This is an optimization exercise on Yosys and OpenROAD, whose aim is small area, not a production implementation. In this exercise RTL edits were held to simulation tests only and were not proved equivalent to the original. Not every run is shown, and edits may drop behaviour that the tests do not exercise. Power and IR-drop figures of this design are not reliable: the tool's default activity estimate is inflated in some of its runs.

[design/flow/design.v]
module Cpu_Alu #(
    parameter DATA_WIDTH = 32
)(
    input [DATA_WIDTH-1:0] A, 
    input [DATA_WIDTH-1:0] B, 
    input [4:0] ALU_Sel, 
    output reg [DATA_WIDTH-1:0] ALU_Out, 
    output reg CarryOut, Zero, Overflow, Negative  
);
    always @(*) begin
        CarryOut = 0;
        Zero = 0;
        Overflow = 0;
        Negative = 0;
        case (ALU_Sel)
            5'b00000: {CarryOut, ALU_Out} = A + B;  
            5'b00001: {CarryOut, ALU_Out} = A - B;  
            5'b00010: ALU_Out = A & B;  
            5'b00011: ALU_Out = A | B;  
            5'b00100: ALU_Out = A ^ B;  
            5'b00101: ALU_Out = ~(A | B);  
            5'b00110: ALU_Out = ($signed(A) < $signed(B)) ? {DATA_WIDTH{1'b1}} : {DATA_WIDTH{1'b0}};  
            5'b00111: begin
                CarryOut = A[DATA_WIDTH-1];
                ALU_Out = A << 1;  
            end
            5'b01000: begin
                CarryOut = A[0];
                ALU_Out = A >> 1;  
            end
            5'b01001: ALU_Out = ~A;  
            5'b01010: ALU_Out = A + 1;  
            5'b01011: ALU_Out = A - 1;  
            5'b01100: begin
                CarryOut = A[DATA_WIDTH-1];
                ALU_Out = {A[DATA_WIDTH-2:0], A[DATA_WIDTH-1]};  
            end
            5'b01101: begin
                CarryOut = A[0];
                ALU_Out = {A[0], A[DATA_WIDTH-1:1]};  
            end
            5'b01110: ALU_Out = B;  
            5'b01111: ALU_Out = A;  
            default: ALU_Out = 32'b0;
        endcase
        Zero = (ALU_Out == 32'b0);
        Negative = ALU_Out[31];
        if (ALU_Sel == 5'b00000)
            Overflow = (A[DATA_WIDTH-1] == B[DATA_WIDTH-1]) && (ALU_Out[DATA_WIDTH-1] != A[DATA_WIDTH-1]);
        else if (ALU_Sel == 5'b00001)
            Overflow = (A[DATA_WIDTH-1] != B[DATA_WIDTH-1]) && (ALU_Out[DATA_WIDTH-1] != A[DATA_WIDTH-1]);
        else if (ALU_Sel == 5'b01010)
            Overflow = (A == {DATA_WIDTH{1'b1}} << (DATA_WIDTH-1));
        else if (ALU_Sel == 5'b01011)
            Overflow = (A == {DATA_WIDTH{1'b1}} << (DATA_WIDTH-1));
    end
endmodule
module Register_File #(
    parameter DATA_WIDTH = 32,
    parameter ADDR_WIDTH = 5 
)(
    input clk,
    input reset,  
    input write_en,
    input [ADDR_WIDTH-1:0] read_reg1, 
    input [ADDR_WIDTH-1:0] read_reg2,
    input [ADDR_WIDTH-1:0] write_reg,
    input [DATA_WIDTH-1:0] write_data,  
    output [DATA_WIDTH-1:0] read_data1,  
    output [DATA_WIDTH-1:0] read_data2  
);
    reg [DATA_WIDTH-1:0] registers [0:(1<<ADDR_WIDTH)-1];  
    assign read_data1 = registers[read_reg1];
    assign read_data2 = registers[read_reg2];
    always @(posedge clk or posedge reset) begin
        integer i;
        if (reset) begin
            for (i = 0; i < (1<<ADDR_WIDTH); i = i + 1) begin
                registers[i] <= {DATA_WIDTH{1'b0}};
            end
        end else if (write_en && write_reg != {ADDR_WIDTH{1'b0}}) begin
            registers[write_reg] <= write_data;
        end
    end
endmodule
module Instruction_Register #(
    parameter DATA_WIDTH = 32
)(  
    input clk,
    input reset,
    input load,
    input [DATA_WIDTH-1:0] data_in,
    output reg [DATA_WIDTH-1:0] instruction
);
    always @(posedge clk or posedge reset) begin
        if (reset) 
            instruction <= {DATA_WIDTH{1'b0}};  
        else if (load) 
            instruction <= data_in;  
    end
endmodule
module Program_Counter #(
    parameter DATA_WIDTH = 32
)(
    input clk,
    input reset,
    input increment,
    input load,
    input [DATA_WIDTH-1:0] pc_in,
    output reg [DATA_WIDTH-1:0] pc_out 
);
    always @(posedge clk or posedge reset) begin
        if (reset) 
            pc_out <= {DATA_WIDTH{1'b0}};  
        else if (load) 
            pc_out <= pc_in;  
        else if (increment) 
            pc_out <= pc_out + 4;  
    end
endmodule
module Memory_Address_Register #(
    parameter ADDR_WIDTH = 8
)(
    input clk,
    input reset,
    input load,
    input [ADDR_WIDTH-1:0] address_in,
    output reg [ADDR_WIDTH-1:0] address_out
);
    always @(posedge clk or posedge reset) begin
        if (reset)
            address_out <= {ADDR_WIDTH{1'b0}};
        else if (load)
            address_out <= address_in;
    end
endmodule
module Memory_Data_Register #(
    parameter DATA_WIDTH = 32
)(
    input wire clk,
    input wire reset,
    input wire [DATA_WIDTH-1:0] data_in,
    input wire write_enable,
    output reg [DATA_WIDTH-1:0] data_out
);
    always @(posedge clk or posedge reset) begin 
        if (reset) 
            data_out <= {DATA_WIDTH{1'b0}};
        else if (write_enable) 
            data_out <= data_in;
    end 
endmodule
module Control_Unit(
    input clk,
    input reset,
    input [31:0] instruction,
    input zero_flag,
    input negative_flag,
    output reg [4:0] AluControl,
    output reg AluSrc,  
    output reg MemtoReg,  
    output reg RegDst,  
    output reg RegWrite,  
    output reg MemRead,  
    output reg MemWrite,  
    output reg Jump,
    output reg Branch,  
    output reg branch_taken,  
    output reg [3:0] current_state 
);
    localparam FETCH= 4'b0000,
               DECODE= 4'b0001,
               EXECUTE= 4'b0010,
               MEMORY= 4'b0011,
               WRITEBACK= 4'b0100;
    reg [3:0] next_state;
    wire [4:0] opcode;
    assign opcode = instruction[31:27];
    always @(posedge clk or posedge reset) begin
        if (reset)
            current_state <= FETCH;
        else
            current_state <= next_state;
    end
    always @(*) begin 
        next_state = current_state;
        AluSrc   = 1'b0;
        MemtoReg = 1'b0;
        RegDst   = 1'b0;
        MemRead  = 1'b0;
        MemWrite = 1'b0;
        RegWrite = 1'b0;
        AluControl    = 5'b00000;
        Jump     = 1'b0;
        Branch   = 1'b0;
        branch_taken = 1'b0;
        case (current_state)
            FETCH: begin
                next_state = DECODE;
                AluSrc     = 1'b0;
                MemtoReg   = 1'b0;
                RegDst     = 1'b0;
                RegWrite   = 1'b0;
                MemRead    = 1'b1;
                MemWrite   = 1'b0;
            end
            DECODE: begin
                next_state = EXECUTE;
                AluSrc     = 1'b0;
                MemtoReg   = 1'b0;
                RegDst     = 1'b0;
                RegWrite   = 1'b0;
                MemRead    = 1'b0;
                MemWrite   = 1'b0;
            end
            EXECUTE: begin
                case (opcode)
                    5'b00000: begin  
                        next_state = WRITEBACK;
                        AluControl      = 5'b00000;
                        AluSrc     = 1'b0;
                        MemtoReg   = 1'b0;
                        RegDst     = 1'b1;
                        RegWrite   = 1'b1;
                        MemRead    = 1'b0;
                        MemWrite   = 1'b0;
                    end
                    5'b00001: begin  
                        next_state = WRITEBACK;
                        AluControl      = 5'b00001;
                        AluSrc     = 1'b0;
                        MemtoReg   = 1'b0;
                        RegDst     = 1'b1;
                        RegWrite   = 1'b1;
                        MemRead    = 1'b0;
                        MemWrite   = 1'b0;
                    end
                    5'b00010: begin  
                        next_state = WRITEBACK;
                        AluControl      = 5'b00010;
                        AluSrc     = 1'b0;
                        MemtoReg   = 1'b0;
                        RegDst     = 1'b1;
                        RegWrite   = 1'b1;
                        MemRead    = 1'b0;
                        MemWrite   = 1'b0;
                    end
                    5'b00011: begin  
                        next_state = WRITEBACK;
                        AluControl      = 5'b00011;
                        AluSrc     = 1'b0;
                        MemtoReg   = 1'b0;
                        RegDst     = 1'b1;
                        RegWrite   = 1'b1;
                        MemRead    = 1'b0;
                        MemWrite   = 1'b0;
                    end
                    5'b00100: begin  
                        next_state = WRITEBACK;
                        AluControl      = 5'b00100;
                        AluSrc     = 1'b0;
                        MemtoReg   = 1'b0;
                        RegDst     = 1'b1;
                        RegWrite   = 1'b1;
                        MemRead    = 1'b0;
                        MemWrite   = 1'b0;
                    end
                    5'b00101: begin  
                        next_state = WRITEBACK;
                        AluControl      = 5'b00101;
                        AluSrc     = 1'b0;
                        MemtoReg   = 1'b0;
                        RegDst     = 1'b1;
                        RegWrite   = 1'b1;
                        MemRead    = 1'b0;
                        MemWrite   = 1'b0;
                    end
                    5'b00110: begin  
                        next_state = WRITEBACK;
                        AluControl      = 5'b00110;
                        AluSrc     = 1'b0;
                        MemtoReg   = 1'b0;
                        RegDst     = 1'b1;
                        RegWrite   = 1'b1;
                        MemRead    = 1'b0;
                        MemWrite   = 1'b0;
                    end
                    5'b00111: begin  
                        next_state = WRITEBACK;
                        AluControl      = 5'b00111;
                        AluSrc     = 1'b0;
                        MemtoReg   = 1'b0;
                        RegDst     = 1'b1;
                        RegWrite   = 1'b1;
                        MemRead    = 1'b0;
                        MemWrite   = 1'b0;
                    end
                    5'b01000: begin  
                        next_state = WRITEBACK;
                        AluControl      = 5'b01000;
                        AluSrc     = 1'b0;
                        MemtoReg   = 1'b0;
                        RegDst     = 1'b1;
                        RegWrite   = 1'b1;
                        MemRead    = 1'b0;
                        MemWrite   = 1'b0;
                    end
                    5'b01001: begin  
                        next_state = WRITEBACK;
                        AluControl      = 5'b01001;
                        AluSrc     = 1'b0;
                        MemtoReg   = 1'b0;
                        RegDst     = 1'b1;
                        RegWrite   = 1'b1;
                        MemRead    = 1'b0;
                        MemWrite   = 1'b0;
                    end
                    5'b01010: begin  
                        next_state = WRITEBACK;
                        AluControl      = 5'b01010;
                        AluSrc     = 1'b0;
                        MemtoReg   = 1'b0;
                        RegDst     = 1'b1;
                        RegWrite   = 1'b1;
                        MemRead    = 1'b0;
                        MemWrite   = 1'b0;
                    end
                    5'b01011: begin  
                        next_state = WRITEBACK;
                        AluControl      = 5'b01011;
                        AluSrc     = 1'b0;
                        MemtoReg   = 1'b0;
                        RegDst     = 1'b1;
                        RegWrite   = 1'b1;
                        MemRead    = 1'b0;
                        MemWrite   = 1'b0;
                    end
                    5'b01100: begin  
                        next_state = WRITEBACK;
                        AluControl      = 5'b01100;
                        AluSrc     = 1'b0;
                        MemtoReg   = 1'b0;
                        RegDst     = 1'b1;
                        RegWrite   = 1'b1;
                        MemRead    = 1'b0;
                        MemWrite   = 1'b0;
                    end
                    5'b01101: begin  
                        next_state = WRITEBACK;
                        AluControl      = 5'b01101;
                        AluSrc     = 1'b0;
                        MemtoReg   = 1'b0;
                        RegDst     = 1'b1;
                        RegWrite   = 1'b1;
                        MemRead    = 1'b0;
                        MemWrite   = 1'b0;
                    end
                    5'b01110: begin  
                        next_state = WRITEBACK;
                        AluControl      = 5'b01110;
                        AluSrc     = 1'b0;
                        MemtoReg   = 1'b0;
                        RegDst     = 1'b1;
                        RegWrite   = 1'b1;
                        MemRead    = 1'b0;
                        MemWrite   = 1'b0;
                    end
                    5'b01111: begin  
                        next_state = WRITEBACK;
                        AluControl      = 5'b01111;
                        AluSrc     = 1'b0;
                        MemtoReg   = 1'b0;
                        RegDst     = 1'b1;
                        RegWrite   = 1'b1;
                        MemRead    = 1'b0;
                        MemWrite   = 1'b0;
                    end
                    5'b10000: begin  
                        next_state = MEMORY;
                        AluControl      = 5'b00000;  
                        AluSrc     = 1'b1;
                        MemtoReg   = 1'b1;
                        RegDst     = 1'b0;
                        RegWrite   = 1'b1;
                        MemRead    = 1'b1;
                        MemWrite   = 1'b0;
                    end
                    5'b10001: begin  
                        next_state = MEMORY;
                        AluControl      = 5'b00000;  
                        AluSrc     = 1'b1;
                        MemtoReg   = 1'b0;
                        RegDst     = 1'b0;
                        RegWrite   = 1'b0;
                        MemRead    = 1'b0;
                        MemWrite   = 1'b1;
                    end
                    5'b10010: begin  
                        next_state = FETCH;
                        Jump       = 1'b1;
                        AluSrc     = 1'b0;
                        MemtoReg   = 1'b0;
                        RegDst     = 1'b0;
                        RegWrite   = 1'b0;
                        MemRead    = 1'b0;
                        MemWrite   = 1'b0;
                    end
                    5'b10011: begin  
                        next_state = FETCH;
                        Branch     = 1'b1;
                        branch_taken = (zero_flag) ? 1'b1 : 1'b0;
                        AluSrc     = 1'b0;
                        MemtoReg   = 1'b0;
                        RegDst     = 1'b0;
                        RegWrite   = 1'b0;
                        MemRead    = 1'b0;
                        MemWrite   = 1'b0;
                    end
                    5'b10100: begin  
                        next_state = FETCH;
                        Branch=1'b1;
                        branch_taken = (!zero_flag) ? 1'b1 : 1'b0;
                        AluSrc     = 1'b0;
                        MemtoReg   = 1'b0;
                        RegDst     = 1'b0;
                        RegWrite   = 1'b0;
                        MemRead    = 1'b0;
                        MemWrite   = 1'b0;
                    end
                    5'b10101: begin  
                        next_state=FETCH;
                        Branch=1'b1;
                        branch_taken=(negative_flag)?1'b1:1'b0;
                        AluSrc=1'b0;
                        MemtoReg=1'b0;
                        RegDst=1'b0;
                        RegWrite=1'b0;
                        MemRead=1'b0;
                        MemWrite=1'b0;
                    end
                    5'b10110: begin  
                        next_state=FETCH;
                        Branch=1'b1;
                        branch_taken=(~negative_flag & ~zero_flag)?1'b1:1'b0;
                        AluSrc=1'b0;
                        MemtoReg=1'b0;
                        RegDst=1'b0;
                        RegWrite=1'b0;
                        MemRead=1'b0;
                        MemWrite=1'b0;
                    end
                    5'b10111: begin  
                        next_state=FETCH;
                        Branch=1'b1;
                        branch_taken=(~negative_flag)?1'b1:1'b0;
                        AluSrc=1'b0;
                        MemtoReg=1'b0;
                        RegDst=1'b0;
                        RegWrite=1'b0;
                        MemRead=1'b0;
                        MemWrite=1'b0;
                    end
                    5'b11000: begin  
                        next_state=FETCH;
                        Branch=1'b1;
                        branch_taken=(negative_flag | zero_flag)?1'b1:1'b0;
                        AluSrc=1'b0;
                        MemtoReg=1'b0;
                        RegDst=1'b0;
                        RegWrite=1'b0;
                        MemRead=1'b0;
                        MemWrite=1'b0;
                    end
                    default: begin  
                        next_state = FETCH;
                        AluSrc     = 1'b0;
                        MemtoReg   = 1'b0;
                        RegDst     = 1'b0;
                        RegWrite   = 1'b0;
                        MemRead    = 1'b0;
                        MemWrite   = 1'b0;
                    end
                endcase
            end
            MEMORY: begin
                case (opcode)
                    5'b10000: begin  
                        next_state = WRITEBACK;
                        AluSrc     = 1'b1;  
                        MemtoReg   = 1'b1;  
                        RegDst     = 1'b0;
                        RegWrite   = 1'b1;  
                        MemRead    = 1'b1;  
                        MemWrite   = 1'b0;
                    end
                    5'b10001: begin  
                        next_state = FETCH;
                        AluSrc     = 1'b1;  
                        MemtoReg   = 1'b0;
                        RegDst     = 1'b0;
                        RegWrite   = 1'b0;
                        MemRead    = 1'b0;
                        MemWrite   = 1'b1;  
                    end
                    default: begin
                        next_state = FETCH;
                        AluSrc     = 1'b0;
                        MemtoReg   = 1'b0;
                        RegDst     = 1'b0;
                        RegWrite   = 1'b0;
                        MemRead    = 1'b0;
                        MemWrite   = 1'b0;
                    end
                endcase
            end
            WRITEBACK: begin
                next_state = FETCH;
                case (opcode)
                    5'b10000: begin  
                        AluSrc   = 1'b1;
                        MemtoReg = 1'b1;
                        RegDst   = 1'b0;
                        RegWrite = 1'b1;
                    end
                    default:begin
                        AluSrc   = 1'b0;
                        MemtoReg = 1'b0;
                        RegDst   = 1'b0;
                        RegWrite = 1'b0;
                    end
                endcase
                MemRead  = 1'b0;
                MemWrite = 1'b0;
            end
        endcase
    end
endmodule
module CPU_Top #(
    parameter DATA_WIDTH = 32,
    parameter ADDR_WIDTH = 8
) (
    input clk,
    input reset, 
    input [DATA_WIDTH-1:0] instruction_data, 
    input [DATA_WIDTH-1:0] read_data, 
    output [ADDR_WIDTH-1:0] instruction_address, 
    output [ADDR_WIDTH-1:0] data_address, 
    output [DATA_WIDTH-1:0] write_data, 
    output write_enable 
);
wire [DATA_WIDTH-1:0] alu_A, alu_B, write_back, address_bus, pc_next, pc_current;
wire [DATA_WIDTH-1:0] jump_target, branch_target;
wire [DATA_WIDTH-1:0] reg_data1, reg_data2, mdr, ir, immediate;
wire [ADDR_WIDTH-1:0] mar;
wire [4:0] rs1_addr, rs2_addr, rd_addr;
wire ir_load, pc_inc, pc_load, mar_load, mdr_load;
wire [DATA_WIDTH-1:0] alu_result;
wire alu_carry, alu_zero, alu_overflow, alu_negative;
wire [4:0] AluControl;
wire AluSrc, MemtoReg, RegDst, RegWrite, MemRead, MemWrite, Jump, Branch, branch_taken;
wire [3:0] current_state;
Cpu_Alu #(.DATA_WIDTH(DATA_WIDTH)) alu (
    .A(alu_A),
    .B(alu_B),
    .ALU_Sel(AluControl),
    .ALU_Out(alu_result),
    .CarryOut(alu_carry),
    .Zero(alu_zero),
    .Overflow(alu_overflow),
    .Negative(alu_negative)
);
Register_File #(.DATA_WIDTH(DATA_WIDTH), .ADDR_WIDTH(5)) reg_file (
    .clk(clk),
    .reset(reset),
    .write_en(RegWrite),
    .read_reg1(rs1_addr),
    .read_reg2(rs2_addr),
    .write_reg(rd_addr),
    .write_data(write_back),
    .read_data1(reg_data1),
    .read_data2(reg_data2)
);
Instruction_Register #(.DATA_WIDTH(DATA_WIDTH)) ir_reg (
    .clk(clk),
    .reset(reset),
    .load(ir_load),
    .data_in(instruction_data),
    .instruction(ir)
);
Program_Counter #(.DATA_WIDTH(DATA_WIDTH)) pc_reg (
    .clk(clk),
    .reset(reset),
    .increment(pc_inc),
    .load(pc_load),
    .pc_in(pc_next),
    .pc_out(pc_current)
);
Memory_Address_Register #(.ADDR_WIDTH(ADDR_WIDTH)) mar_reg (
    .clk(clk),
    .reset(reset),
    .load(mar_load),
    .address_in(address_bus[ADDR_WIDTH-1:0]),
    .address_out(mar)
);
Memory_Data_Register #(.DATA_WIDTH(DATA_WIDTH)) mdr_reg (
    .clk(clk),
    .reset(reset),
    .data_in(read_data),
    .write_enable(mdr_load),
    .data_out(mdr)
);
Control_Unit cu (
    .clk(clk),
    .reset(reset),
    .instruction(ir),
    .zero_flag(alu_zero),
    .negative_flag(alu_negative),
    .AluControl(AluControl),
    .AluSrc(AluSrc),
    .MemtoReg(MemtoReg),
    .RegDst(RegDst),
    .RegWrite(RegWrite),
    .MemRead(MemRead),
    .MemWrite(MemWrite),
    .Jump(Jump),
    .Branch(Branch),
    .branch_taken(branch_taken),
    .current_state(current_state)
);
assign rd_addr = ir[26:22];    
assign rs1_addr = ir[21:17];  
assign rs2_addr = ir[16:12];  
assign immediate = {{20{ir[11]}}, ir[11:0]};  
assign jump_target = {pc_current[DATA_WIDTH-1:DATA_WIDTH-4], ir[25:0], 2'b00};  
assign branch_target = pc_current + 4 + (immediate << 2);  
assign alu_A = reg_data1; 
assign alu_B = AluSrc ? immediate : reg_data2; 
assign write_back = MemtoReg ? mdr : alu_result; 
assign address_bus = MemRead || MemWrite ? (reg_data1 + immediate) : pc_current; 
assign pc_next = Jump ? jump_target :
                 (Branch && branch_taken) ? branch_target :
                 pc_current + 4;
assign instruction_address=pc_current[9:2]; 
assign data_address=mar[7:0]; 
assign write_data=reg_data2; 
assign write_enable=MemWrite; 
assign ir_load = current_state == 4'b0000;  
assign pc_inc = current_state == 4'b0001;  
assign pc_load = Jump || (Branch && branch_taken);  
assign mar_load = MemRead || MemWrite;  
assign mdr_load = MemRead;  
endmodule
[design/flow/run.sh]
#!/bin/bash
# synth_recipe.tcl (not shown) runs the flow's synth.tcl, then flattens the netlist and writes it again
# the make line also repeats each setting of config.mk as NAME=value (left out here)
make -C /OpenROAD-flow-scripts/flow DESIGN_CONFIG=/design/flow/config.mk WORK_HOME=/design/flow/orfs CLKGATE_MAP_FILE= SYNTH_SCRIPT=/design/flow/synth_recipe.tcl finish
[design/flow/config.mk]
export PLATFORM = sky130hd
export DESIGN_NAME = CPU_Top
export DESIGN_NICKNAME = CPU_Top
export VERILOG_FILES = /design/flow/design.v
export SDC_FILE = /design/flow/constraint.sdc
export NUM_CORES = 4
export LEC_CHECK = 0
export CAP_MARGIN = 20
export CORE_MARGIN = 2
export CORE_UTILIZATION = 25
export GPL_ROUTABILITY_DRIVEN = 1
export PLACE_DENSITY = 0.35
export SLEW_MARGIN = 20
[design/flow/constraint.sdc]
create_clock -name core_clock -period 17.5 [get_ports {clk}]
set_input_delay 3.5000 -clock core_clock [delete_from_list [all_inputs] [get_ports {clk}]]
set_output_delay 3.5000 -clock core_clock [all_outputs]
set_load 0.01 [all_outputs]
Fig. 1: run 1, metal layers overlaid
Bar = 200 um. Only two layers are drawn.
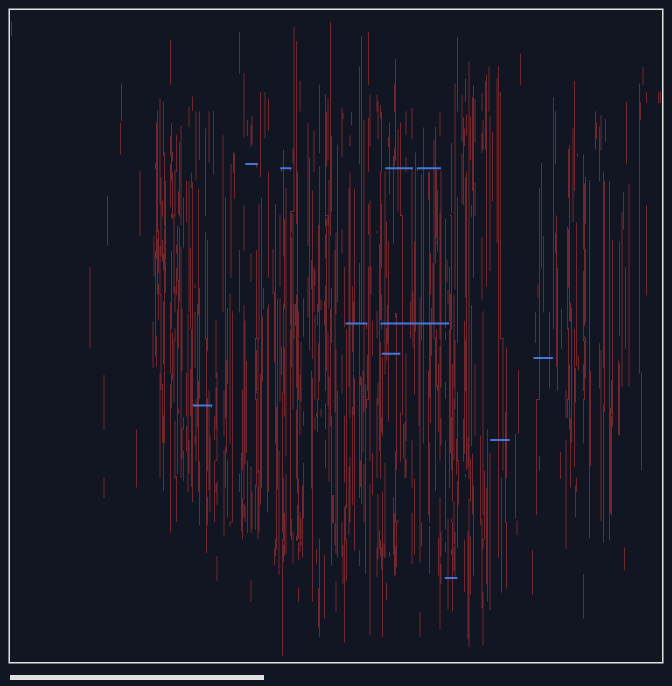
metal 5 -> blue  # wire length 184 um
metal 4 -> red  # wire length 36.7 mm
GRT Total Usage: 34.5%
final WL: 469000 um

Fig. 2: run 1, placed cells, one colour a class
Bar = 200 um.
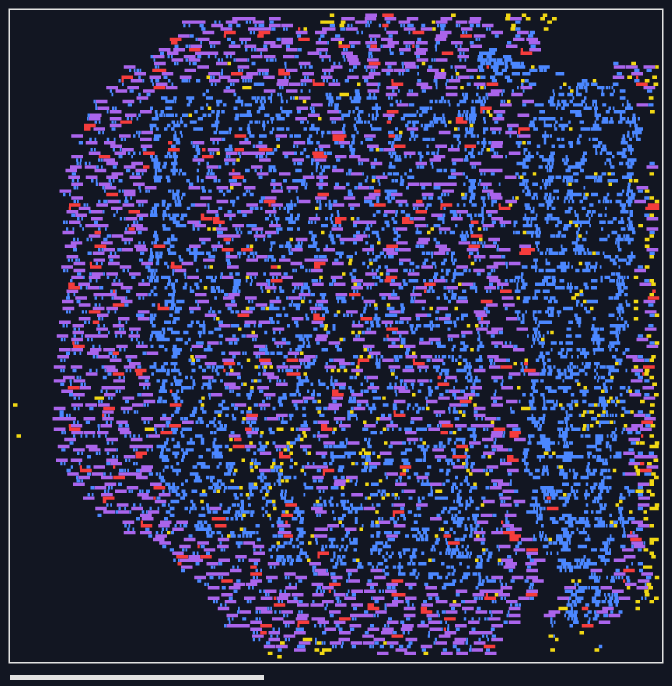
flops -> purple  # cells 1107, share of their area 39%
combinational and other logic -> blue  # cells 5783, share of their area 50%
clock drivers and dummy loads -> red  # cells 264, share of their area 6.9%
other buffers and delay cells -> yellow  # cells 414, share of their area 4.9%
post-route cell area: 0.0759 mm^2
Placeable Area: 0.259 mm^2

==> results.cfg, run 1 <==
[outcome]
status = no timing/DRC/antenna violations

[layout]
post-route-util_pct = 29.3
fillers = 27600
drive_gt1_share_pct = 11.7
multi_input_area_mm2 = 0.0351

[cts]
post_cts_buffers = 0
ctsHtreeMaxLevel = 4
cts_sinks = 1107
cts_resized = 0
clkLatencyLatePin_ps = 860

[worst_setup_path]
crit_top_cell = a21oi_1
rr_startpoint = ir_reg.instruction[15]$_DFFE_PP0P_
reg2reg_slack_ps = 4710
worstSetupPathType = reg -> reg
cp.arrival_ps = 13560
slowest_stage = or3_1
critical_path.max_stage_delay_ps = 890

[synthesis]
ys_types = 96
synth_area_mm2 = 0.0651
synth_top_cell_area_share_pct = 42.6
synth_ff_type = dfrtp_1
seq_area_frac_synth_pct = 42.6
yosysTopAreaCell = dfrtp_1
synth_xor_area_share_pct = 1.10
synth-edff-count = 0
yosys_warnings = 8
synth_nets = 7835

[sta]
whs_ps = 383
fin_crit_ps = 12790
hold_violations = 0

[routing]
vias = 68500
post_drt_wl_per_cell_um = 42.6
viasPerCell = 6.23

[worst_hold_path]
hp-start = reg_file.registers[0][6]$_DFFE_PP0P_

[global_route]
gr-total-overflow = 0
grt_max_degree = 167

[die]
io_pins = 115
Fig. 3: run 1, layout detail
Bar = 5 um. Region (247, 247) to (267, 267) um. Cells in grey, sequential cells in the stronger grey; small squares are vias.
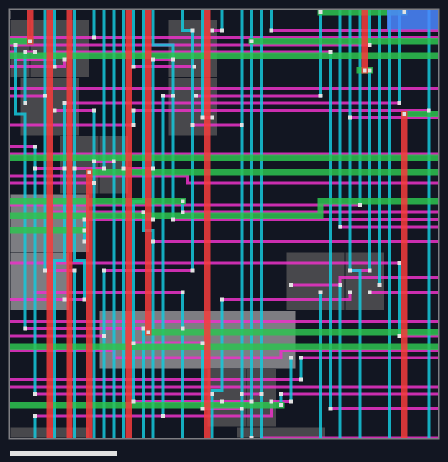
metal 5 -> blue
metal 2 -> cyan
metal 1 -> magenta
metal 4 -> red
metal 3 -> green
cells with their middle in the window = 11
most frequent = buf_4 (3)
netlist names of flops here include = reg_file.registers (1)
sequential cells in the window = 1

## run 1: layer usage
| metal | track usage, % | up-vias | share of wire, % |
|---|---|---|---|
| met2 | 50.5 | 4749 | 42 |
| met5 | 0 | - | 0.039 |
| met3 | 8.51 | 1330 | 9.7 |
| met4 | 22.9 | 22 | 7.8 |
| li1 | - | 27600 | - |
| met1 | 44.9 | 34700 | 41 |
## run 1: sequential cells by signal (all words and copies together) (netlist names)
name and flops:
reg_file.registers 1024, mdr_reg.data_out 32, ir_reg.instruction 32, mar_reg.address_out 8, cu.current_state 3, pc_reg.pc_out 8
## run 1: cell type report
type                       instances  area share [%]
sequential                      1107            36.5
inverter                         111           0.554
antenna                           26          0.0857
multi-input combinational       5672            46.2
tap                             3402            5.60
clock buffer                     216            5.62
timing repair buffer             414            4.60
clock inverter                    48           0.850
==> run 2: a larger rewrite; changed files in full <==
==> design/flow/design.v <==
module CPU_Top #(
    parameter DATA_WIDTH = 32,
    parameter ADDR_WIDTH = 8
) (
    input clk,
    input reset,
    input [DATA_WIDTH-1:0] instruction_data,
    input [DATA_WIDTH-1:0] read_data,
    output [ADDR_WIDTH-1:0] instruction_address,
    output [ADDR_WIDTH-1:0] data_address,
    output [DATA_WIDTH-1:0] write_data,
    output write_enable
);
    localparam FETCH = 3'd0, DECODE = 3'd1, EXECUTE = 3'd2, MEMORY = 3'd3, WRITEBACK = 3'd4;
    reg  [2:0]  state;
    reg  [31:0] ir;
    reg  [31:0] mdr;
    reg  [7:0]  mar;
    reg  [7:0]  pc;
    reg  [31:0] wd_q;       
    reg  [31:1] valid;
    wire s_f = state == FETCH;
    wire s_d = state == DECODE;
    wire s_e = state == EXECUTE;
    wire s_m = state == MEMORY;
    wire s_w = state == WRITEBACK;
    wire [4:0] opcode = ir[31:27];
    wire [4:0] rd     = ir[26:22];
    wire [4:0] rs1    = ir[21:17];
    wire [4:0] rs2    = ir[16:12];
    wire [7:0] imm8   = ir[7:0];
    wire op_alu   = ~opcode[4];
    wire op_load  = opcode == 5'b10000;
    wire op_store = opcode == 5'b10001;
    wire op_jump  = opcode == 5'b10010;
    wire op_ls    = op_load | op_store;
    wire        reg_write = (s_e & (op_alu | op_load)) | ((s_m | s_w) & op_load);
    wire [31:0] alu_out;
    wire [31:0] wdata = opcode[4] ? mdr : alu_out;
    wire [4:0]  ridx  = s_d ? rs2 : rs1;
    wire [31:0] rf_q [1:31];
    wire [31:1] rsel;
    genvar gi;
    generate
        for (gi = 1; gi < 32; gi = gi + 1) begin : g_rf
            reg [31:0] r;
            always @(posedge clk)
                if (reg_write && rd == gi)
                    r <= wdata;
            assign rf_q[gi] = r;
            assign rsel[gi] = (ridx == gi) & valid[gi];
        end
    endgenerate
    always @(posedge clk or posedge reset)
        if (reset)
            valid <= 31'b0;
        else if (reg_write && rd != 5'd0)
            valid[rd] <= 1'b1;
    reg [31:0] port;
    integer k;
    always @(*) begin
        port = 32'b0;
        for (k = 1; k < 32; k = k + 1)
            port = port | (rf_q[k] & {32{rsel[k]}});
    end
    always @(posedge clk or posedge reset)
        if (reset)
            wd_q <= 32'b0;
        else if (s_d)
            wd_q <= port;
        else if (reg_write && rd == rs2 && rd != 5'd0)
            wd_q <= wdata;
    wire [31:0] a = port;
    wire [31:0] b = wd_q;
    wire [3:0] aop = opcode[3:0];
    wire alu = ~opcode[4];
    wire bsel = ~alu | aop == 4'd0 | aop == 4'd1 | aop == 4'd6;
    wire inv  = alu & (aop == 4'd1 | aop == 4'd6 | aop == 4'd11);
    wire cin  = alu & (aop == 4'd1 | aop == 4'd6 | aop == 4'd10);
    wire [31:0] x = (b & {32{bsel}}) ^ {32{inv}};
    wire [32:0] cy;
    wire [31:0] s;
    assign cy[0] = cin;
    genvar i;
    generate for (i = 0; i < 32; i = i + 1) begin : g
        assign s[i] = a[i] ^ x[i] ^ cy[i];
        assign cy[i+1] = (a[i] & x[i]) | (a[i] & cy[i]) | (x[i] & cy[i]);
    end endgenerate
    wire lt = (a[31] ^ b[31]) ? a[31] : s[31];
    wire e_sum = aop == 4'd0 | aop == 4'd1 | aop == 4'd10 | aop == 4'd11;
    wire e_and = aop == 4'd2, e_or = aop == 4'd3, e_xor = aop == 4'd4, e_nor = aop == 4'd5;
    wire e_slt = aop == 4'd6, e_not = aop == 4'd9, e_pb = aop == 4'd14, e_pa = aop == 4'd15;
    wire e_shl = aop == 4'd7 | aop == 4'd12, e_shr = aop == 4'd8 | aop == 4'd13, rot = aop[3] & aop[2];
    wire [31:0] shl = {a[30:0], rot & a[31]};
    wire [31:0] shr = {rot & a[0], a[31:1]};
    wire k11 = e_and | e_or | e_pb | e_pa;
    wire k10 = e_or | e_xor | e_pa;
    wire k01 = e_or | e_xor | e_not | e_pb;
    wire k00 = e_nor | e_not;
    wire [31:0] lg = (a & b & {32{k11}}) | (a & ~b & {32{k10}}) | (~a & b & {32{k01}}) | (~a & ~b & {32{k00}});
    wire [31:0] alu_r = ({32{e_sum}} & s) | lg | ({32{e_shl}} & shl) | ({32{e_shr}} & shr) | {32{e_slt & lt}};
    wire zero = ~|s;
    wire neg  = s[31];
    reg c;
    always @(*) begin
        case (opcode)
            5'd19: c = zero;
            5'd20: c = ~zero;
            5'd21: c = neg;
            5'd22: c = ~neg & ~zero;
            5'd23: c = ~neg;
            5'd24: c = neg | zero;
            default: c = 1'b0;
        endcase
    end
    assign alu_out = alu_r;
    wire cond = c;
    wire taken = s_e & cond;
    reg [2:0] next_state;
    always @(*) begin
        case (state)
            FETCH:     next_state = DECODE;
            DECODE:    next_state = EXECUTE;
            EXECUTE:   next_state = op_alu ? WRITEBACK : op_ls ? MEMORY : FETCH;
            MEMORY:    next_state = op_load ? WRITEBACK : FETCH;
            default:   next_state = FETCH;
        endcase
    end
    always @(posedge clk or posedge reset)
        if (reset)
            state <= FETCH;
        else
            state <= next_state;
    always @(posedge clk or posedge reset)
        if (reset)
            ir[7:0] <= 8'b0;
        else if (s_f)
            ir[7:0] <= instruction_data[7:0];
    always @(posedge clk)
        if (s_f)
            ir[31:8] <= instruction_data[31:8];
    wire mem_ls = (s_e | s_m) & op_ls;
    always @(posedge clk)
        if (s_f | (mem_ls & op_load))
            mdr <= read_data;
    wire [7:0] addr = a[7:0] + imm8;
    always @(posedge clk or posedge reset)
        if (reset)
            mar <= 8'b0;
        else if (s_f | mem_ls)
            mar <= addr;
    wire jump = s_e & op_jump;
    wire [7:0] pc_add = (taken ? imm8 : 8'b0) + {7'b0, s_d | taken};
    always @(posedge clk or posedge reset)
        if (reset)
            pc <= 8'b0;
        else if (jump)
            pc <= ir[7:0];
        else if (s_d | taken)
            pc <= pc + pc_add;
    assign instruction_address = pc;
    assign data_address = mar;
    assign write_data = s_d ? port : wd_q;
    assign write_enable = mem_ls & op_store;
endmodule
==> design/flow/config.mk <==
export PLATFORM = sky130hd
export DESIGN_NAME = CPU_Top
export DESIGN_NICKNAME = CPU_Top
export VERILOG_FILES = /design/flow/design.v
export SDC_FILE = /design/flow/constraint.sdc
export NUM_CORES = 4
export LEC_CHECK = 0
export ABC_AREA = 1
export CAP_MARGIN = 20
export CORE_MARGIN = 2
export CORE_UTILIZATION = 55
export GPL_ROUTABILITY_DRIVEN = 1
export PLACE_DENSITY = 0.65
export SLEW_MARGIN = 20
Fig. 4: run 2, placed cells, one colour a class
Bar = 100 um.
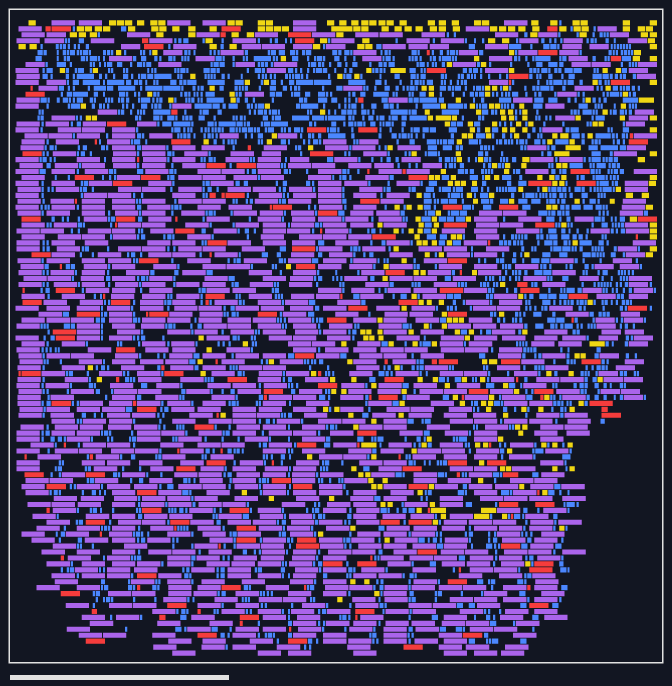
clock drivers and dummy loads -> red  # cells 207, share of their area 6.7%
combinational and other logic -> blue  # cells 2698, share of their area 26%
flops -> purple  # cells 1134, share of their area 61%
other buffers and delay cells -> yellow  # cells 411, share of their area 6.4%
Final Util: 65.7%
sequential cell area share: 59.8%
Placeable Area: 0.0855 mm^2
post-route cell area: 0.0562 mm^2

Fig. 5: run 2, metal layers overlaid
Bar = 100 um. Only two layers are drawn.
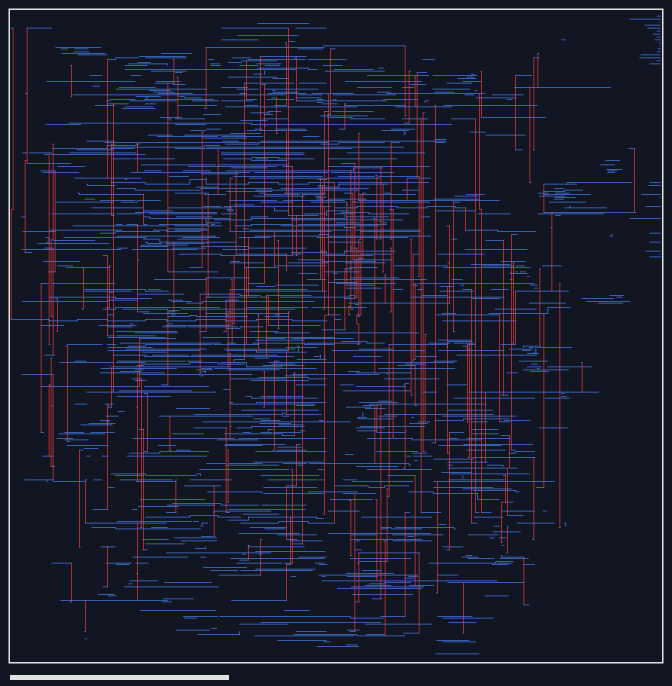
metal 3 -> blue  # wire length 17500 um
metal 4 -> red  # wire length 8040 um
vias after detailed routing: 34100
WL/cell: 27.7 um
final WL: 155000 um

Fig. 6: run 2, layout detail
Bar = 5 um. Region (139, 139) to (159, 159) um. Cells in grey, sequential cells in the stronger grey; small squares are vias.
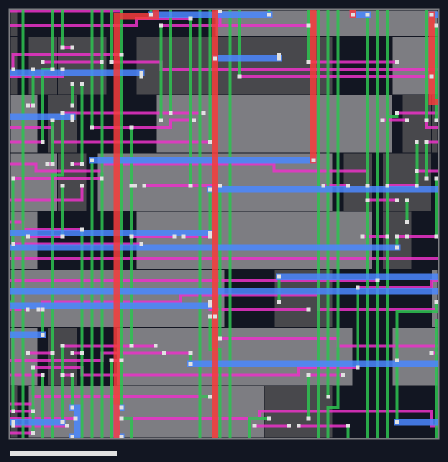
metal 3 -> blue
metal 2 -> green
metal 1 -> magenta
metal 4 -> red
sequential cells in the window = 6
most frequent = nand2_1 (7), edfxtp_1 (6), nand4_1 (2)
netlist names of flops here include = g_rf.r (6)
cells with their middle in the window = 18

Fig. 7: run 2, cell sizes after repair
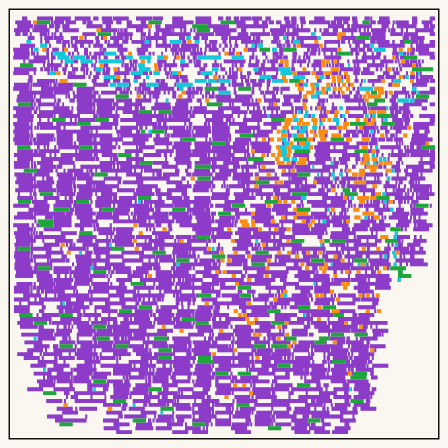
_0 and _1 cells -> purple  # cells 3791, share 85%
_3 and _4 cells -> orange  # cells 347, share 7.8%
_6 and larger -> green  # cells 147, share 3.3%
_2 cells -> cyan  # cells 165, share 3.7%
worst setup margin: 787 ps
Non-CTS buffers: 411
P&R area growth vs syn: 18.0%

==> results.cfg, run 2 <==
[global_route]
met1_usage_pct = 49.0
top_usage_layer = met2
met3_usage_pct = 5.86
grt_max_degree = 60
grtUsageMet2_pct = 54.2
track_usage_pct = 34.9
gr-total-overflow = 0

[cts]
clkLatencyLatePin_ps = 710
ctsHtreeMaxLevel = 3
cts_sinks = 1134

[layout]
reg_top3 = g_rf.r x992, mdr x32, wd_q x32
multi_input_area_share_pct = 23.1
largest_cell_class = registers
largest_register = g_rf.r
n_antenna_cell = 0
inverters = 262
fillers = 6366
nonClkBufAreaFrac_pct = 6.25

[worst_setup_path]
crit_top_cell = fa_2
critical_path.max_stage_delay_ps = 550
slowest_stage = fa_1
cp.arrival_ps = 17310

[synthesis]
synth-edff-count = 1044
synth_nets = 4108
synth_xor_area_share_pct = 0.791
synth_area_mm2 = 0.0476
yosysTopAreaCell = edfxtp_1
seq_area_frac_synth_pct = 70.5

[outcome]
status = no timing/DRC/antenna violations

[routing]
highest_layer = met4
wl_met3_um = 17500
wl_met1_um = 59700
run 2: cell count changes after synthesis, moves of 293 or more:
| cell | before | now |
|---|---|---|
| a22oi_1 | 299 | 6 |
| dfrtp_1 | 1107 | 90 |
| clkbuf_1 | 630 | 72 |
| and3_1 | 378 | 0 |
| o21ai_0 | 1122 | 92 |
| edfxtp_1 | 0 | 1044 |
run 2: repair_timing:
action | 4_1_cts | 5_1_grt
setup buffers | 2 | 1
setup endpoints to repair | 25 | 7
gates cloned | 1 | 0
resized for setup | 58 | 26
pin swaps | 8 | 12
run 2: final timing paths:
check	startpoint	to	slack (ps)	cells after the start
min in group asynchronous	reset	valid[15]$_DFFE_PP0P_	3150	2
max in group asynchronous	reset	state[0]$_DFF_PP0_	13060	3
worst max-delay path	state[0]$_DFF_PP0_	pc[7]$_DFFE_PP0P_	790	79
worst max register to register	state[0]$_DFF_PP0_	pc[7]$_DFFE_PP0P_	790	79
worst min register to register	valid[13]$_DFFE_PP0P_	valid[13]$_DFFE_PP0P_	450	2
worst min-delay path	valid[13]$_DFFE_PP0P_	valid[13]$_DFFE_PP0P_	450	2
--- run 3 (diff from run 2) ---
--- a/design/flow/design.v
+++ b/design/flow/design.v
@@ -38,31 +38,72 @@
     wire [31:0] alu_out;
     wire [31:0] wdata = opcode[4] ? mdr : alu_out;
     wire [4:0]  ridx  = s_d ? rs2 : rs1;
-    wire [31:0] rf_q [1:31];
-    wire [31:1] rsel;
-    genvar gi;
+    reg  [1:0]  phase;
+    always @(posedge clk or posedge reset)
+        if (reset)
+            phase <= 2'd0;
+        else
+            phase <= phase + 2'd1;
+    reg         p_v;
+    reg  [4:0]  p_rd;
+    reg  [31:0] p_data;
+    wire wn = reg_write & (rd != 5'd0);
+    wire [1:0] rd_pos = rd[1:0] + phase;
+    wire [1:0] p_pos  = p_rd[1:0] + phase;
+    wire p_commit = p_v & (p_pos == 2'd3) & ~(wn & (rd == p_rd));
+    wire direct   = wn & (rd_pos == 2'd3) & ~p_commit;
+    wire [31:0] cdata = p_commit ? p_data : wdata;
+    always @(posedge clk or posedge reset)
+        if (reset)
+            p_v <= 1'b0;
+        else if (wn)
+            p_v <= ~direct;
+        else if (p_commit)
+            p_v <= 1'b0;
+    always @(posedge clk)
+        if (wn) begin
+            p_rd   <= rd;
+            p_data <= wdata;
+        end
+    wire [1:0] r_pos = ridx[1:0] + phase;
+    wire [31:0] slot_q [0:31];
+    wire [31:0] slot_sel;
+    genvar gg, gi;
     generate
-        for (gi = 1; gi < 32; gi = gi + 1) begin : g_rf
-            reg [31:0] r;
-            always @(posedge clk)
-                if (reg_write && rd == gi)
-                    r <= wdata;
-            assign rf_q[gi] = r;
-            assign rsel[gi] = (ridx == gi) & valid[gi];
+        for (gg = 0; gg < 8; gg = gg + 1) begin : g_ring
+            reg [31:0] s0, s1, s2, s3;
+            wire commit_g = (p_commit & (p_rd[4:2] == gg)) | (direct & (rd[4:2] == gg));
+            always @(posedge clk) begin
+                s0 <= commit_g ? cdata : s3;
+                s1 <= s0;
+                s2 <= s1;
+                s3 <= s2;
+            end
+            assign slot_q[4*gg+0] = s0;
+            assign slot_q[4*gg+1] = s1;
+            assign slot_q[4*gg+2] = s2;
+            assign slot_q[4*gg+3] = s3;
+            for (gi = 0; gi < 4; gi = gi + 1) begin : g_sel
+                assign slot_sel[4*gg+gi] = (ridx[4:2] == gg) & (r_pos == gi);
+            end
         end
     endgenerate
     always @(posedge clk or posedge reset)
         if (reset)
             valid <= 31'b0;
-        else if (reg_write && rd != 5'd0)
+        else if (wn)
             valid[rd] <= 1'b1;
-    reg [31:0] port;
+    wire [31:0] valid0 = {valid, 1'b0};
+    wire r_valid = valid0[ridx];
+    wire r_fwd   = p_v & (p_rd == ridx);
+    reg [31:0] ring;
     integer k;
     always @(*) begin
-        port = 32'b0;
-        for (k = 1; k < 32; k = k + 1)
-            port = port | (rf_q[k] & {32{rsel[k]}});
+        ring = 32'b0;
+        for (k = 0; k < 32; k = k + 1)
+            ring = ring | (slot_q[k] & {32{slot_sel[k]}});
     end
+    wire [31:0] port = {32{r_valid}} & (r_fwd ? p_data : ring);
     always @(posedge clk or posedge reset)
         if (reset)
             wd_q <= 32'b0;
--- a/design/flow/config.mk
+++ b/design/flow/config.mk
@@ -9,6 +9,7 @@
 export CAP_MARGIN = 20
 export CORE_MARGIN = 2
 export CORE_UTILIZATION = 55
+export CTS_BUF_LIST = sky130_fd_sc_hd__clkbuf_8
 export GPL_ROUTABILITY_DRIVEN = 1
 export PLACE_DENSITY = 0.65
 export SLEW_MARGIN = 20
Fig. 8: run 3, static IR drop
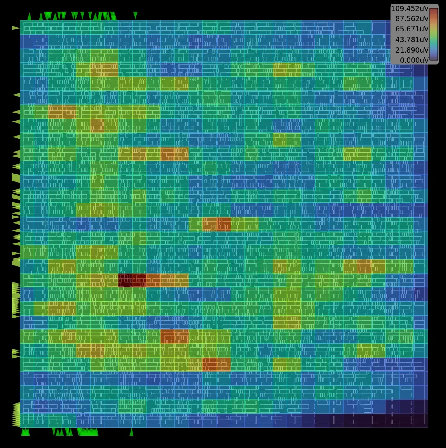

Fig. 9: run 3, layout detail
Bar = 5 um. Region (135, 135) to (155, 155) um. Cells in grey, sequential cells in the stronger grey; small squares are vias.
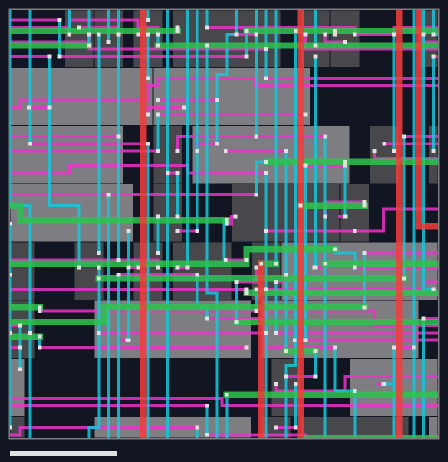
metal 1 -> magenta
metal 3 -> green
metal 4 -> red
metal 2 -> cyan
sequential cells in the window = 9
netlist names of flops here include = g_ring.s1 (3), g_ring.s0 (3), g_ring.s2 (2)
cells with their middle in the window = 27
most frequent = nand2_1 (13), dfxtp_1 (9)

Fig. 10: run 3, cell sizes after repair
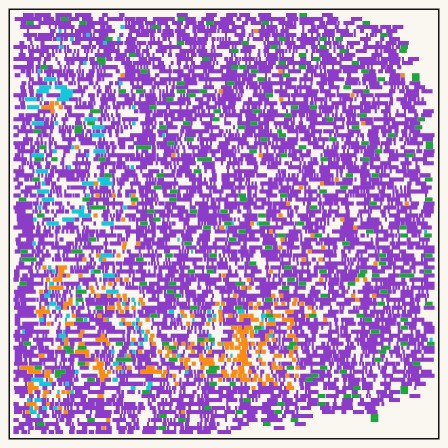
_0 and _1 cells -> purple  # cells 5336, share 88%
_2 cells -> cyan  # cells 144, share 2.4%
_6 and larger -> green  # cells 250, share 4.1%
_3 and _4 cells -> orange  # cells 324, share 5.4%
Non-CTS buffers: 382
worst setup margin: 274 ps
post-route cell area: 0.0530 mm^2
P&R area growth vs syn: 17.4%

Fig. 11: run 3, metal layers overlaid
Bar = 100 um. Only two layers are drawn.
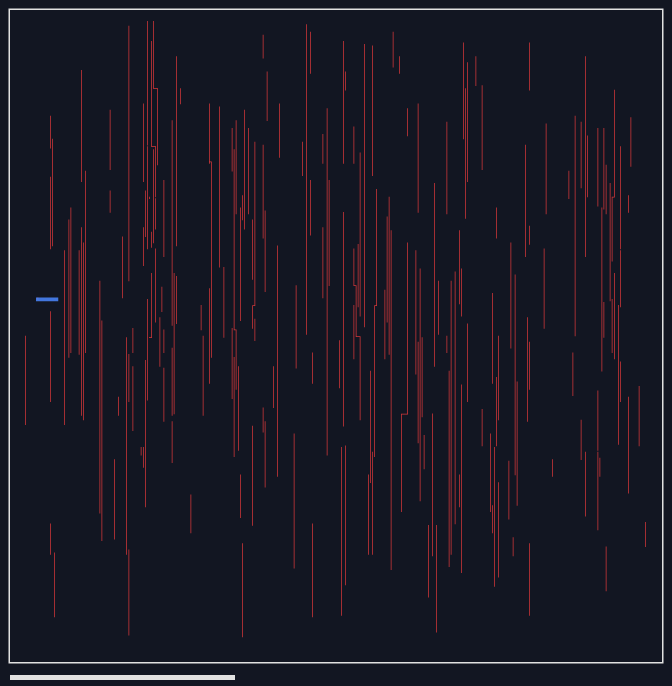
metal 4 -> red  # wire length 8770 um
metal 5 -> blue  # wire length 8.30 um
WL/cell: 22.8 um
vias after detailed routing: 39300
final WL: 162000 um

==> results.cfg, run 3 <==
[outcome]
status = no timing/DRC/antenna violations

[cts]
ctsHtreeMaxLevel = 4
clkLatencyLatePin_ps = 930

[worst_setup_path]
crit_path_start = state[2]$_DFF_PP0_
rr_startpoint = state[2]$_DFF_PP0_
reg2reg_slack_ps = 270
slowest_stage = fa_2
setup.worst_path.end = pc[7]$_DFFE_PP0P_
cp.arrival_ps = 18000
critical_path.max_stage_delay_ps = 430

[layout]
seq_share_pct = 48.2
multi_input_area_mm2 = 0.0178
largest_cell_class = registers
multi_input_area_share_pct = 33.7
n_clock_buffer = 227

[sta]
hold_violations = 0
fin_crit_ps = 17230

[synthesis]
yosys_warnings = 1
synth_top_cell_area_share_pct = 45.5
synth_nets = 5701
yosysTopAreaCell = dfxtp_1
synth-edff-count = 89

[global_route]
gr-total-overflow = 0

[routing]
highest_layer = met5
route.met2.wl_um = 72100
wl_met3_um = 17400
wl_met1_um = 63900
viasPerCell = 5.52

[worst_hold_path]
holdPathEnd = g_ring[5].s1[17]$_DFF_P_

[die]
core_mm2 = 0.0816
num_tap_cells = 1070
==> run 3: changes by cell type after synthesis, sizes merged, moves of 64 or more <==
cell	delta
dfxtp	+1024
nand4	-64
inv	+101
nand2	+1113
o21ai	+88
nand3	+157
nor2	+158
edfxtp	-955
==> run 3: through the flow <==
stage          util, %  hold slack (ps)  instances  setup slack (ps)
2_1_floorplan        -              331       5573              8.65
3_3_place_gp      59.8              332       6785              -701
3_5_place_dp      59.8              335       6785              -771
4_1_cts           64.4              320       7112              59.1
5_1_grt           64.9              322       7125              -315
6_report          64.9              314       7127               274
==> run 3: worst max-delay path: cells and delay by family (launching register included) <==
family	cells	cell delay, ps
AND/OR/NAND/NOR	36	3200
buffers and inverters	11	1000
flip-flops	1	400
adder cells (fa/ha/maj)	32	11980
AO/OA/AOI/OAI	3	480
==> run 3: cells by family after synthesis <==
kind of cell	Yosys count	share of synthesized area (%)
simple gates	3271	29.4
flops	1206	56.5
buf+inv	585	5.32
compound gates	396	5.47
fa+ha+maj	62	2.29
xor+xnor	53	1.03
--- run 4 (diff from run 3) ---
--- a/design/flow/design.v
+++ b/design/flow/design.v
@@ -191,14 +191,14 @@
         else if (s_f | mem_ls)
             mar <= addr;
     wire jump = s_e & op_jump;
-    wire [7:0] pc_add = (taken ? imm8 : 8'b0) + {7'b0, s_d | taken};
+    wire [7:0] pc_sum = pc + (s_e ? imm8 : 8'b0) + 8'd1;
     always @(posedge clk or posedge reset)
         if (reset)
             pc <= 8'b0;
         else if (jump)
             pc <= ir[7:0];
         else if (s_d | taken)
-            pc <= pc + pc_add;
+            pc <= pc_sum;
     assign instruction_address = pc;
     assign data_address = mar;
     assign write_data = s_d ? port : wd_q;
--- a/design/flow/config.mk
+++ b/design/flow/config.mk
@@ -9,7 +9,9 @@
 export CAP_MARGIN = 20
 export CORE_MARGIN = 2
 export CORE_UTILIZATION = 55
-export CTS_BUF_LIST = sky130_fd_sc_hd__clkbuf_8
+export CTS_BUF_LIST = sky130_fd_sc_hd__clkbuf_16
+export CTS_CLUSTER_DIAMETER = 100
+export CTS_CLUSTER_SIZE = 30
 export GPL_ROUTABILITY_DRIVEN = 1
 export PLACE_DENSITY = 0.65
 export SLEW_MARGIN = 20
Fig. 12: run 4, cell sizes after repair
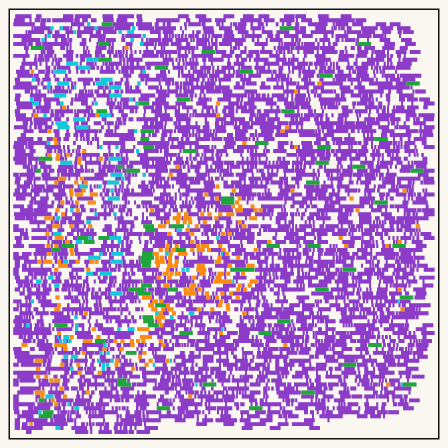
_3 and _4 cells -> orange  # cells 280, share 4.6%
_2 cells -> cyan  # cells 126, share 2.1%
_6 and larger -> green  # cells 80, share 1.3%
_0 and _1 cells -> purple  # cells 5595, share 92%
Non-CTS buffers: 373
worst setup margin: 584 ps

Fig. 13: run 4, static IR drop
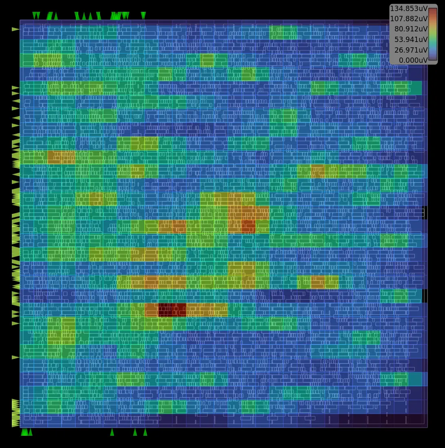

Fig. 14: run 4, placed cells, one colour a class
Bar = 100 um.
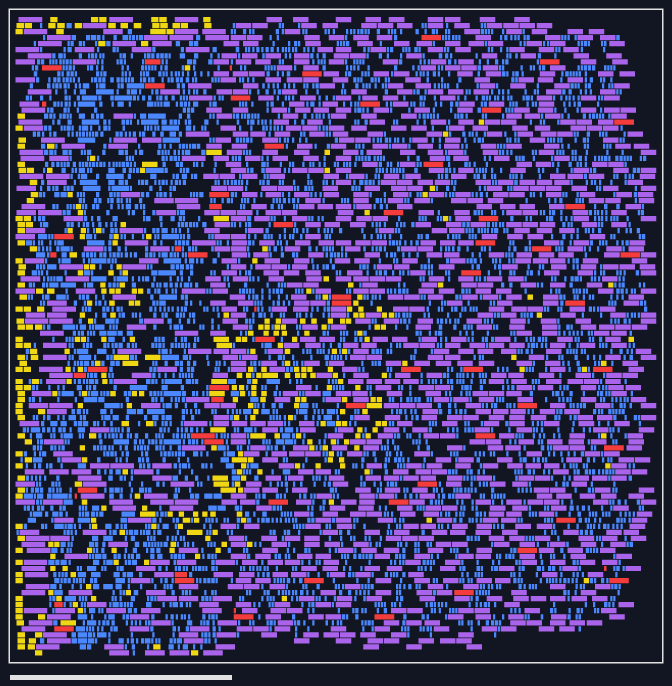
flops -> purple  # cells 1206, share of their area 51%
other buffers and delay cells -> yellow  # cells 373, share of their area 6.7%
clock drivers and dummy loads -> red  # cells 64, share of their area 2.8%
combinational and other logic -> blue  # cells 4438, share of their area 40%
post-route cell area: 0.0515 mm^2
FP Rows: 106
Final Util: 61.7%
sequential cell area share: 49.5%
Placeable Area: 0.0834 mm^2

Fig. 15: run 4, layout detail
Bar = 5 um. Region (137, 137) to (157, 157) um. Cells in grey, sequential cells in the stronger grey; small squares are vias.
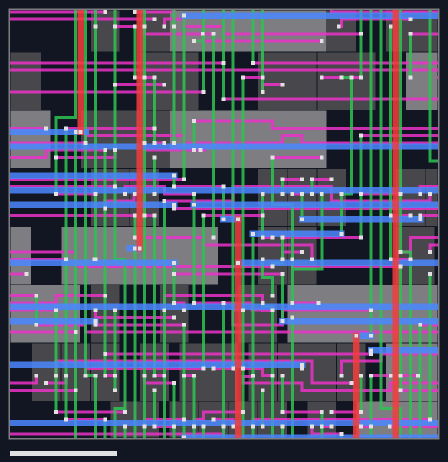
metal 4 -> red
metal 3 -> blue
metal 2 -> green
metal 1 -> magenta
cells with their middle in the window = 41
most frequent = nand2_1 (19), buf_4 (8), dfxtp_1 (5)
netlist names of flops here include = g_ring.s1 (2), g_ring.s2 (2)
sequential cells in the window = 5

==> results.cfg, run 4 <==
[synthesis]
synth_top_cell_area_share_pct = 44.3
synth_mux_area_share_pct = 0
synthAdderAreaFrac_pct = 2.21
synth_ff_type = dfxtp_1
synth_xor_area_share_pct = 1.06
ys_types = 54
synth_compound_area_share_pct = 3.37
seq_area_frac_synth_pct = 55.1
synth-edff-count = 89

[outcome]
status = no timing/DRC/antenna violations

[global_route]
met1_usage_pct = 51.1
track_usage_pct = 37.1
gr-total-overflow = 0
met3_usage_pct = 5.20
top_usage_layer = met2
grt_max_degree = 67

[routing]
wl_met3_um = 15700
viasPerCell = 5.61
post_drt_wl_per_cell_um = 22.5
vias = 40200
drt-total-wl_um = 161000
highest_layer = met4

[worst_setup_path]
critPathTopFamily = adder cells
cp.arrival_ps = 17540
reg2reg_slack_ps = 580
r2r_cells = 65
critical_path.max_stage_delay_ps = 460
crit_top_cell = fa_2
rr_startpoint = state[2]$_DFF_PP0_
r2r-end = pc[1]$_DFFE_PP0P_

[die]
io_pins = 115

[cts]
clkLatencyLatePin_ps = 690
ctsHtreeMaxLevel = 2
post_cts_buffers = 1
cts_resized = 22

[layout]
syn_to_final_growth_pct = 11.3
n_antenna_cell = 0

[place]
dp.cells = 7093
place_ws_ps = -1080
-- run 4: worst min-delay path by stage --
stage               slack (ps)                startpoint                  endpoint
floorplan                  330  g_ring[0].s2[20]$_DFF_P_  g_ring[0].s3[20]$_DFF_P_
global placement           330  g_ring[7].s1[20]$_DFF_P_  g_ring[7].s2[20]$_DFF_P_
detailed placement         330  g_ring[0].s0[24]$_DFF_P_  g_ring[0].s1[24]$_DFF_P_
CTS                        340   g_ring[0].s0[4]$_DFF_P_   g_ring[0].s1[4]$_DFF_P_
global route               350   g_ring[2].s1[0]$_DFF_P_   g_ring[2].s2[0]$_DFF_P_
finish                     340  g_ring[0].s0[24]$_DFF_P_  g_ring[0].s1[24]$_DFF_P_
-- run 4: final cells by class --
cell class                      instances  area, um^2
Clock buffer                           49        1230
Clock inverter                         15         169
Fill cell                            7627       32000
Inverter                              263         991
Multi-Input combinational cell       4175       18900
Sequential cell                      1206       25500
Tap cell                             1080        1350
Timing Repair Buffer                  373        3350
-- run 4: per-stage QoR --
stage | util [%] | hold slack [ps]
2_1_floorplan | - | 331
3_3_place_gp | 59.9 | 332
3_5_place_dp | 59.9 | 335
4_1_cts | 61.6 | 337
5_1_grt | 61.7 | 349
6_report | 61.7 | 340
--- run 5 (diff from run 4) ---
==> design/flow/flow/run.sh (new file) <==
#!/bin/bash
# Own layout flow: the standard synthesis, then the combinational logic
# between the (unchanged) registers is re-mapped by ABC for area, then the standard flow's
# standard layout from floorplan to finish on that netlist.
# Each tool's full output goes to a log file of its own in this folder.
set -euo pipefail
WORK=$(pwd)
R=$WORK/orfs/results/$FLOW_PLATFORM/CPU_Top/base

# 1. standard synthesis (registers, their names and cell types come from here)
bash standard.sh synth > "$WORK/log_1_standard_synth.log" 2>&1

# 2. re-map the combinational logic for area
cp "$R/1_2_yosys.v" "$WORK/standard_1_2_yosys.v"
REOPT_IN="$WORK/standard_1_2_yosys.v" REOPT_OUT="$WORK/reopt_1_2_yosys.v" \
REOPT_SCRIPT="$WORK/flow/area.abc" \
  yosys -c flow/reopt.tcl > "$WORK/log_2_reopt.log" 2>&1
cp "$WORK/reopt_1_2_yosys.v" "$R/1_2_yosys.v"
rm -f "$R/1_synth.odb" "$R/1_synth.sdc"
touch "$R/1_2_yosys.v"

# 3. standard layout from the re-mapped netlist
bash standard.sh finish > "$WORK/log_3_standard_layout.log" 2>&1
==> design/flow/flow/area.abc (new file) <==
strash
dch -f
amap
topo
==> design/flow/flow/reopt.tcl (new file) <==
# Re-map the combinational cells of a mapped netlist for area, keeping every
# flip-flop instance (name and cell type) as it is.
yosys -import
set lib $::env(FLOW_HOME)/platforms/$::env(FLOW_PLATFORM)/lib/sky130_fd_sc_hd__tt_025C_1v80.lib
set top $::env(FLOW_TOP)
set dont_use {}
foreach c {
  sky130_fd_sc_hd__probe_p_8 sky130_fd_sc_hd__probec_p_8 sky130_fd_sc_hd__lpflow_bleeder_1
  sky130_fd_sc_hd__lpflow_clkbufkapwr_1 sky130_fd_sc_hd__lpflow_clkbufkapwr_16
  sky130_fd_sc_hd__lpflow_clkbufkapwr_2 sky130_fd_sc_hd__lpflow_clkbufkapwr_4
  sky130_fd_sc_hd__lpflow_clkbufkapwr_8 sky130_fd_sc_hd__lpflow_clkinvkapwr_1
  sky130_fd_sc_hd__lpflow_clkinvkapwr_16 sky130_fd_sc_hd__lpflow_clkinvkapwr_2
  sky130_fd_sc_hd__lpflow_clkinvkapwr_4 sky130_fd_sc_hd__lpflow_clkinvkapwr_8
  sky130_fd_sc_hd__lpflow_inputiso0n_1 sky130_fd_sc_hd__lpflow_inputiso0p_1
  sky130_fd_sc_hd__lpflow_inputiso1n_1 sky130_fd_sc_hd__lpflow_inputiso1p_1
  sky130_fd_sc_hd__lpflow_inputisolatch_1 sky130_fd_sc_hd__lpflow_isobufsrc_1
  sky130_fd_sc_hd__lpflow_isobufsrc_16 sky130_fd_sc_hd__lpflow_isobufsrc_2
  sky130_fd_sc_hd__lpflow_isobufsrc_4 sky130_fd_sc_hd__lpflow_isobufsrc_8
  sky130_fd_sc_hd__lpflow_isobufsrckapwr_16
} { lappend dont_use -dont_use $c }

# combinational cells as logic, sequential cells kept as instances
read_liberty -ignore_miss_func $lib
read_verilog $::env(REOPT_IN)
hierarchy -top $top
set seq {}
foreach c [regexp -all -inline {sky130_fd_sc_hd__[a-z0-9_]+} [read [open $::env(REOPT_IN)]]] {
  if {[regexp {__(df|edf|sdf|dl|sedf)} $c] && [lsearch $seq $c] < 0} { lappend seq $c }
}
puts "sequential cell types kept: $seq"
foreach c $seq { setattr -mod -set keep_hierarchy 1 $c }
tee -o before_stat.txt stat
flatten
opt_clean
abc -liberty $lib {*}$dont_use -script $::env(REOPT_SCRIPT)
opt_clean
read_liberty -lib -overwrite $lib
setattr -mod -unset keep_hierarchy
splitnets
opt_clean -purge
hilomap -singleton -hicell sky130_fd_sc_hd__conb_1 HI -locell sky130_fd_sc_hd__conb_1 LO
insbuf -buf sky130_fd_sc_hd__buf_4 A X
# left out here: clean up, hide names made inside functions
tee -o reopt_stat.txt stat -liberty $lib
check -assert -mapped
write_verilog -noattr -nohex -nodec $::env(REOPT_OUT)
==> design/flow/standard.sh (new file) <==
#!/bin/bash
# synth_recipe.tcl (not shown) runs the flow's synth.tcl, then flattens the netlist and writes it again
# the make line also repeats each setting of config.mk as NAME=value (left out here)
make -C /OpenROAD-flow-scripts/flow DESIGN_CONFIG=/design/flow/config.mk WORK_HOME=/design/flow/orfs CLKGATE_MAP_FILE= SYNTH_SCRIPT=/design/flow/synth_recipe.tcl "${@:-finish}"
--- a/design/flow/config.mk
+++ b/design/flow/config.mk
@@ -9,9 +9,7 @@
 export CAP_MARGIN = 20
 export CORE_MARGIN = 2
 export CORE_UTILIZATION = 55
-export CTS_BUF_LIST = sky130_fd_sc_hd__clkbuf_16
-export CTS_CLUSTER_DIAMETER = 100
-export CTS_CLUSTER_SIZE = 30
+export CTS_BUF_LIST = sky130_fd_sc_hd__clkbuf_8
 export GPL_ROUTABILITY_DRIVEN = 1
 export PLACE_DENSITY = 0.65
 export SLEW_MARGIN = 20
removed: design/flow/run.sh
Fig. 16: run 5, layout detail
Bar = 5 um. Region (126, 126) to (146, 146) um. Cells in grey, sequential cells in the stronger grey; small squares are vias.
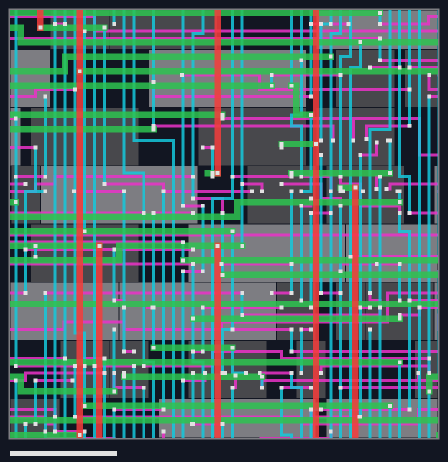
metal 2 -> cyan
metal 1 -> magenta
metal 3 -> green
metal 4 -> red
sequential cells in the window = 9
cells with their middle in the window = 29
most frequent = dfxtp_1 (9), clkbuf_8 (4), a222oi_1 (3)
netlist names of flops here include = g_ring.s2 (3), g_ring.s1 (3), g_ring.s0 (2)

Fig. 17: run 5, placed cells, one colour a class
Bar = 100 um.
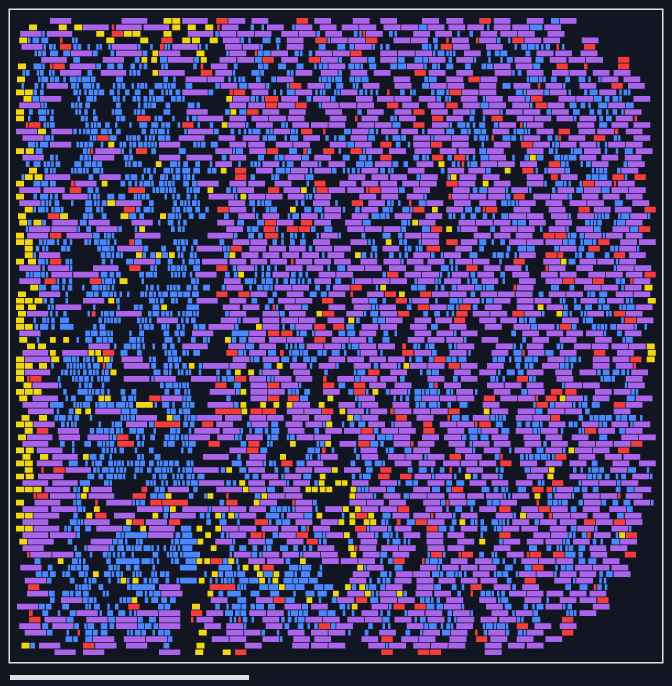
flops -> purple  # cells 1206, share of their area 56%
other buffers and delay cells -> yellow  # cells 272, share of their area 5.1%
combinational and other logic -> blue  # cells 2464, share of their area 31%
clock drivers and dummy loads -> red  # cells 328, share of their area 8.2%
FP Rows: 98
sequential cell area share: 54.2%
Final Util: 66.0%

Fig. 18: run 5, metal layers overlaid
Bar = 100 um. Only two layers are drawn.
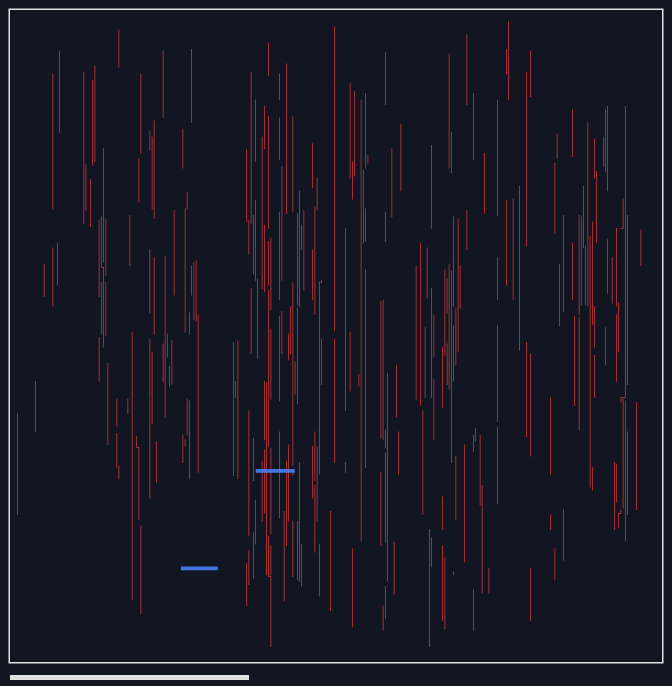
metal 5 -> blue  # wire length 28.5 um
metal 4 -> red  # wire length 8310 um
WL/cell: 29.2 um
final WL: 153000 um
GRT Total Usage: 40.6%

Fig. 19: run 5, cell sizes after repair
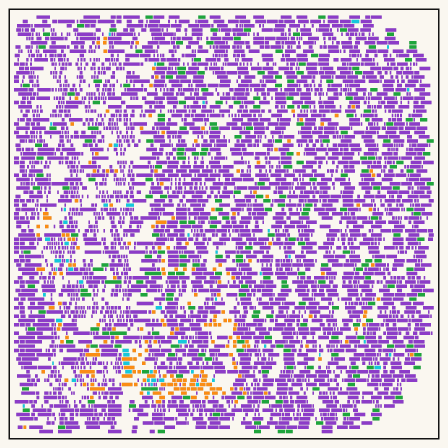
_2 cells -> cyan  # cells 50, share 1.2%
_0 and _1 cells -> purple  # cells 3772, share 88%
_3 and _4 cells -> orange  # cells 204, share 4.8%
_6 and larger -> green  # cells 244, share 5.7%
P&R area growth vs syn: 18.8%
Non-CTS buffers: 272

==> results.cfg, run 5 <==
[worst_setup_path]
setup.worst_path.end = g_ring[5].s0[3]$_DFF_P_
critical_path.max_stage_delay_ps = 390
crit_path_start = state[2]$_DFF_PP0_
worstSetupPathType = reg -> reg

[sta]
hold_violations = 0
whs_ps = 320

[worst_hold_path]
hp-start = g_ring[0].s2[7]$_DFF_P_

[die]
io_pins = 115
core_mm2 = 0.0714

[routing]
route.met2.wl_um = 66900
wl_met1_um = 57700
highest_layer = met5

[outcome]
status = no timing/DRC/antenna violations

[layout]
postLayoutCellArea_mm2 = 0.0471
multi_input_area_mm2 = 0.0131
fillers = 5631
drive_gt1_share_pct = 11.7
register_area_mm2 = 0.0255

[synthesis]
yosys_warnings = 1

[place]
dp.cells = 4888

[cts]
cts_sinks = 1206

[global_route]
met3_usage_pct = 10.6
top_usage_layer = met2
gr-total-overflow = 0
[run 5: repair_timing]
action / in CTS / in global routing
buffers inserted: 1 / 3
endpoints found under the setup margin: 174 / 328
cloned: 0 / 0
resized for setup: 11 / 33
pin swaps: 1 / 3
[run 5: worst max-delay path, delay by kind of cell, from the launching register on]
kind | cells | cell delay [ps]
AO/OA/AOI/OAI | 39 | 7730
buffers and inverters | 10 | 1850
flip-flops | 1 | 390
AND/OR/NAND/NOR | 46 | 5680
[run 5: layout make-up]
type / instances / area share [%]
Sequential cell: 1206 / 54.2
Multi-Input combinational cell: 2140 / 27.7
Clock buffer: 227 / 6.63
Timing Repair Buffer: 272 / 4.95
Inverter: 324 / 2.60
Tap cell: 950 / 2.52
Clock inverter: 101 / 1.40
Antenna cell: 2 / 0.0106
--- run 6 (diff from run 5) ---
--- a/design/flow/design.v
+++ b/design/flow/design.v
@@ -38,20 +38,33 @@
     wire [31:0] alu_out;
     wire [31:0] wdata = opcode[4] ? mdr : alu_out;
     wire [4:0]  ridx  = s_d ? rs2 : rs1;
-    reg  [1:0]  phase;
-    always @(posedge clk or posedge reset)
-        if (reset)
-            phase <= 2'd0;
-        else
-            phase <= phase + 2'd1;
+    reg  [1:0]  phase;      
+    reg  [1:0]  phase3;     
+    always @(posedge clk or posedge reset)
+        if (reset) begin
+            phase  <= 2'd0;
+            phase3 <= 2'd0;
+        end else begin
+            phase  <= phase + 2'd1;
+            phase3 <= (phase3 == 2'd2) ? 2'd0 : phase3 + 2'd1;
+        end
+    function at_head;
+        input [4:0] r;
+        input [1:0] ph;
+        input [1:0] ph3;
+        begin
+            if (r[4:2] == 3'd0)
+                at_head = r[1:0] == 2'd3 - ph3;
+            else
+                at_head = r[1:0] == ~ph;
+        end
+    endfunction
     reg         p_v;
     reg  [4:0]  p_rd;
     reg  [31:0] p_data;
     wire wn = reg_write & (rd != 5'd0);
-    wire [1:0] rd_pos = rd[1:0] + phase;
-    wire [1:0] p_pos  = p_rd[1:0] + phase;
-    wire p_commit = p_v & (p_pos == 2'd3) & ~(wn & (rd == p_rd));
-    wire direct   = wn & (rd_pos == 2'd3) & ~p_commit;
+    wire p_commit = p_v & at_head(p_rd, phase, phase3) & ~(wn & (rd == p_rd));
+    wire direct   = wn & at_head(rd, phase, phase3) & ~p_commit;
     wire [31:0] cdata = p_commit ? p_data : wdata;
     always @(posedge clk or posedge reset)
         if (reset)
@@ -65,26 +78,45 @@
             p_rd   <= rd;
             p_data <= wdata;
         end
-    wire [1:0] r_pos = ridx[1:0] + phase;
-    wire [31:0] slot_q [0:31];
-    wire [31:0] slot_sel;
+    wire [3:0] jdec = 4'b0001 << ridx[1:0];
+    wire [3:0] rot4 = {jdec, jdec} >> (3'd4 - {1'b0, phase});
+    wire [2:0] rot3 = (phase3 == 2'd0) ? jdec[3:1] :
+                      (phase3 == 2'd1) ? {jdec[2:1], jdec[3]} :
+                                         {jdec[1], jdec[3:2]};
+    wire [31:0] slot_q [1:31];
+    wire [31:1] slot_sel;
     genvar gg, gi;
     generate
         for (gg = 0; gg < 8; gg = gg + 1) begin : g_ring
-            reg [31:0] s0, s1, s2, s3;
             wire commit_g = (p_commit & (p_rd[4:2] == gg)) | (direct & (rd[4:2] == gg));
-            always @(posedge clk) begin
-                s0 <= commit_g ? cdata : s3;
-                s1 <= s0;
-                s2 <= s1;
-                s3 <= s2;
-            end
-            assign slot_q[4*gg+0] = s0;
-            assign slot_q[4*gg+1] = s1;
-            assign slot_q[4*gg+2] = s2;
-            assign slot_q[4*gg+3] = s3;
-            for (gi = 0; gi < 4; gi = gi + 1) begin : g_sel
-                assign slot_sel[4*gg+gi] = (ridx[4:2] == gg) & (r_pos == gi);
+            if (gg == 0) begin : g3
+                reg [31:0] s0, s1, s2;
+                always @(posedge clk) begin
+                    s0 <= commit_g ? cdata : s2;
+                    s1 <= s0;
+                    s2 <= s1;
+                end
+                assign slot_q[1] = s0;
+                assign slot_q[2] = s1;
+                assign slot_q[3] = s2;
+                for (gi = 0; gi < 3; gi = gi + 1) begin : g_sel
+                    assign slot_sel[1+gi] = (ridx[4:2] == gg) & rot3[gi];
+                end
+            end else begin : g4
+                reg [31:0] s0, s1, s2, s3;
+                always @(posedge clk) begin
+                    s0 <= commit_g ? cdata : s3;
+                    s1 <= s0;
+                    s2 <= s1;
+                    s3 <= s2;
+                end
+                assign slot_q[4*gg+0] = s0;
+                assign slot_q[4*gg+1] = s1;
+                assign slot_q[4*gg+2] = s2;
+                assign slot_q[4*gg+3] = s3;
+                for (gi = 0; gi < 4; gi = gi + 1) begin : g_sel
+                    assign slot_sel[4*gg+gi] = (ridx[4:2] == gg) & rot4[gi];
+                end
             end
         end
     endgenerate
@@ -100,7 +132,7 @@
     integer k;
     always @(*) begin
         ring = 32'b0;
-        for (k = 0; k < 32; k = k + 1)
+        for (k = 1; k < 32; k = k + 1)
             ring = ring | (slot_q[k] & {32{slot_sel[k]}});
     end
     wire [31:0] port = {32{r_valid}} & (r_fwd ? p_data : ring);
==> design/flow/flow/area.abc (replaced) <==
strash
&get -n
&dch -f
&nf -a -R 1000
&put
topo
--- a/design/flow/config.mk
+++ b/design/flow/config.mk
@@ -8,8 +8,10 @@
 export ABC_AREA = 1
 export CAP_MARGIN = 20
 export CORE_MARGIN = 2
-export CORE_UTILIZATION = 55
-export CTS_BUF_LIST = sky130_fd_sc_hd__clkbuf_8
+export CORE_UTILIZATION = 60
+export CTS_BUF_LIST = sky130_fd_sc_hd__clkbuf_16
+export CTS_CLUSTER_DIAMETER = 100
+export CTS_CLUSTER_SIZE = 24
 export GPL_ROUTABILITY_DRIVEN = 1
-export PLACE_DENSITY = 0.65
+export PLACE_DENSITY = 0.7
 export SLEW_MARGIN = 20
Fig. 20: run 6, metal layers overlaid
Bar = 100 um. Only two layers are drawn.
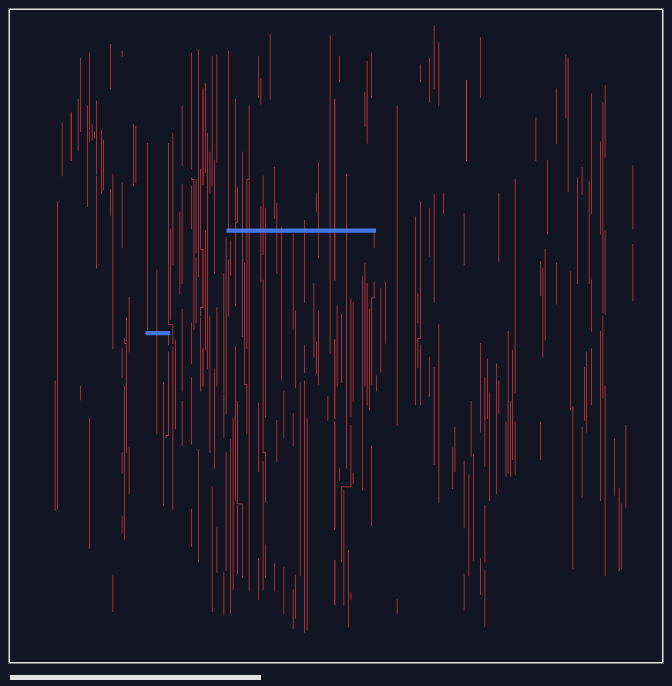
metal 4 -> red  # wire length 8470 um
metal 5 -> blue  # wire length 66.2 um
GRT Total Usage: 40.0%
final WL: 137000 um

Fig. 21: run 6, cell sizes after repair
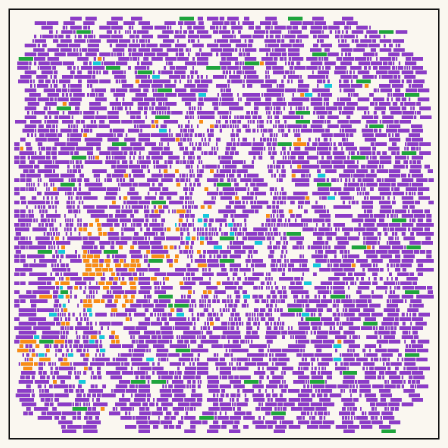
_3 and _4 cells -> orange  # cells 159, share 4.1%
_0 and _1 cells -> purple  # cells 3580, share 93%
_6 and larger -> green  # cells 57, share 1.5%
_2 cells -> cyan  # cells 40, share 1.0%
worst setup margin: 1460 ps
Non-CTS buffers: 227

Fig. 22: run 6, layout detail
Bar = 5 um. Region (120, 120) to (140, 140) um. Cells in grey, sequential cells in the stronger grey; small squares are vias.
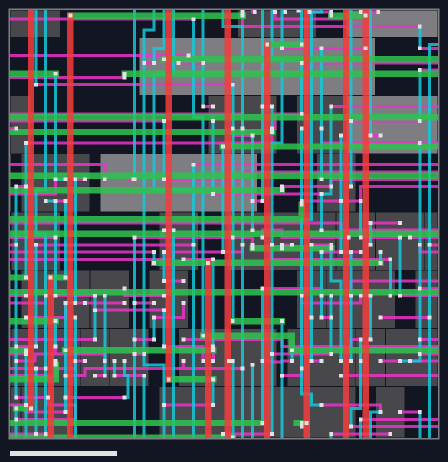
metal 1 -> magenta
metal 2 -> cyan
metal 3 -> green
metal 4 -> red
most frequent = o21ai_0 (6), nor2_1 (4), nand2_1 (3)
netlist names of flops here include = g_ring.g4.s1 (1), p_data (1)
cells with their middle in the window = 31
sequential cells in the window = 2

Fig. 23: run 6, placed cells, one colour a class
Bar = 100 um.
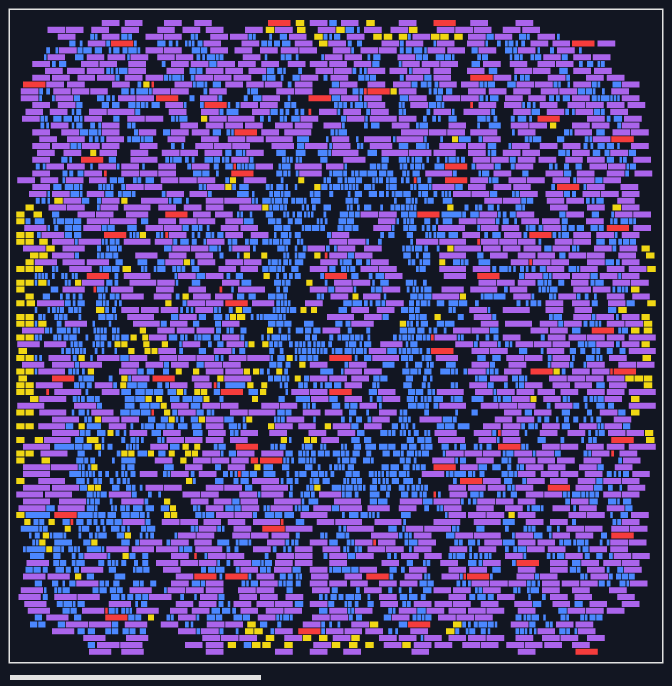
flops -> purple  # cells 1176, share of their area 58%
other buffers and delay cells -> yellow  # cells 227, share of their area 4.6%
clock drivers and dummy loads -> red  # cells 84, share of their area 3.5%
combinational and other logic -> blue  # cells 2349, share of their area 34%
sequential cell area share: 56.8%
post-route cell area: 0.0439 mm^2
Final Util: 68.1%
FP Rows: 93
Placeable Area: 0.0645 mm^2

==> results.cfg, run 6 <==
[worst_hold_path]
hp-start = g_ring[2].g4.s2[2]$_DFF_P_

[synthesis]
yosys_warnings = 1
synth_nets = 3639

[routing]
vias = 32100
post_drt_wl_per_cell_um = 29.2
viasPerCell = 6.84

[layout]
layoutNonFillerInstCount = 4693
multi_input_area_mm2 = 0.0143
syn_to_final_growth_pct = 12.0
register_area_mm2 = 0.0249

[worst_setup_path]
critical_path.max_stage_delay_ps = 520
critPathTopFamily = simple AND/OR/NAND/NOR gates
worstSetupPathType = reg -> reg
cp_num_cells = 87
reg2reg_slack_ps = 1460
setup.worst_path.end = g_ring[6].g4.s0[19]$_DFF_P_
rr_startpoint = state[0]$_DFF_PP0_

[cts]
ctsHtreeMaxLevel = 2
clkLatencyLatePin_ps = 660
cts_resized = 0
cts_sinks = 1176
post_cts_buffers = 0

[global_route]
gr-total-overflow = 0

[place]
place_ws_ps = 1100

[sta]
hold_violations = 0

[outcome]
status = no timing/DRC/antenna violations

[die]
io_pins = 115
## run 6: cell count changes in the layout (fill, tap and decap cells not counted), sizes merged, moves of 62 or more
cell / previous run / this run
a21oi: 157 / 314
nand2: 308 / 412
o22ai: 354 / 12
xnor2: 2 / 64
a22oi: 60 / 168
clkinv: 342 / 21
clkbuf: 227 / 56
## run 6: layer usage
layer | track usage, % | wire, um | vias to the layer above
met1 | 54.0 | 50600 | 15400
met4 | 20.1 | 8470 | 4
met3 | 9.78 | 19300 | 548
met2 | 60.3 | 58300 | 2342
li1 | - | - | 13800
met5 | 0.641 | 66 | -
## run 6: final cells by class
cell class	count	share of cell area, %
diodes	2	0.0114
clock buffers	55	3.14
clock inverters	29	0.259
inverters	23	0.202
multi-input cells	2326	32.7
flip-flops and latches	1176	56.8
well taps	855	2.44
repair buffers	227	4.52
--- run 7 (diff from run 6) ---
--- a/design/flow/design.v
+++ b/design/flow/design.v
@@ -136,58 +136,64 @@
             ring = ring | (slot_q[k] & {32{slot_sel[k]}});
     end
     wire [31:0] port = {32{r_valid}} & (r_fwd ? p_data : ring);
-    always @(posedge clk or posedge reset)
-        if (reset)
-            wd_q <= 32'b0;
+    reg wd_v;
+    always @(posedge clk or posedge reset)
+        if (reset)
+            wd_v <= 1'b0;
         else if (s_d)
+            wd_v <= 1'b1;
+    always @(posedge clk)
+        if (s_d)
             wd_q <= port;
-        else if (reg_write && rd == rs2 && rd != 5'd0)
+        else if (wn && rd == rs2)
             wd_q <= wdata;
     wire [31:0] a = port;
     wire [31:0] b = wd_q;
     wire [3:0] aop = opcode[3:0];
     wire alu = ~opcode[4];
-    wire bsel = ~alu | aop == 4'd0 | aop == 4'd1 | aop == 4'd6;
-    wire inv  = alu & (aop == 4'd1 | aop == 4'd6 | aop == 4'd11);
-    wire cin  = alu & (aop == 4'd1 | aop == 4'd6 | aop == 4'd10);
+    wire o0 = aop == 4'd0, o1 = aop == 4'd1, o2 = aop == 4'd2, o3 = aop == 4'd3;
+    wire o4 = aop == 4'd4, o5 = aop == 4'd5, o6 = aop == 4'd6, o7 = aop == 4'd7;
+    wire o8 = aop == 4'd8, o9 = aop == 4'd9, o10 = aop == 4'd10, o11 = aop == 4'd11;
+    wire o12 = aop == 4'd12, o13 = aop == 4'd13, o14 = aop == 4'd14, o15 = aop == 4'd15;
+    wire bsel = ~alu | ~(o7 | o8 | o9 | o10 | o11 | o12 | o13 | o15);
+    wire inv  = alu & (o1 | o6 | o9 | o11);
+    wire cin  = alu & (o1 | o6 | o10);
     wire [31:0] x = (b & {32{bsel}}) ^ {32{inv}};
-    wire [32:0] cy;
-    wire [31:0] s;
-    assign cy[0] = cin;
-    genvar i;
-    generate for (i = 0; i < 32; i = i + 1) begin : g
-        assign s[i] = a[i] ^ x[i] ^ cy[i];
-        assign cy[i+1] = (a[i] & x[i]) | (a[i] & cy[i]) | (x[i] & cy[i]);
+    wire [31:0] p = a ^ x;
+    wire [31:0] g = a & x;
+    wire [32:0] c;
+    assign c[0] = cin;
+    genvar ci;
+    generate for (ci = 0; ci < 32; ci = ci + 1) begin : gc
+        assign c[ci+1] = g[ci] | (p[ci] & c[ci]);
     end endgenerate
+    wire [31:0] s = p ^ c[31:0];
     wire lt = (a[31] ^ b[31]) ? a[31] : s[31];
-    wire e_sum = aop == 4'd0 | aop == 4'd1 | aop == 4'd10 | aop == 4'd11;
-    wire e_and = aop == 4'd2, e_or = aop == 4'd3, e_xor = aop == 4'd4, e_nor = aop == 4'd5;
-    wire e_slt = aop == 4'd6, e_not = aop == 4'd9, e_pb = aop == 4'd14, e_pa = aop == 4'd15;
-    wire e_shl = aop == 4'd7 | aop == 4'd12, e_shr = aop == 4'd8 | aop == 4'd13, rot = aop[3] & aop[2];
+    wire sel_s = o0 | o1 | o10 | o11;
+    wire sel_p = o3 | o4 | o9 | o15;
+    wire sel_g = o2 | o3;
+    wire sel_n = o5;
+    wire sel_x = o14;
+    wire sel_l = o7 | o12, sel_r = o8 | o13, rot = o12 | o13;
     wire [31:0] shl = {a[30:0], rot & a[31]};
     wire [31:0] shr = {rot & a[0], a[31:1]};
-    wire k11 = e_and | e_or | e_pb | e_pa;
-    wire k10 = e_or | e_xor | e_pa;
-    wire k01 = e_or | e_xor | e_not | e_pb;
-    wire k00 = e_nor | e_not;
-    wire [31:0] lg = (a & b & {32{k11}}) | (a & ~b & {32{k10}}) | (~a & b & {32{k01}}) | (~a & ~b & {32{k00}});
-    wire [31:0] alu_r = ({32{e_sum}} & s) | lg | ({32{e_shl}} & shl) | ({32{e_shr}} & shr) | {32{e_slt & lt}};
+    wire [31:0] alu_r = ({32{sel_s}} & s) | ({32{sel_p}} & p) | ({32{sel_g}} & g) | ({32{sel_n}} & ~(p | g))
+                   | ({32{sel_x}} & x) | ({32{sel_l}} & shl) | ({32{sel_r}} & shr) | {32{o6 & lt}};
+    assign alu_out = alu_r;
     wire zero = ~|s;
     wire neg  = s[31];
-    reg c;
+    reg cond;
     always @(*) begin
         case (opcode)
-            5'd19: c = zero;
-            5'd20: c = ~zero;
-            5'd21: c = neg;
-            5'd22: c = ~neg & ~zero;
-            5'd23: c = ~neg;
-            5'd24: c = neg | zero;
-            default: c = 1'b0;
+            5'd19: cond = zero;
+            5'd20: cond = ~zero;
+            5'd21: cond = neg;
+            5'd22: cond = ~neg & ~zero;
+            5'd23: cond = ~neg;
+            5'd24: cond = neg | zero;
+            default: cond = 1'b0;
         endcase
     end
-    assign alu_out = alu_r;
-    wire cond = c;
     wire taken = s_e & cond;
     reg [2:0] next_state;
     always @(*) begin
@@ -233,6 +239,6 @@
             pc <= pc_sum;
     assign instruction_address = pc;
     assign data_address = mar;
-    assign write_data = s_d ? port : wd_q;
+    assign write_data = s_d ? port : (wd_q & {32{wd_v}});
     assign write_enable = mem_ls & op_store;
 endmodule
==> design/flow/flow/area.abc (replaced) <==
strash
&get -n
&deepsyn -T 120
&put
dc2
&get -n
&dch -f
&nf -a -R 2000
&put
topo
Fig. 24: run 7, static IR drop
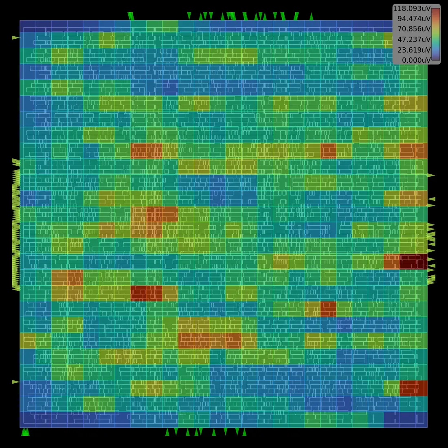

Fig. 25: run 7, cell sizes after repair
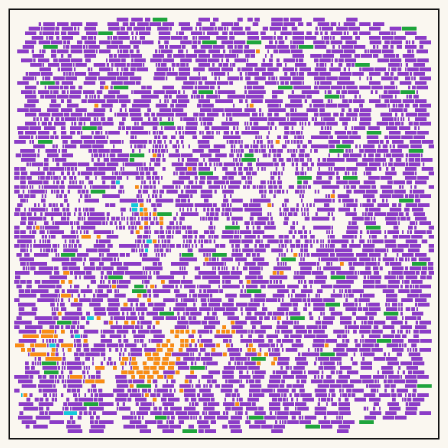
_3 and _4 cells -> orange  # cells 148, share 4.0%
_0 and _1 cells -> purple  # cells 3442, share 94%
_2 cells -> cyan  # cells 11, share 0.30%
_6 and larger -> green  # cells 63, share 1.7%
P&R area growth vs syn: 12.1%
post-route cell area: 0.0432 mm^2

Fig. 26: run 7, metal layers overlaid
Bar = 100 um. Only two layers are drawn.
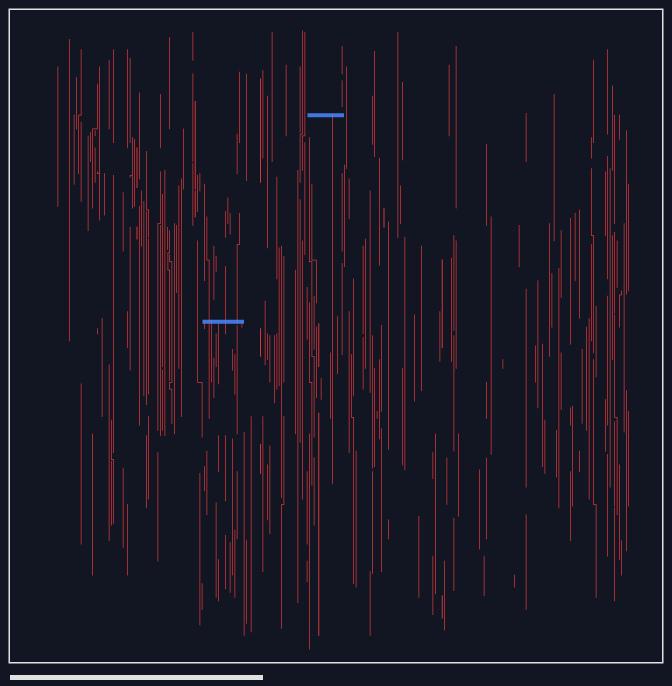
metal 5 -> blue  # wire length 27.6 um
metal 4 -> red  # wire length 10500 um
vias after detailed routing: 31500
GRT Total Usage: 40.7%
final WL: 138000 um
WL/cell: 30.6 um

Fig. 27: run 7, placed cells, one colour a class
Bar = 100 um.
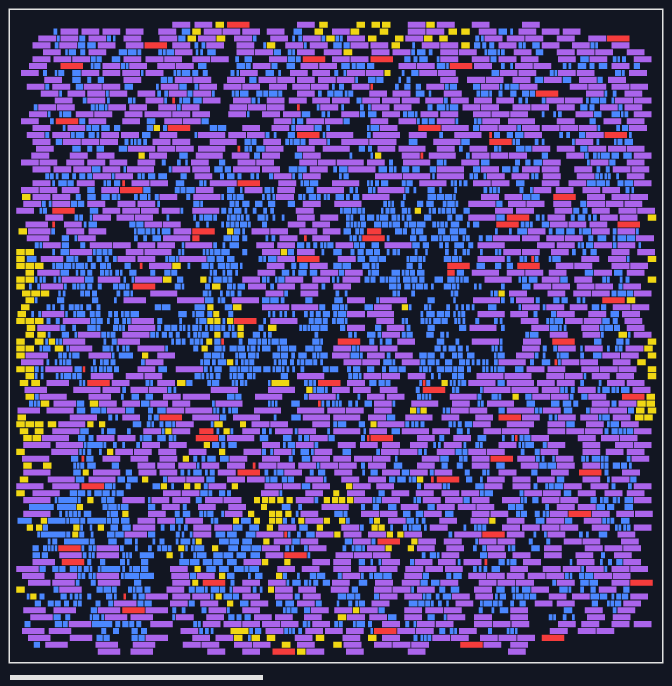
other buffers and delay cells -> yellow  # cells 217, share of their area 4.6%
flops -> purple  # cells 1177, share of their area 60%
clock drivers and dummy loads -> red  # cells 85, share of their area 3.7%
combinational and other logic -> blue  # cells 2185, share of their area 32%
Final Util: 68.2%
FP Rows: 92
sequential cell area share: 58.1%
Placeable Area: 0.0633 mm^2

==> results.cfg, run 7 <==
[worst_setup_path]
path_buf_inv = 7
reg2reg_slack_ps = 1200
crit_top_cell = maj3_1
setup.worst_path.end = g_ring[1].g4.s0[14]$_DFF_P_
r2r_cells = 62
cp_num_cells = 62
slowest_stage = buf_4
cp.arrival_ps = 16800
critPathTopFamily = adder cells
rr_startpoint = state[1]$_DFF_PP0_
r2r-end = g_ring[1].g4.s0[14]$_DFF_P_

[synthesis]
yosys_warnings = 1
synth_area_mm2 = 0.0385

[cts]
ctsHtreeMaxLevel = 2
cts_resized = 0
clkLatencyLatePin_ps = 670

[sta]
hold_violations = 0
fin_crit_ps = 16300

[routing]
viasPerCell = 6.98

[worst_hold_path]
holdPathStages = 0
hp-start = g_ring[3].g4.s1[31]$_DFF_P_
holdPathEnd = g_ring[3].g4.s2[31]$_DFF_P_

[global_route]
gr-total-overflow = 0

[outcome]
status = no timing/DRC/antenna violations

[place]
place_ws_ps = 1560
[run 7: metrics by stage]
stage               hold WS [ps]  utilization (%)  instance area [um^2]
floorplan                    326                -                 38500
global placement             333             65.7                 41600
detailed placement           336             65.7                 41600
CTS                          338             68.2                 43200
global route                 339             68.2                 43200
finish                       340             68.2                 43200
[run 7: layout make-up]
| type | count | area (um^2) | share of cell area (%) |
|---|---|---|---|
| sequential | 1177 | 25100 | 58.1 |
| multi-input combinational | 2137 | 13300 | 30.9 |
| timing repair buffer | 217 | 1930 | 4.47 |
| clock buffer | 57 | 1430 | 3.30 |
| tap | 846 | 1060 | 2.45 |
| inverter | 48 | 180 | 0.417 |
| clock inverter | 28 | 140 | 0.325 |
| antenna | 2 | 5.00 | 0.0116 |
[run 7: per-layer routing]
layer,global-route usage [%],part of all wire (%),vias to the layer above,wire (um)
li1,-,-,13400,-
met1,54.1,36,15000,50300
met2,60.0,42,2470,57400
met3,9.59,14,642,19700
met4,26.1,7.6,4,10500
met5,0,0.020,-,27
--- run 8 (diff from run 7) ---
--- a/design/flow/config.mk
+++ b/design/flow/config.mk
@@ -6,7 +6,7 @@
 export NUM_CORES = 4
 export LEC_CHECK = 0
 export ABC_AREA = 1
-export CAP_MARGIN = 20
+export CAP_MARGIN = 5
 export CORE_MARGIN = 2
 export CORE_UTILIZATION = 60
 export CTS_BUF_LIST = sky130_fd_sc_hd__clkbuf_16
@@ -14,4 +14,4 @@
 export CTS_CLUSTER_SIZE = 24
 export GPL_ROUTABILITY_DRIVEN = 1
 export PLACE_DENSITY = 0.7
-export SLEW_MARGIN = 20
+export SLEW_MARGIN = 5
Fig. 28: run 8, static IR drop
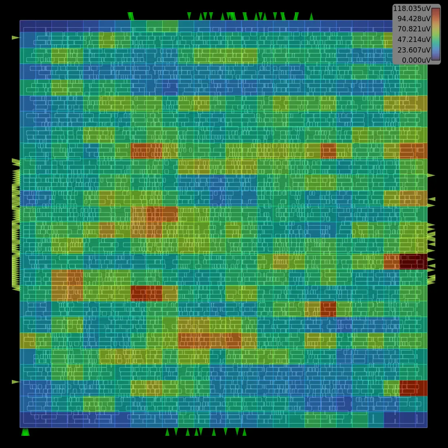

Fig. 29: run 8, metal layers overlaid
Bar = 100 um. Only two layers are drawn.
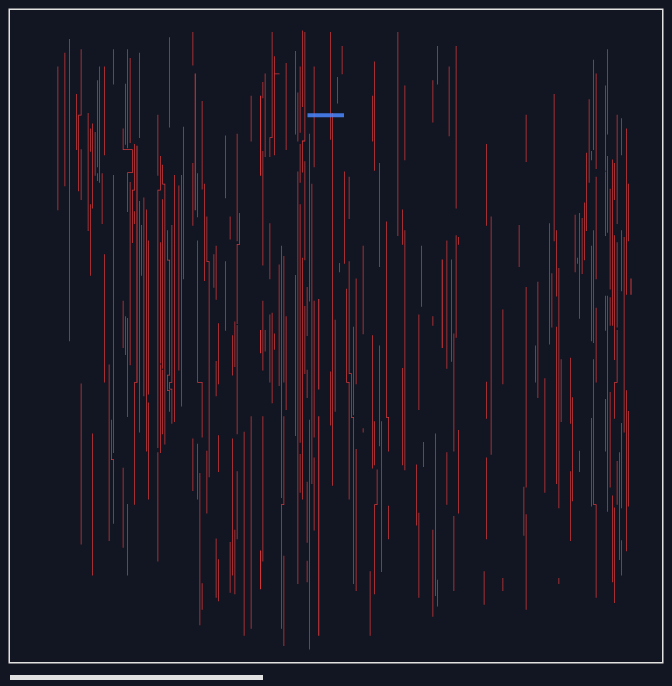
metal 4 -> red  # wire length 10700 um
metal 5 -> blue  # wire length 12.9 um
vias after detailed routing: 31600
final WL: 138000 um

Fig. 30: run 8, layout detail
Bar = 5 um. Region (119, 119) to (139, 139) um. Cells in grey, sequential cells in the stronger grey; small squares are vias.
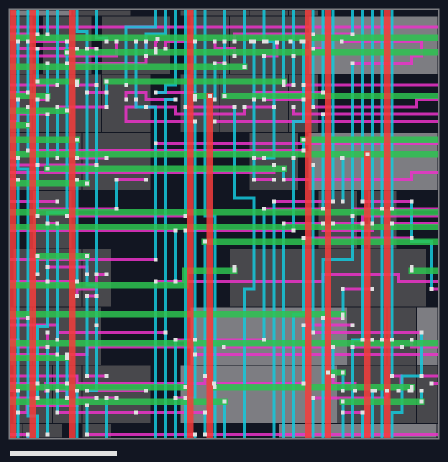
metal 2 -> cyan
metal 4 -> red
metal 1 -> magenta
metal 3 -> green
sequential cells in the window = 4
most frequent = xor2_1 (4), nor2_1 (4), dfxtp_1 (4)
cells with their middle in the window = 31

Fig. 31: run 8, cell sizes after repair
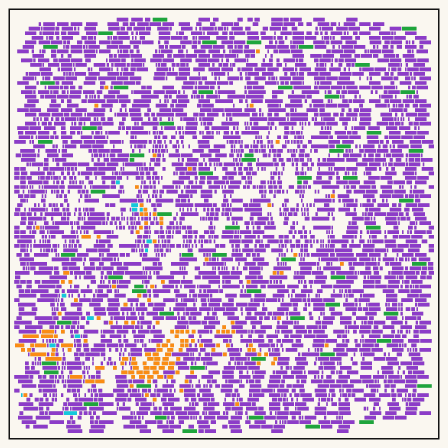
_3 and _4 cells -> orange  # cells 147, share 4.0%
_0 and _1 cells -> purple  # cells 3442, share 94%
_6 and larger -> green  # cells 63, share 1.7%
_2 cells -> cyan  # cells 12, share 0.33%
P&R area growth vs syn: 12.0%
Non-CTS buffers: 217
post-route cell area: 0.0432 mm^2

==> results.cfg, run 8 <==
[worst_setup_path]
critical_path.max_stage_delay_ps = 880
cp.arrival_ps = 16920
critPathTopFamily = adder cells
rr_startpoint = state[1]$_DFF_PP0_
crit_top_cell = maj3_1
r2r-end = g_ring[1].g4.s0[14]$_DFF_P_
cp_num_cells = 61
r2r_cells = 61
worstSetupPathType = reg -> reg
slowest_stage = or2_0
crit_path_start = state[1]$_DFF_PP0_
setup.worst_path.end = g_ring[1].g4.s0[14]$_DFF_P_

[layout]
multi_input_area_mm2 = 0.0133
layoutNonFillerInstCount = 4513
drive_gt1_share_pct = 6.06
register_area_mm2 = 0.0251
fillers = 4818
post-route-util_pct = 68.2

[global_route]
gr-total-overflow = 0
track_usage_pct = 40.7
grt_max_degree = 65

[sta]
hold_violations = 0
layout_setup_ws_ps = 1080
whs_ps = 339
fin_crit_ps = 16420

[die]
io_pins = 115
core_mm2 = 0.0633

[routing]
wl_met3_um = 19100
route.met2.wl_um = 57300
post_drt_wl_per_cell_um = 30.5
wl_met1_um = 50700
highest_layer = met5
viasPerCell = 6.99

[cts]
cts_resized = 0
cts_sinks = 1177
clkLatencyLatePin_ps = 670
post_cts_buffers = 0

[worst_hold_path]
holdPathEnd = g_ring[3].g4.s2[31]$_DFF_P_
holdPathStages = 0
hp-start = g_ring[3].g4.s1[31]$_DFF_P_

[synthesis]
yosys_warnings = 1
synth_nets = 3476

[place]
dpl-instance-area_mm2 = 0.0416
dp.cells = 4425
place_ws_ps = 1560

[outcome]
status = no timing/DRC/antenna violations
[run 8: metal layers]
metal / track usage, % / vias to the layer above
li1: - / 13400
met1: 54.1 / 15200
met2: 60.0 / 2414
met3: 9.59 / 647
met4: 26.1 / 2
met5: 0 / -
[run 8: layout make-up]
class	count	area share [%]
tap	846	2.45
timing repair buffer	217	4.47
sequential	1177	58.1
clock inverter	28	0.325
clock buffer	57	3.30
antenna	3	0.0174
multi-input combinational	2137	30.9
inverter	48	0.417
[run 8: worst reg2reg max path, delay by kind of cell (launching register included)]
family / cells / cell delay, ps
AO/OA/AOI/OAI: 23 / 4920
XOR/XNOR: 2 / 590
adder cells (fa/ha/maj): 13 / 5110
multiplexers: 2 / 1190
flip-flops: 1 / 410
AND/OR/NAND/NOR: 17 / 3400
buffers and inverters: 4 / 640
--- run 9 (diff from run 8) ---
--- a/design/flow/design.v
+++ b/design/flow/design.v
@@ -18,7 +18,6 @@
     reg  [7:0]  mar;
     reg  [7:0]  pc;
     reg  [31:0] wd_q;       
-    reg  [31:1] valid;
     wire s_f = state == FETCH;
     wire s_d = state == DECODE;
     wire s_e = state == EXECUTE;
@@ -91,42 +90,49 @@
             wire commit_g = (p_commit & (p_rd[4:2] == gg)) | (direct & (rd[4:2] == gg));
             if (gg == 0) begin : g3
                 reg [31:0] s0, s1, s2;
+                reg        v0, v1, v2;      
                 always @(posedge clk) begin
                     s0 <= commit_g ? cdata : s2;
                     s1 <= s0;
                     s2 <= s1;
                 end
+                always @(posedge clk or posedge reset)
+                    if (reset)
+                        {v0, v1, v2} <= 3'b0;
+                    else
+                        {v0, v1, v2} <= {commit_g | v2, v0, v1};
+                wire [2:0] vq = {v2, v1, v0};
                 assign slot_q[1] = s0;
                 assign slot_q[2] = s1;
                 assign slot_q[3] = s2;
                 for (gi = 0; gi < 3; gi = gi + 1) begin : g_sel
-                    assign slot_sel[1+gi] = (ridx[4:2] == gg) & rot3[gi];
+                    assign slot_sel[1+gi] = (ridx[4:2] == gg) & rot3[gi] & vq[gi];
                 end
             end else begin : g4
                 reg [31:0] s0, s1, s2, s3;
+                reg        v0, v1, v2, v3;  
                 always @(posedge clk) begin
                     s0 <= commit_g ? cdata : s3;
                     s1 <= s0;
                     s2 <= s1;
                     s3 <= s2;
                 end
+                always @(posedge clk or posedge reset)
+                    if (reset)
+                        {v0, v1, v2, v3} <= 4'b0;
+                    else
+                        {v0, v1, v2, v3} <= {commit_g | v3, v0, v1, v2};
+                wire [3:0] vq = {v3, v2, v1, v0};
                 assign slot_q[4*gg+0] = s0;
                 assign slot_q[4*gg+1] = s1;
                 assign slot_q[4*gg+2] = s2;
                 assign slot_q[4*gg+3] = s3;
                 for (gi = 0; gi < 4; gi = gi + 1) begin : g_sel
-                    assign slot_sel[4*gg+gi] = (ridx[4:2] == gg) & rot4[gi];
+                    assign slot_sel[4*gg+gi] = (ridx[4:2] == gg) & rot4[gi] & vq[gi];
                 end
             end
         end
     endgenerate
-    always @(posedge clk or posedge reset)
-        if (reset)
-            valid <= 31'b0;
-        else if (wn)
-            valid[rd] <= 1'b1;
-    wire [31:0] valid0 = {valid, 1'b0};
-    wire r_valid = valid0[ridx];
     wire r_fwd   = p_v & (p_rd == ridx);
     reg [31:0] ring;
     integer k;
@@ -135,7 +141,7 @@
         for (k = 1; k < 32; k = k + 1)
             ring = ring | (slot_q[k] & {32{slot_sel[k]}});
     end
-    wire [31:0] port = {32{r_valid}} & (r_fwd ? p_data : ring);
+    wire [31:0] port = r_fwd ? p_data : ring;
     reg wd_v;
     always @(posedge clk or posedge reset)
         if (reset)
@@ -158,11 +164,13 @@
     wire bsel = ~alu | ~(o7 | o8 | o9 | o10 | o11 | o12 | o13 | o15);
     wire inv  = alu & (o1 | o6 | o9 | o11);
     wire cin  = alu & (o1 | o6 | o10);
-    wire [31:0] x = (b & {32{bsel}}) ^ {32{inv}};
+    wire use_imm = s_f | s_m | (s_e & op_ls);
+    wire [31:0] xb = (b & {32{bsel}}) ^ {32{inv}};
+    wire [31:0] x = {xb[31:8], use_imm ? imm8 : xb[7:0]};
     wire [31:0] p = a ^ x;
     wire [31:0] g = a & x;
     wire [32:0] c;
-    assign c[0] = cin;
+    assign c[0] = cin & ~use_imm;
     genvar ci;
     generate for (ci = 0; ci < 32; ci = ci + 1) begin : gc
         assign c[ci+1] = g[ci] | (p[ci] & c[ci]);
@@ -178,7 +186,7 @@
     wire [31:0] shl = {a[30:0], rot & a[31]};
     wire [31:0] shr = {rot & a[0], a[31:1]};
     wire [31:0] alu_r = ({32{sel_s}} & s) | ({32{sel_p}} & p) | ({32{sel_g}} & g) | ({32{sel_n}} & ~(p | g))
-                   | ({32{sel_x}} & x) | ({32{sel_l}} & shl) | ({32{sel_r}} & shr) | {32{o6 & lt}};
+                   | ({32{sel_x}} & xb) | ({32{sel_l}} & shl) | ({32{sel_r}} & shr) | {32{o6 & lt}};
     assign alu_out = alu_r;
     wire zero = ~|s;
     wire neg  = s[31];
@@ -222,7 +230,7 @@
     always @(posedge clk)
         if (s_f | (mem_ls & op_load))
             mdr <= read_data;
-    wire [7:0] addr = a[7:0] + imm8;
+    wire [7:0] addr = s[7:0];
     always @(posedge clk or posedge reset)
         if (reset)
             mar <= 8'b0;
--- a/design/flow/config.mk
+++ b/design/flow/config.mk
@@ -6,7 +6,7 @@
 export NUM_CORES = 4
 export LEC_CHECK = 0
 export ABC_AREA = 1
-export CAP_MARGIN = 5
+export CAP_MARGIN = 20
 export CORE_MARGIN = 2
 export CORE_UTILIZATION = 60
 export CTS_BUF_LIST = sky130_fd_sc_hd__clkbuf_16
@@ -14,4 +14,4 @@
 export CTS_CLUSTER_SIZE = 24
 export GPL_ROUTABILITY_DRIVEN = 1
 export PLACE_DENSITY = 0.7
-export SLEW_MARGIN = 5
+export SLEW_MARGIN = 20
Fig. 32: run 9, cell sizes after repair
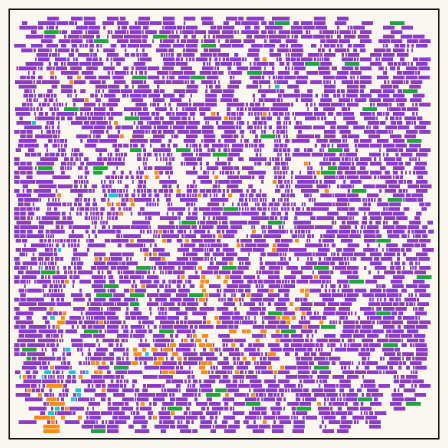
_2 cells -> cyan  # cells 19, share 0.52%
_3 and _4 cells -> orange  # cells 151, share 4.1%
_6 and larger -> green  # cells 62, share 1.7%
_0 and _1 cells -> purple  # cells 3445, share 94%
post-route cell area: 0.0430 mm^2
Non-CTS buffers: 234
worst setup margin: 644 ps
P&R area growth vs syn: 12.1%

Fig. 33: run 9, static IR drop
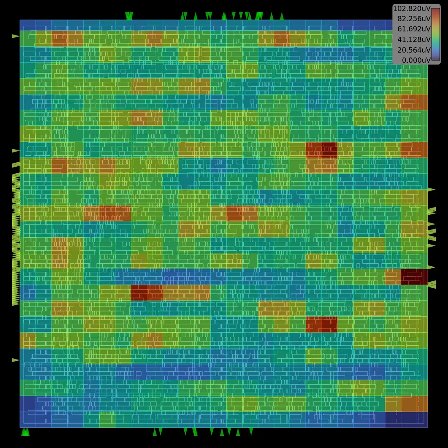

Fig. 34: run 9, placed cells, one colour a class
Bar = 100 um.
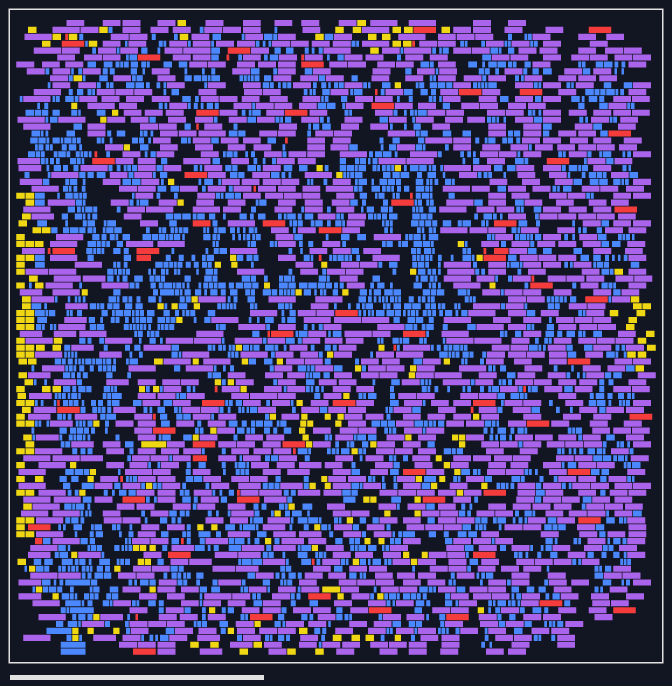
flops -> purple  # cells 1177, share of their area 60%
other buffers and delay cells -> yellow  # cells 234, share of their area 4.9%
combinational and other logic -> blue  # cells 2179, share of their area 31%
clock drivers and dummy loads -> red  # cells 87, share of their area 3.7%
Placeable Area: 0.0631 mm^2
Final Util: 68.1%
sequential cell area share: 58.4%

Fig. 35: run 9, metal layers overlaid
Bar = 100 um. Only two layers are drawn.
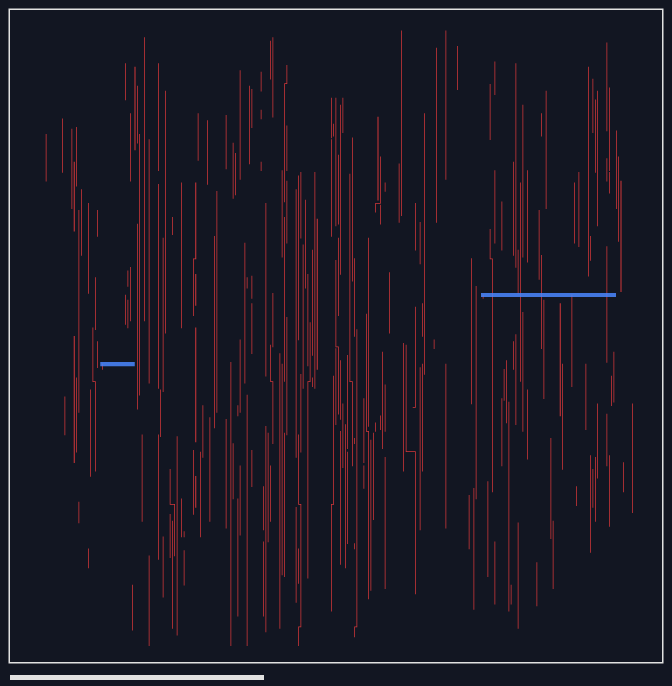
metal 5 -> blue  # wire length 63.5 um
metal 4 -> red  # wire length 8960 um
final WL: 139000 um
WL/cell: 30.8 um
vias after detailed routing: 31200
GRT Total Usage: 41.4%

==> results.cfg, run 9 <==
[global_route]
met1_usage_pct = 55.4
top_usage_layer = met2
met3_usage_pct = 10.2

[sta]
hold_violations = 0
whs_ps = 348

[outcome]
status = no timing/DRC/antenna violations

[layout]
largest_cell_class = registers
inverters = 38
multi_input_area_share_pct = 30.4
fillers = 4818
n_antenna_cell = 0
design.seq.count = 1177
layoutNonFillerInstCount = 4523
multi_input_gates = 2141
nonClkBufAreaFrac_pct = 4.81
n_clock_buffer = 55

[synthesis]
synth_area_mm2 = 0.0383
synth_nets = 3470

[die]
rows = 92
io_pins = 115
num_tap_cells = 846

[worst_setup_path]
worstSetupPathType = reg -> reg
rr_startpoint = state[0]$_DFF_PP0_
crit_top_cell = maj3_1
slowest_stage = a21oi_1
crit_path_start = state[0]$_DFF_PP0_

[cts]
ctsHtreeMaxLevel = 2
post_cts_buffers = 0

[routing]
highest_layer = met5
wl_met3_um = 19900
wl_met1_um = 51500

[worst_hold_path]
hp-start = g_ring[5].g4.s1[21]$_DFF_P_

[place]
dp.cells = 4435
-- run 9: changes by cell type in the layout (fill, tap and decap cells not counted), sizes merged, moves of 17 or more --
cell and delta:
nand4 -32, nand3 +34, a221oi -28, nor2 -19, buf +17, a21oi +39
-- run 9: worst paths after layout --
path                       cells past startpoint  slack, ps                     endpoint
min reg2reg                                    0        350  g_ring[5].g4.s2[21]$_DFF_P_
min in group asynchronous                      3       3410           phase[1]$_DFF_PP0_
max                                           60        640  g_ring[2].g4.s0[16]$_DFF_P_
max in group asynchronous                      3      13480            ir[4]$_DFFE_PP0P_
max reg2reg                                   60        640  g_ring[2].g4.s0[16]$_DFF_P_
min                                            0        350  g_ring[5].g4.s2[21]$_DFF_P_
-- run 9: repair_timing --
| action | 4_1_cts | 5_1_grt |
|---|---|---|
| setup endpoints to repair | 0 | 180 |
| hold buffers | 0 | 0 |
| gates resized for setup | 0 | 5 |
-- run 9: worst max-delay path: cells and delay by family (launching register included) --
kind	cells	cell delay, ps
fa+ha+maj	15	5700
mux	1	550
buf+inv	7	1500
xor+xnor	1	370
simple gates	19	3390
flops	1	460
compound gates	17	4670
--- run 10 (diff from run 9) ---
--- a/design/flow/config.mk
+++ b/design/flow/config.mk
@@ -8,10 +8,10 @@
 export ABC_AREA = 1
 export CAP_MARGIN = 20
 export CORE_MARGIN = 2
-export CORE_UTILIZATION = 60
+export CORE_UTILIZATION = 70
 export CTS_BUF_LIST = sky130_fd_sc_hd__clkbuf_16
 export CTS_CLUSTER_DIAMETER = 100
-export CTS_CLUSTER_SIZE = 24
+export CTS_CLUSTER_SIZE = 28
 export GPL_ROUTABILITY_DRIVEN = 1
-export PLACE_DENSITY = 0.7
+export PLACE_DENSITY = 0.8
 export SLEW_MARGIN = 20
Fig. 36: run 10, layout detail
Bar = 5 um. Region (109, 109) to (129, 129) um. Cells in grey, sequential cells in the stronger grey; small squares are vias.
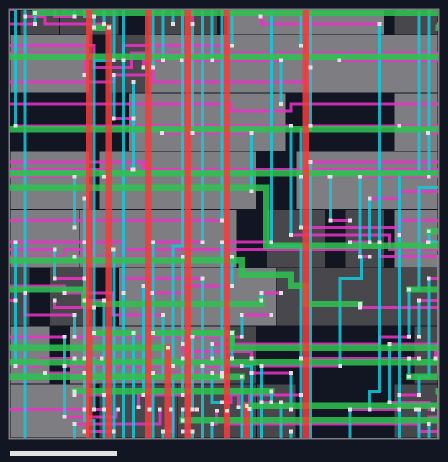
metal 1 -> magenta
metal 2 -> cyan
metal 3 -> green
metal 4 -> red
most frequent = dfxtp_1 (11), a222oi_1 (3), o21ai_0 (2)
sequential cells in the window = 11
netlist names of flops here include = g_ring.g3.s1 (2), g_ring.g3.s2 (2), g_ring.g4.s2 (2)
cells with their middle in the window = 22

Fig. 37: run 10, metal layers overlaid
Bar = 50 um. Only two layers are drawn.
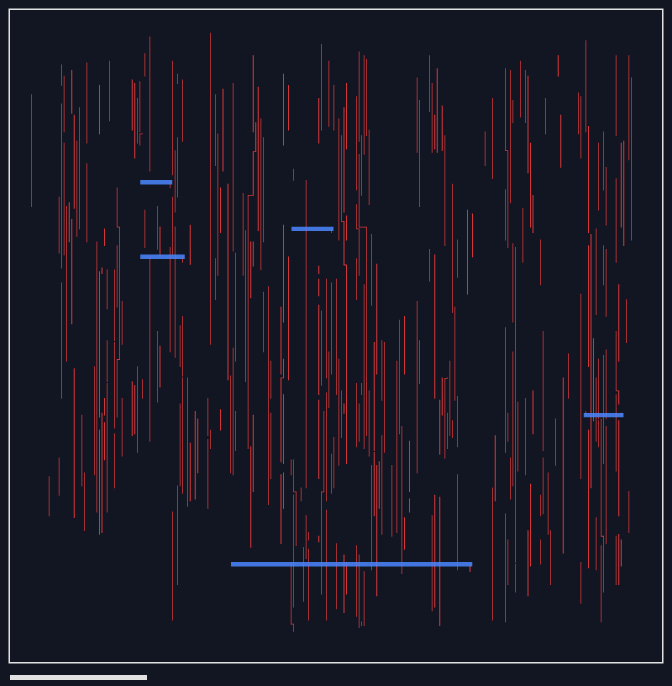
metal 4 -> red  # wire length 9010 um
metal 5 -> blue  # wire length 138 um
WL/cell: 30.3 um
GRT Total Usage: 45.9%

Fig. 38: run 10, placed cells, one colour a class
Bar = 50 um.
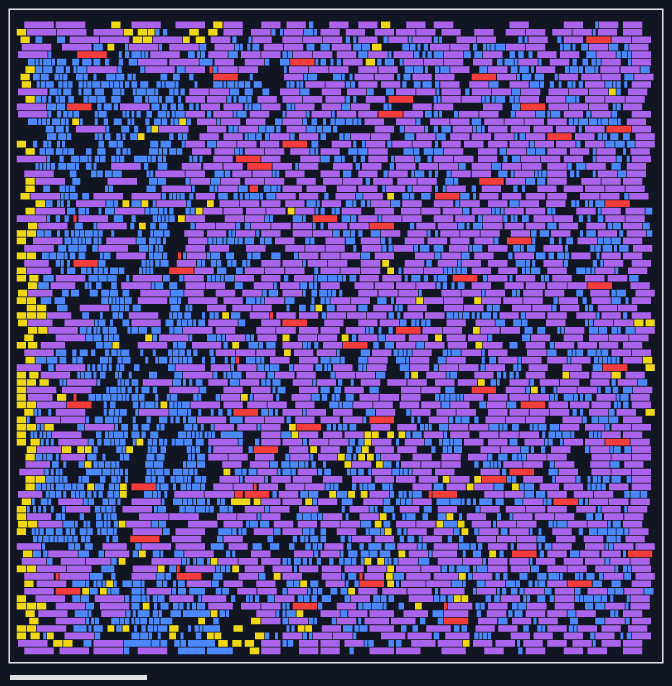
flops -> purple  # cells 1177, share of their area 60%
clock drivers and dummy loads -> red  # cells 65, share of their area 3.2%
other buffers and delay cells -> yellow  # cells 223, share of their area 4.7%
combinational and other logic -> blue  # cells 2179, share of their area 32%
Final Util: 78.9%
sequential cell area share: 59.0%
FP Rows: 85

Fig. 39: run 10, cell sizes after repair
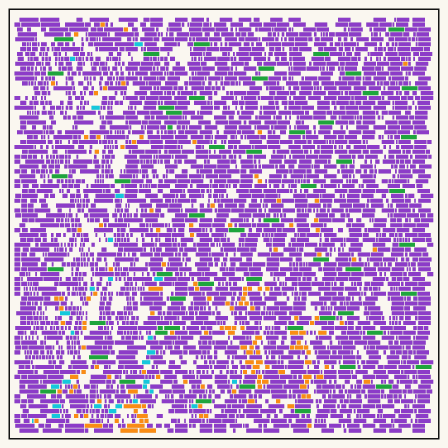
_2 cells -> cyan  # cells 27, share 0.74%
_0 and _1 cells -> purple  # cells 3421, share 94%
_6 and larger -> green  # cells 54, share 1.5%
_3 and _4 cells -> orange  # cells 142, share 3.9%
post-route cell area: 0.0425 mm^2
worst setup margin: 1060 ps
Non-CTS buffers: 223
P&R area growth vs syn: 11.0%

==> results.cfg, run 10 <==
[outcome]
status = no timing/DRC/antenna violations

[routing]
drt-total-wl_um = 131000
vias = 31400
route.met2.wl_um = 56200
wl_met1_um = 45900
highest_layer = met5
viasPerCell = 7.23

[worst_hold_path]
hp-start = g_ring[1].g4.s2[4]$_DFF_P_
holdPathEnd = g_ring[1].g4.s3[4]$_DFF_P_
holdPathStages = 0

[layout]
layoutNonFillerInstCount = 4343
drive_gt1_share_pct = 6.12
fillers = 3380

[cts]
ctsHoldBuffers = 0
clkLatencyLatePin_ps = 650
post_cts_buffers = 0

[synthesis]
synth_nets = 3470
synth_area_mm2 = 0.0383
yosys_warnings = 1

[global_route]
grt_max_degree = 66
met1_usage_pct = 58.5
met3_usage_pct = 14.9
top_usage_layer = met2
gr-total-overflow = 0

[die]
core_mm2 = 0.0539

[sta]
whs_ps = 350
hold_violations = 0

[place]
dp.cells = 4269
dpl-instance-area_mm2 = 0.0411

[worst_setup_path]
critPathTopFamily = adder cells
slowest_stage = mux2i_1
reg2reg_slack_ps = 1060
cp_num_cells = 60
crit_top_cell = maj3_1
rr_startpoint = state[0]$_DFF_PP0_
-- run 10: cell count changes in the layout (fill, tap and decap cells not counted), moves of 2 or more --
| cell | delta |
|---|---|
| buf_4 | -10 |
| a21oi_2 | +2 |
| inv_2 | -3 |
| and2_1 | +2 |
| mux2i_1 | -11 |
| clkbuf_16 | -6 |
| clkinv_8 | -3 |
| a21oi_1 | -3 |
| inv_1 | -13 |
| diode_2 | +3 |
| mux2i_2 | +10 |
-- run 10: area by class of cell --
| type | count | area (um^2) | area share [%] |
|---|---|---|---|
| flip-flops and latches | 1177 | 25100 | 59.0 |
| multi-input cells | 2141 | 13100 | 30.8 |
| well taps | 696 | 871 | 2.05 |
| repair buffers | 223 | 1960 | 4.61 |
| clock inverters | 16 | 123 | 0.288 |
| clock buffers | 49 | 1230 | 2.88 |
| diodes | 3 | 7.51 | 0.0177 |
| inverters | 38 | 143 | 0.335 |

==> notes/layouts.md <==
Pictures saved along the way, in no particular order.

Static IR drop.
(a)
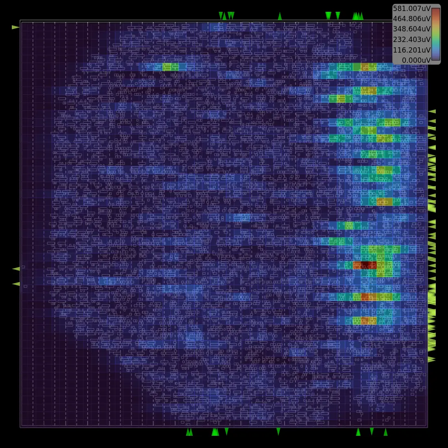
(b)
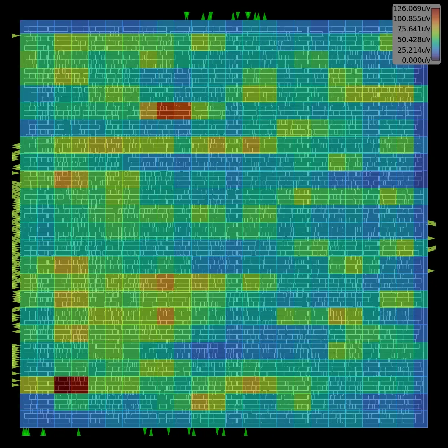
(c)
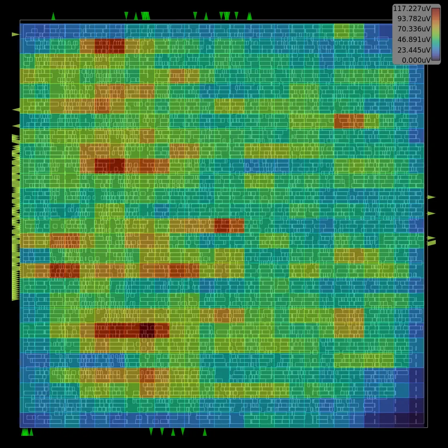
(d)
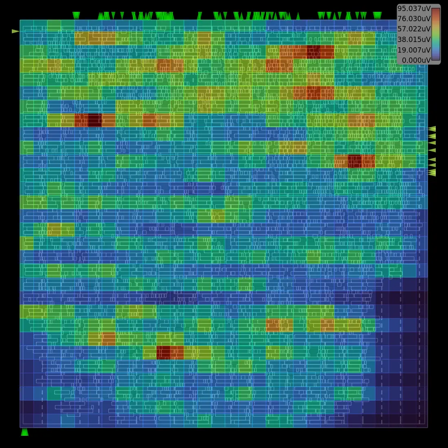
run 5 -> (c)
run 10 -> (b)
run 2 -> (d)
run 1 -> (a)

-- port drivers added, routing unchanged --
The results above use ideal ports. As a check the final layouts listed here were re-extracted and re-timed, cells and wires unchanged. Step 1 assumes that a clkbuf_16 drives the clock port and a buf_2 every other input. Step 2 moves the port delays by t, midway between the first and last clock arrival at a register: inputs arrive t later, outputs are due t later. That takes back most of the time a late clock gives input paths. Slacks: ideal / step 1 / step 2; pairs: ideal / step 1.
| run | shift t [ns] | setup WS [ns] | latest minus earliest clock arrival (ns) | cell pins on the clock port's net |
|---|---|---|---|---|
| run 1 | 0.950 | 4.711 / 4.711 / 4.711 | 0.040 / 0.039 | 1 |
| run 2 | 0.762 | 0.787 / 0.787 / 0.787 | 0.040 / 0.041 | 1 |
| run 3 | 0.967 | 0.274 / 0.274 / 0.274 | 0.071 / 0.071 | 1 |
| run 4 | 0.740 | 0.584 / 0.584 / 0.584 | 0.041 / 0.041 | 1 |
| run 5 | 0.924 | 1.613 / 1.613 / 1.613 | 0.059 / 0.060 | 1 |
| run 6 | 0.720 | 1.456 / 1.456 / 1.456 | 0.028 / 0.028 | 1 |
| run 7 | 0.734 | 1.203 / 1.203 / 1.203 | 0.025 / 0.026 | 1 |
| run 8 | 0.734 | 1.077 / 1.077 / 1.077 | 0.027 / 0.027 | 1 |
| run 9 | 0.740 | 0.644 / 0.644 / 0.644 | 0.020 / 0.020 | 1 |
| run 10 | 0.703 | 1.056 / 1.056 / 1.056 | 0.037 / 0.037 | 1 |
After both steps every run listed still meets setup and hold.
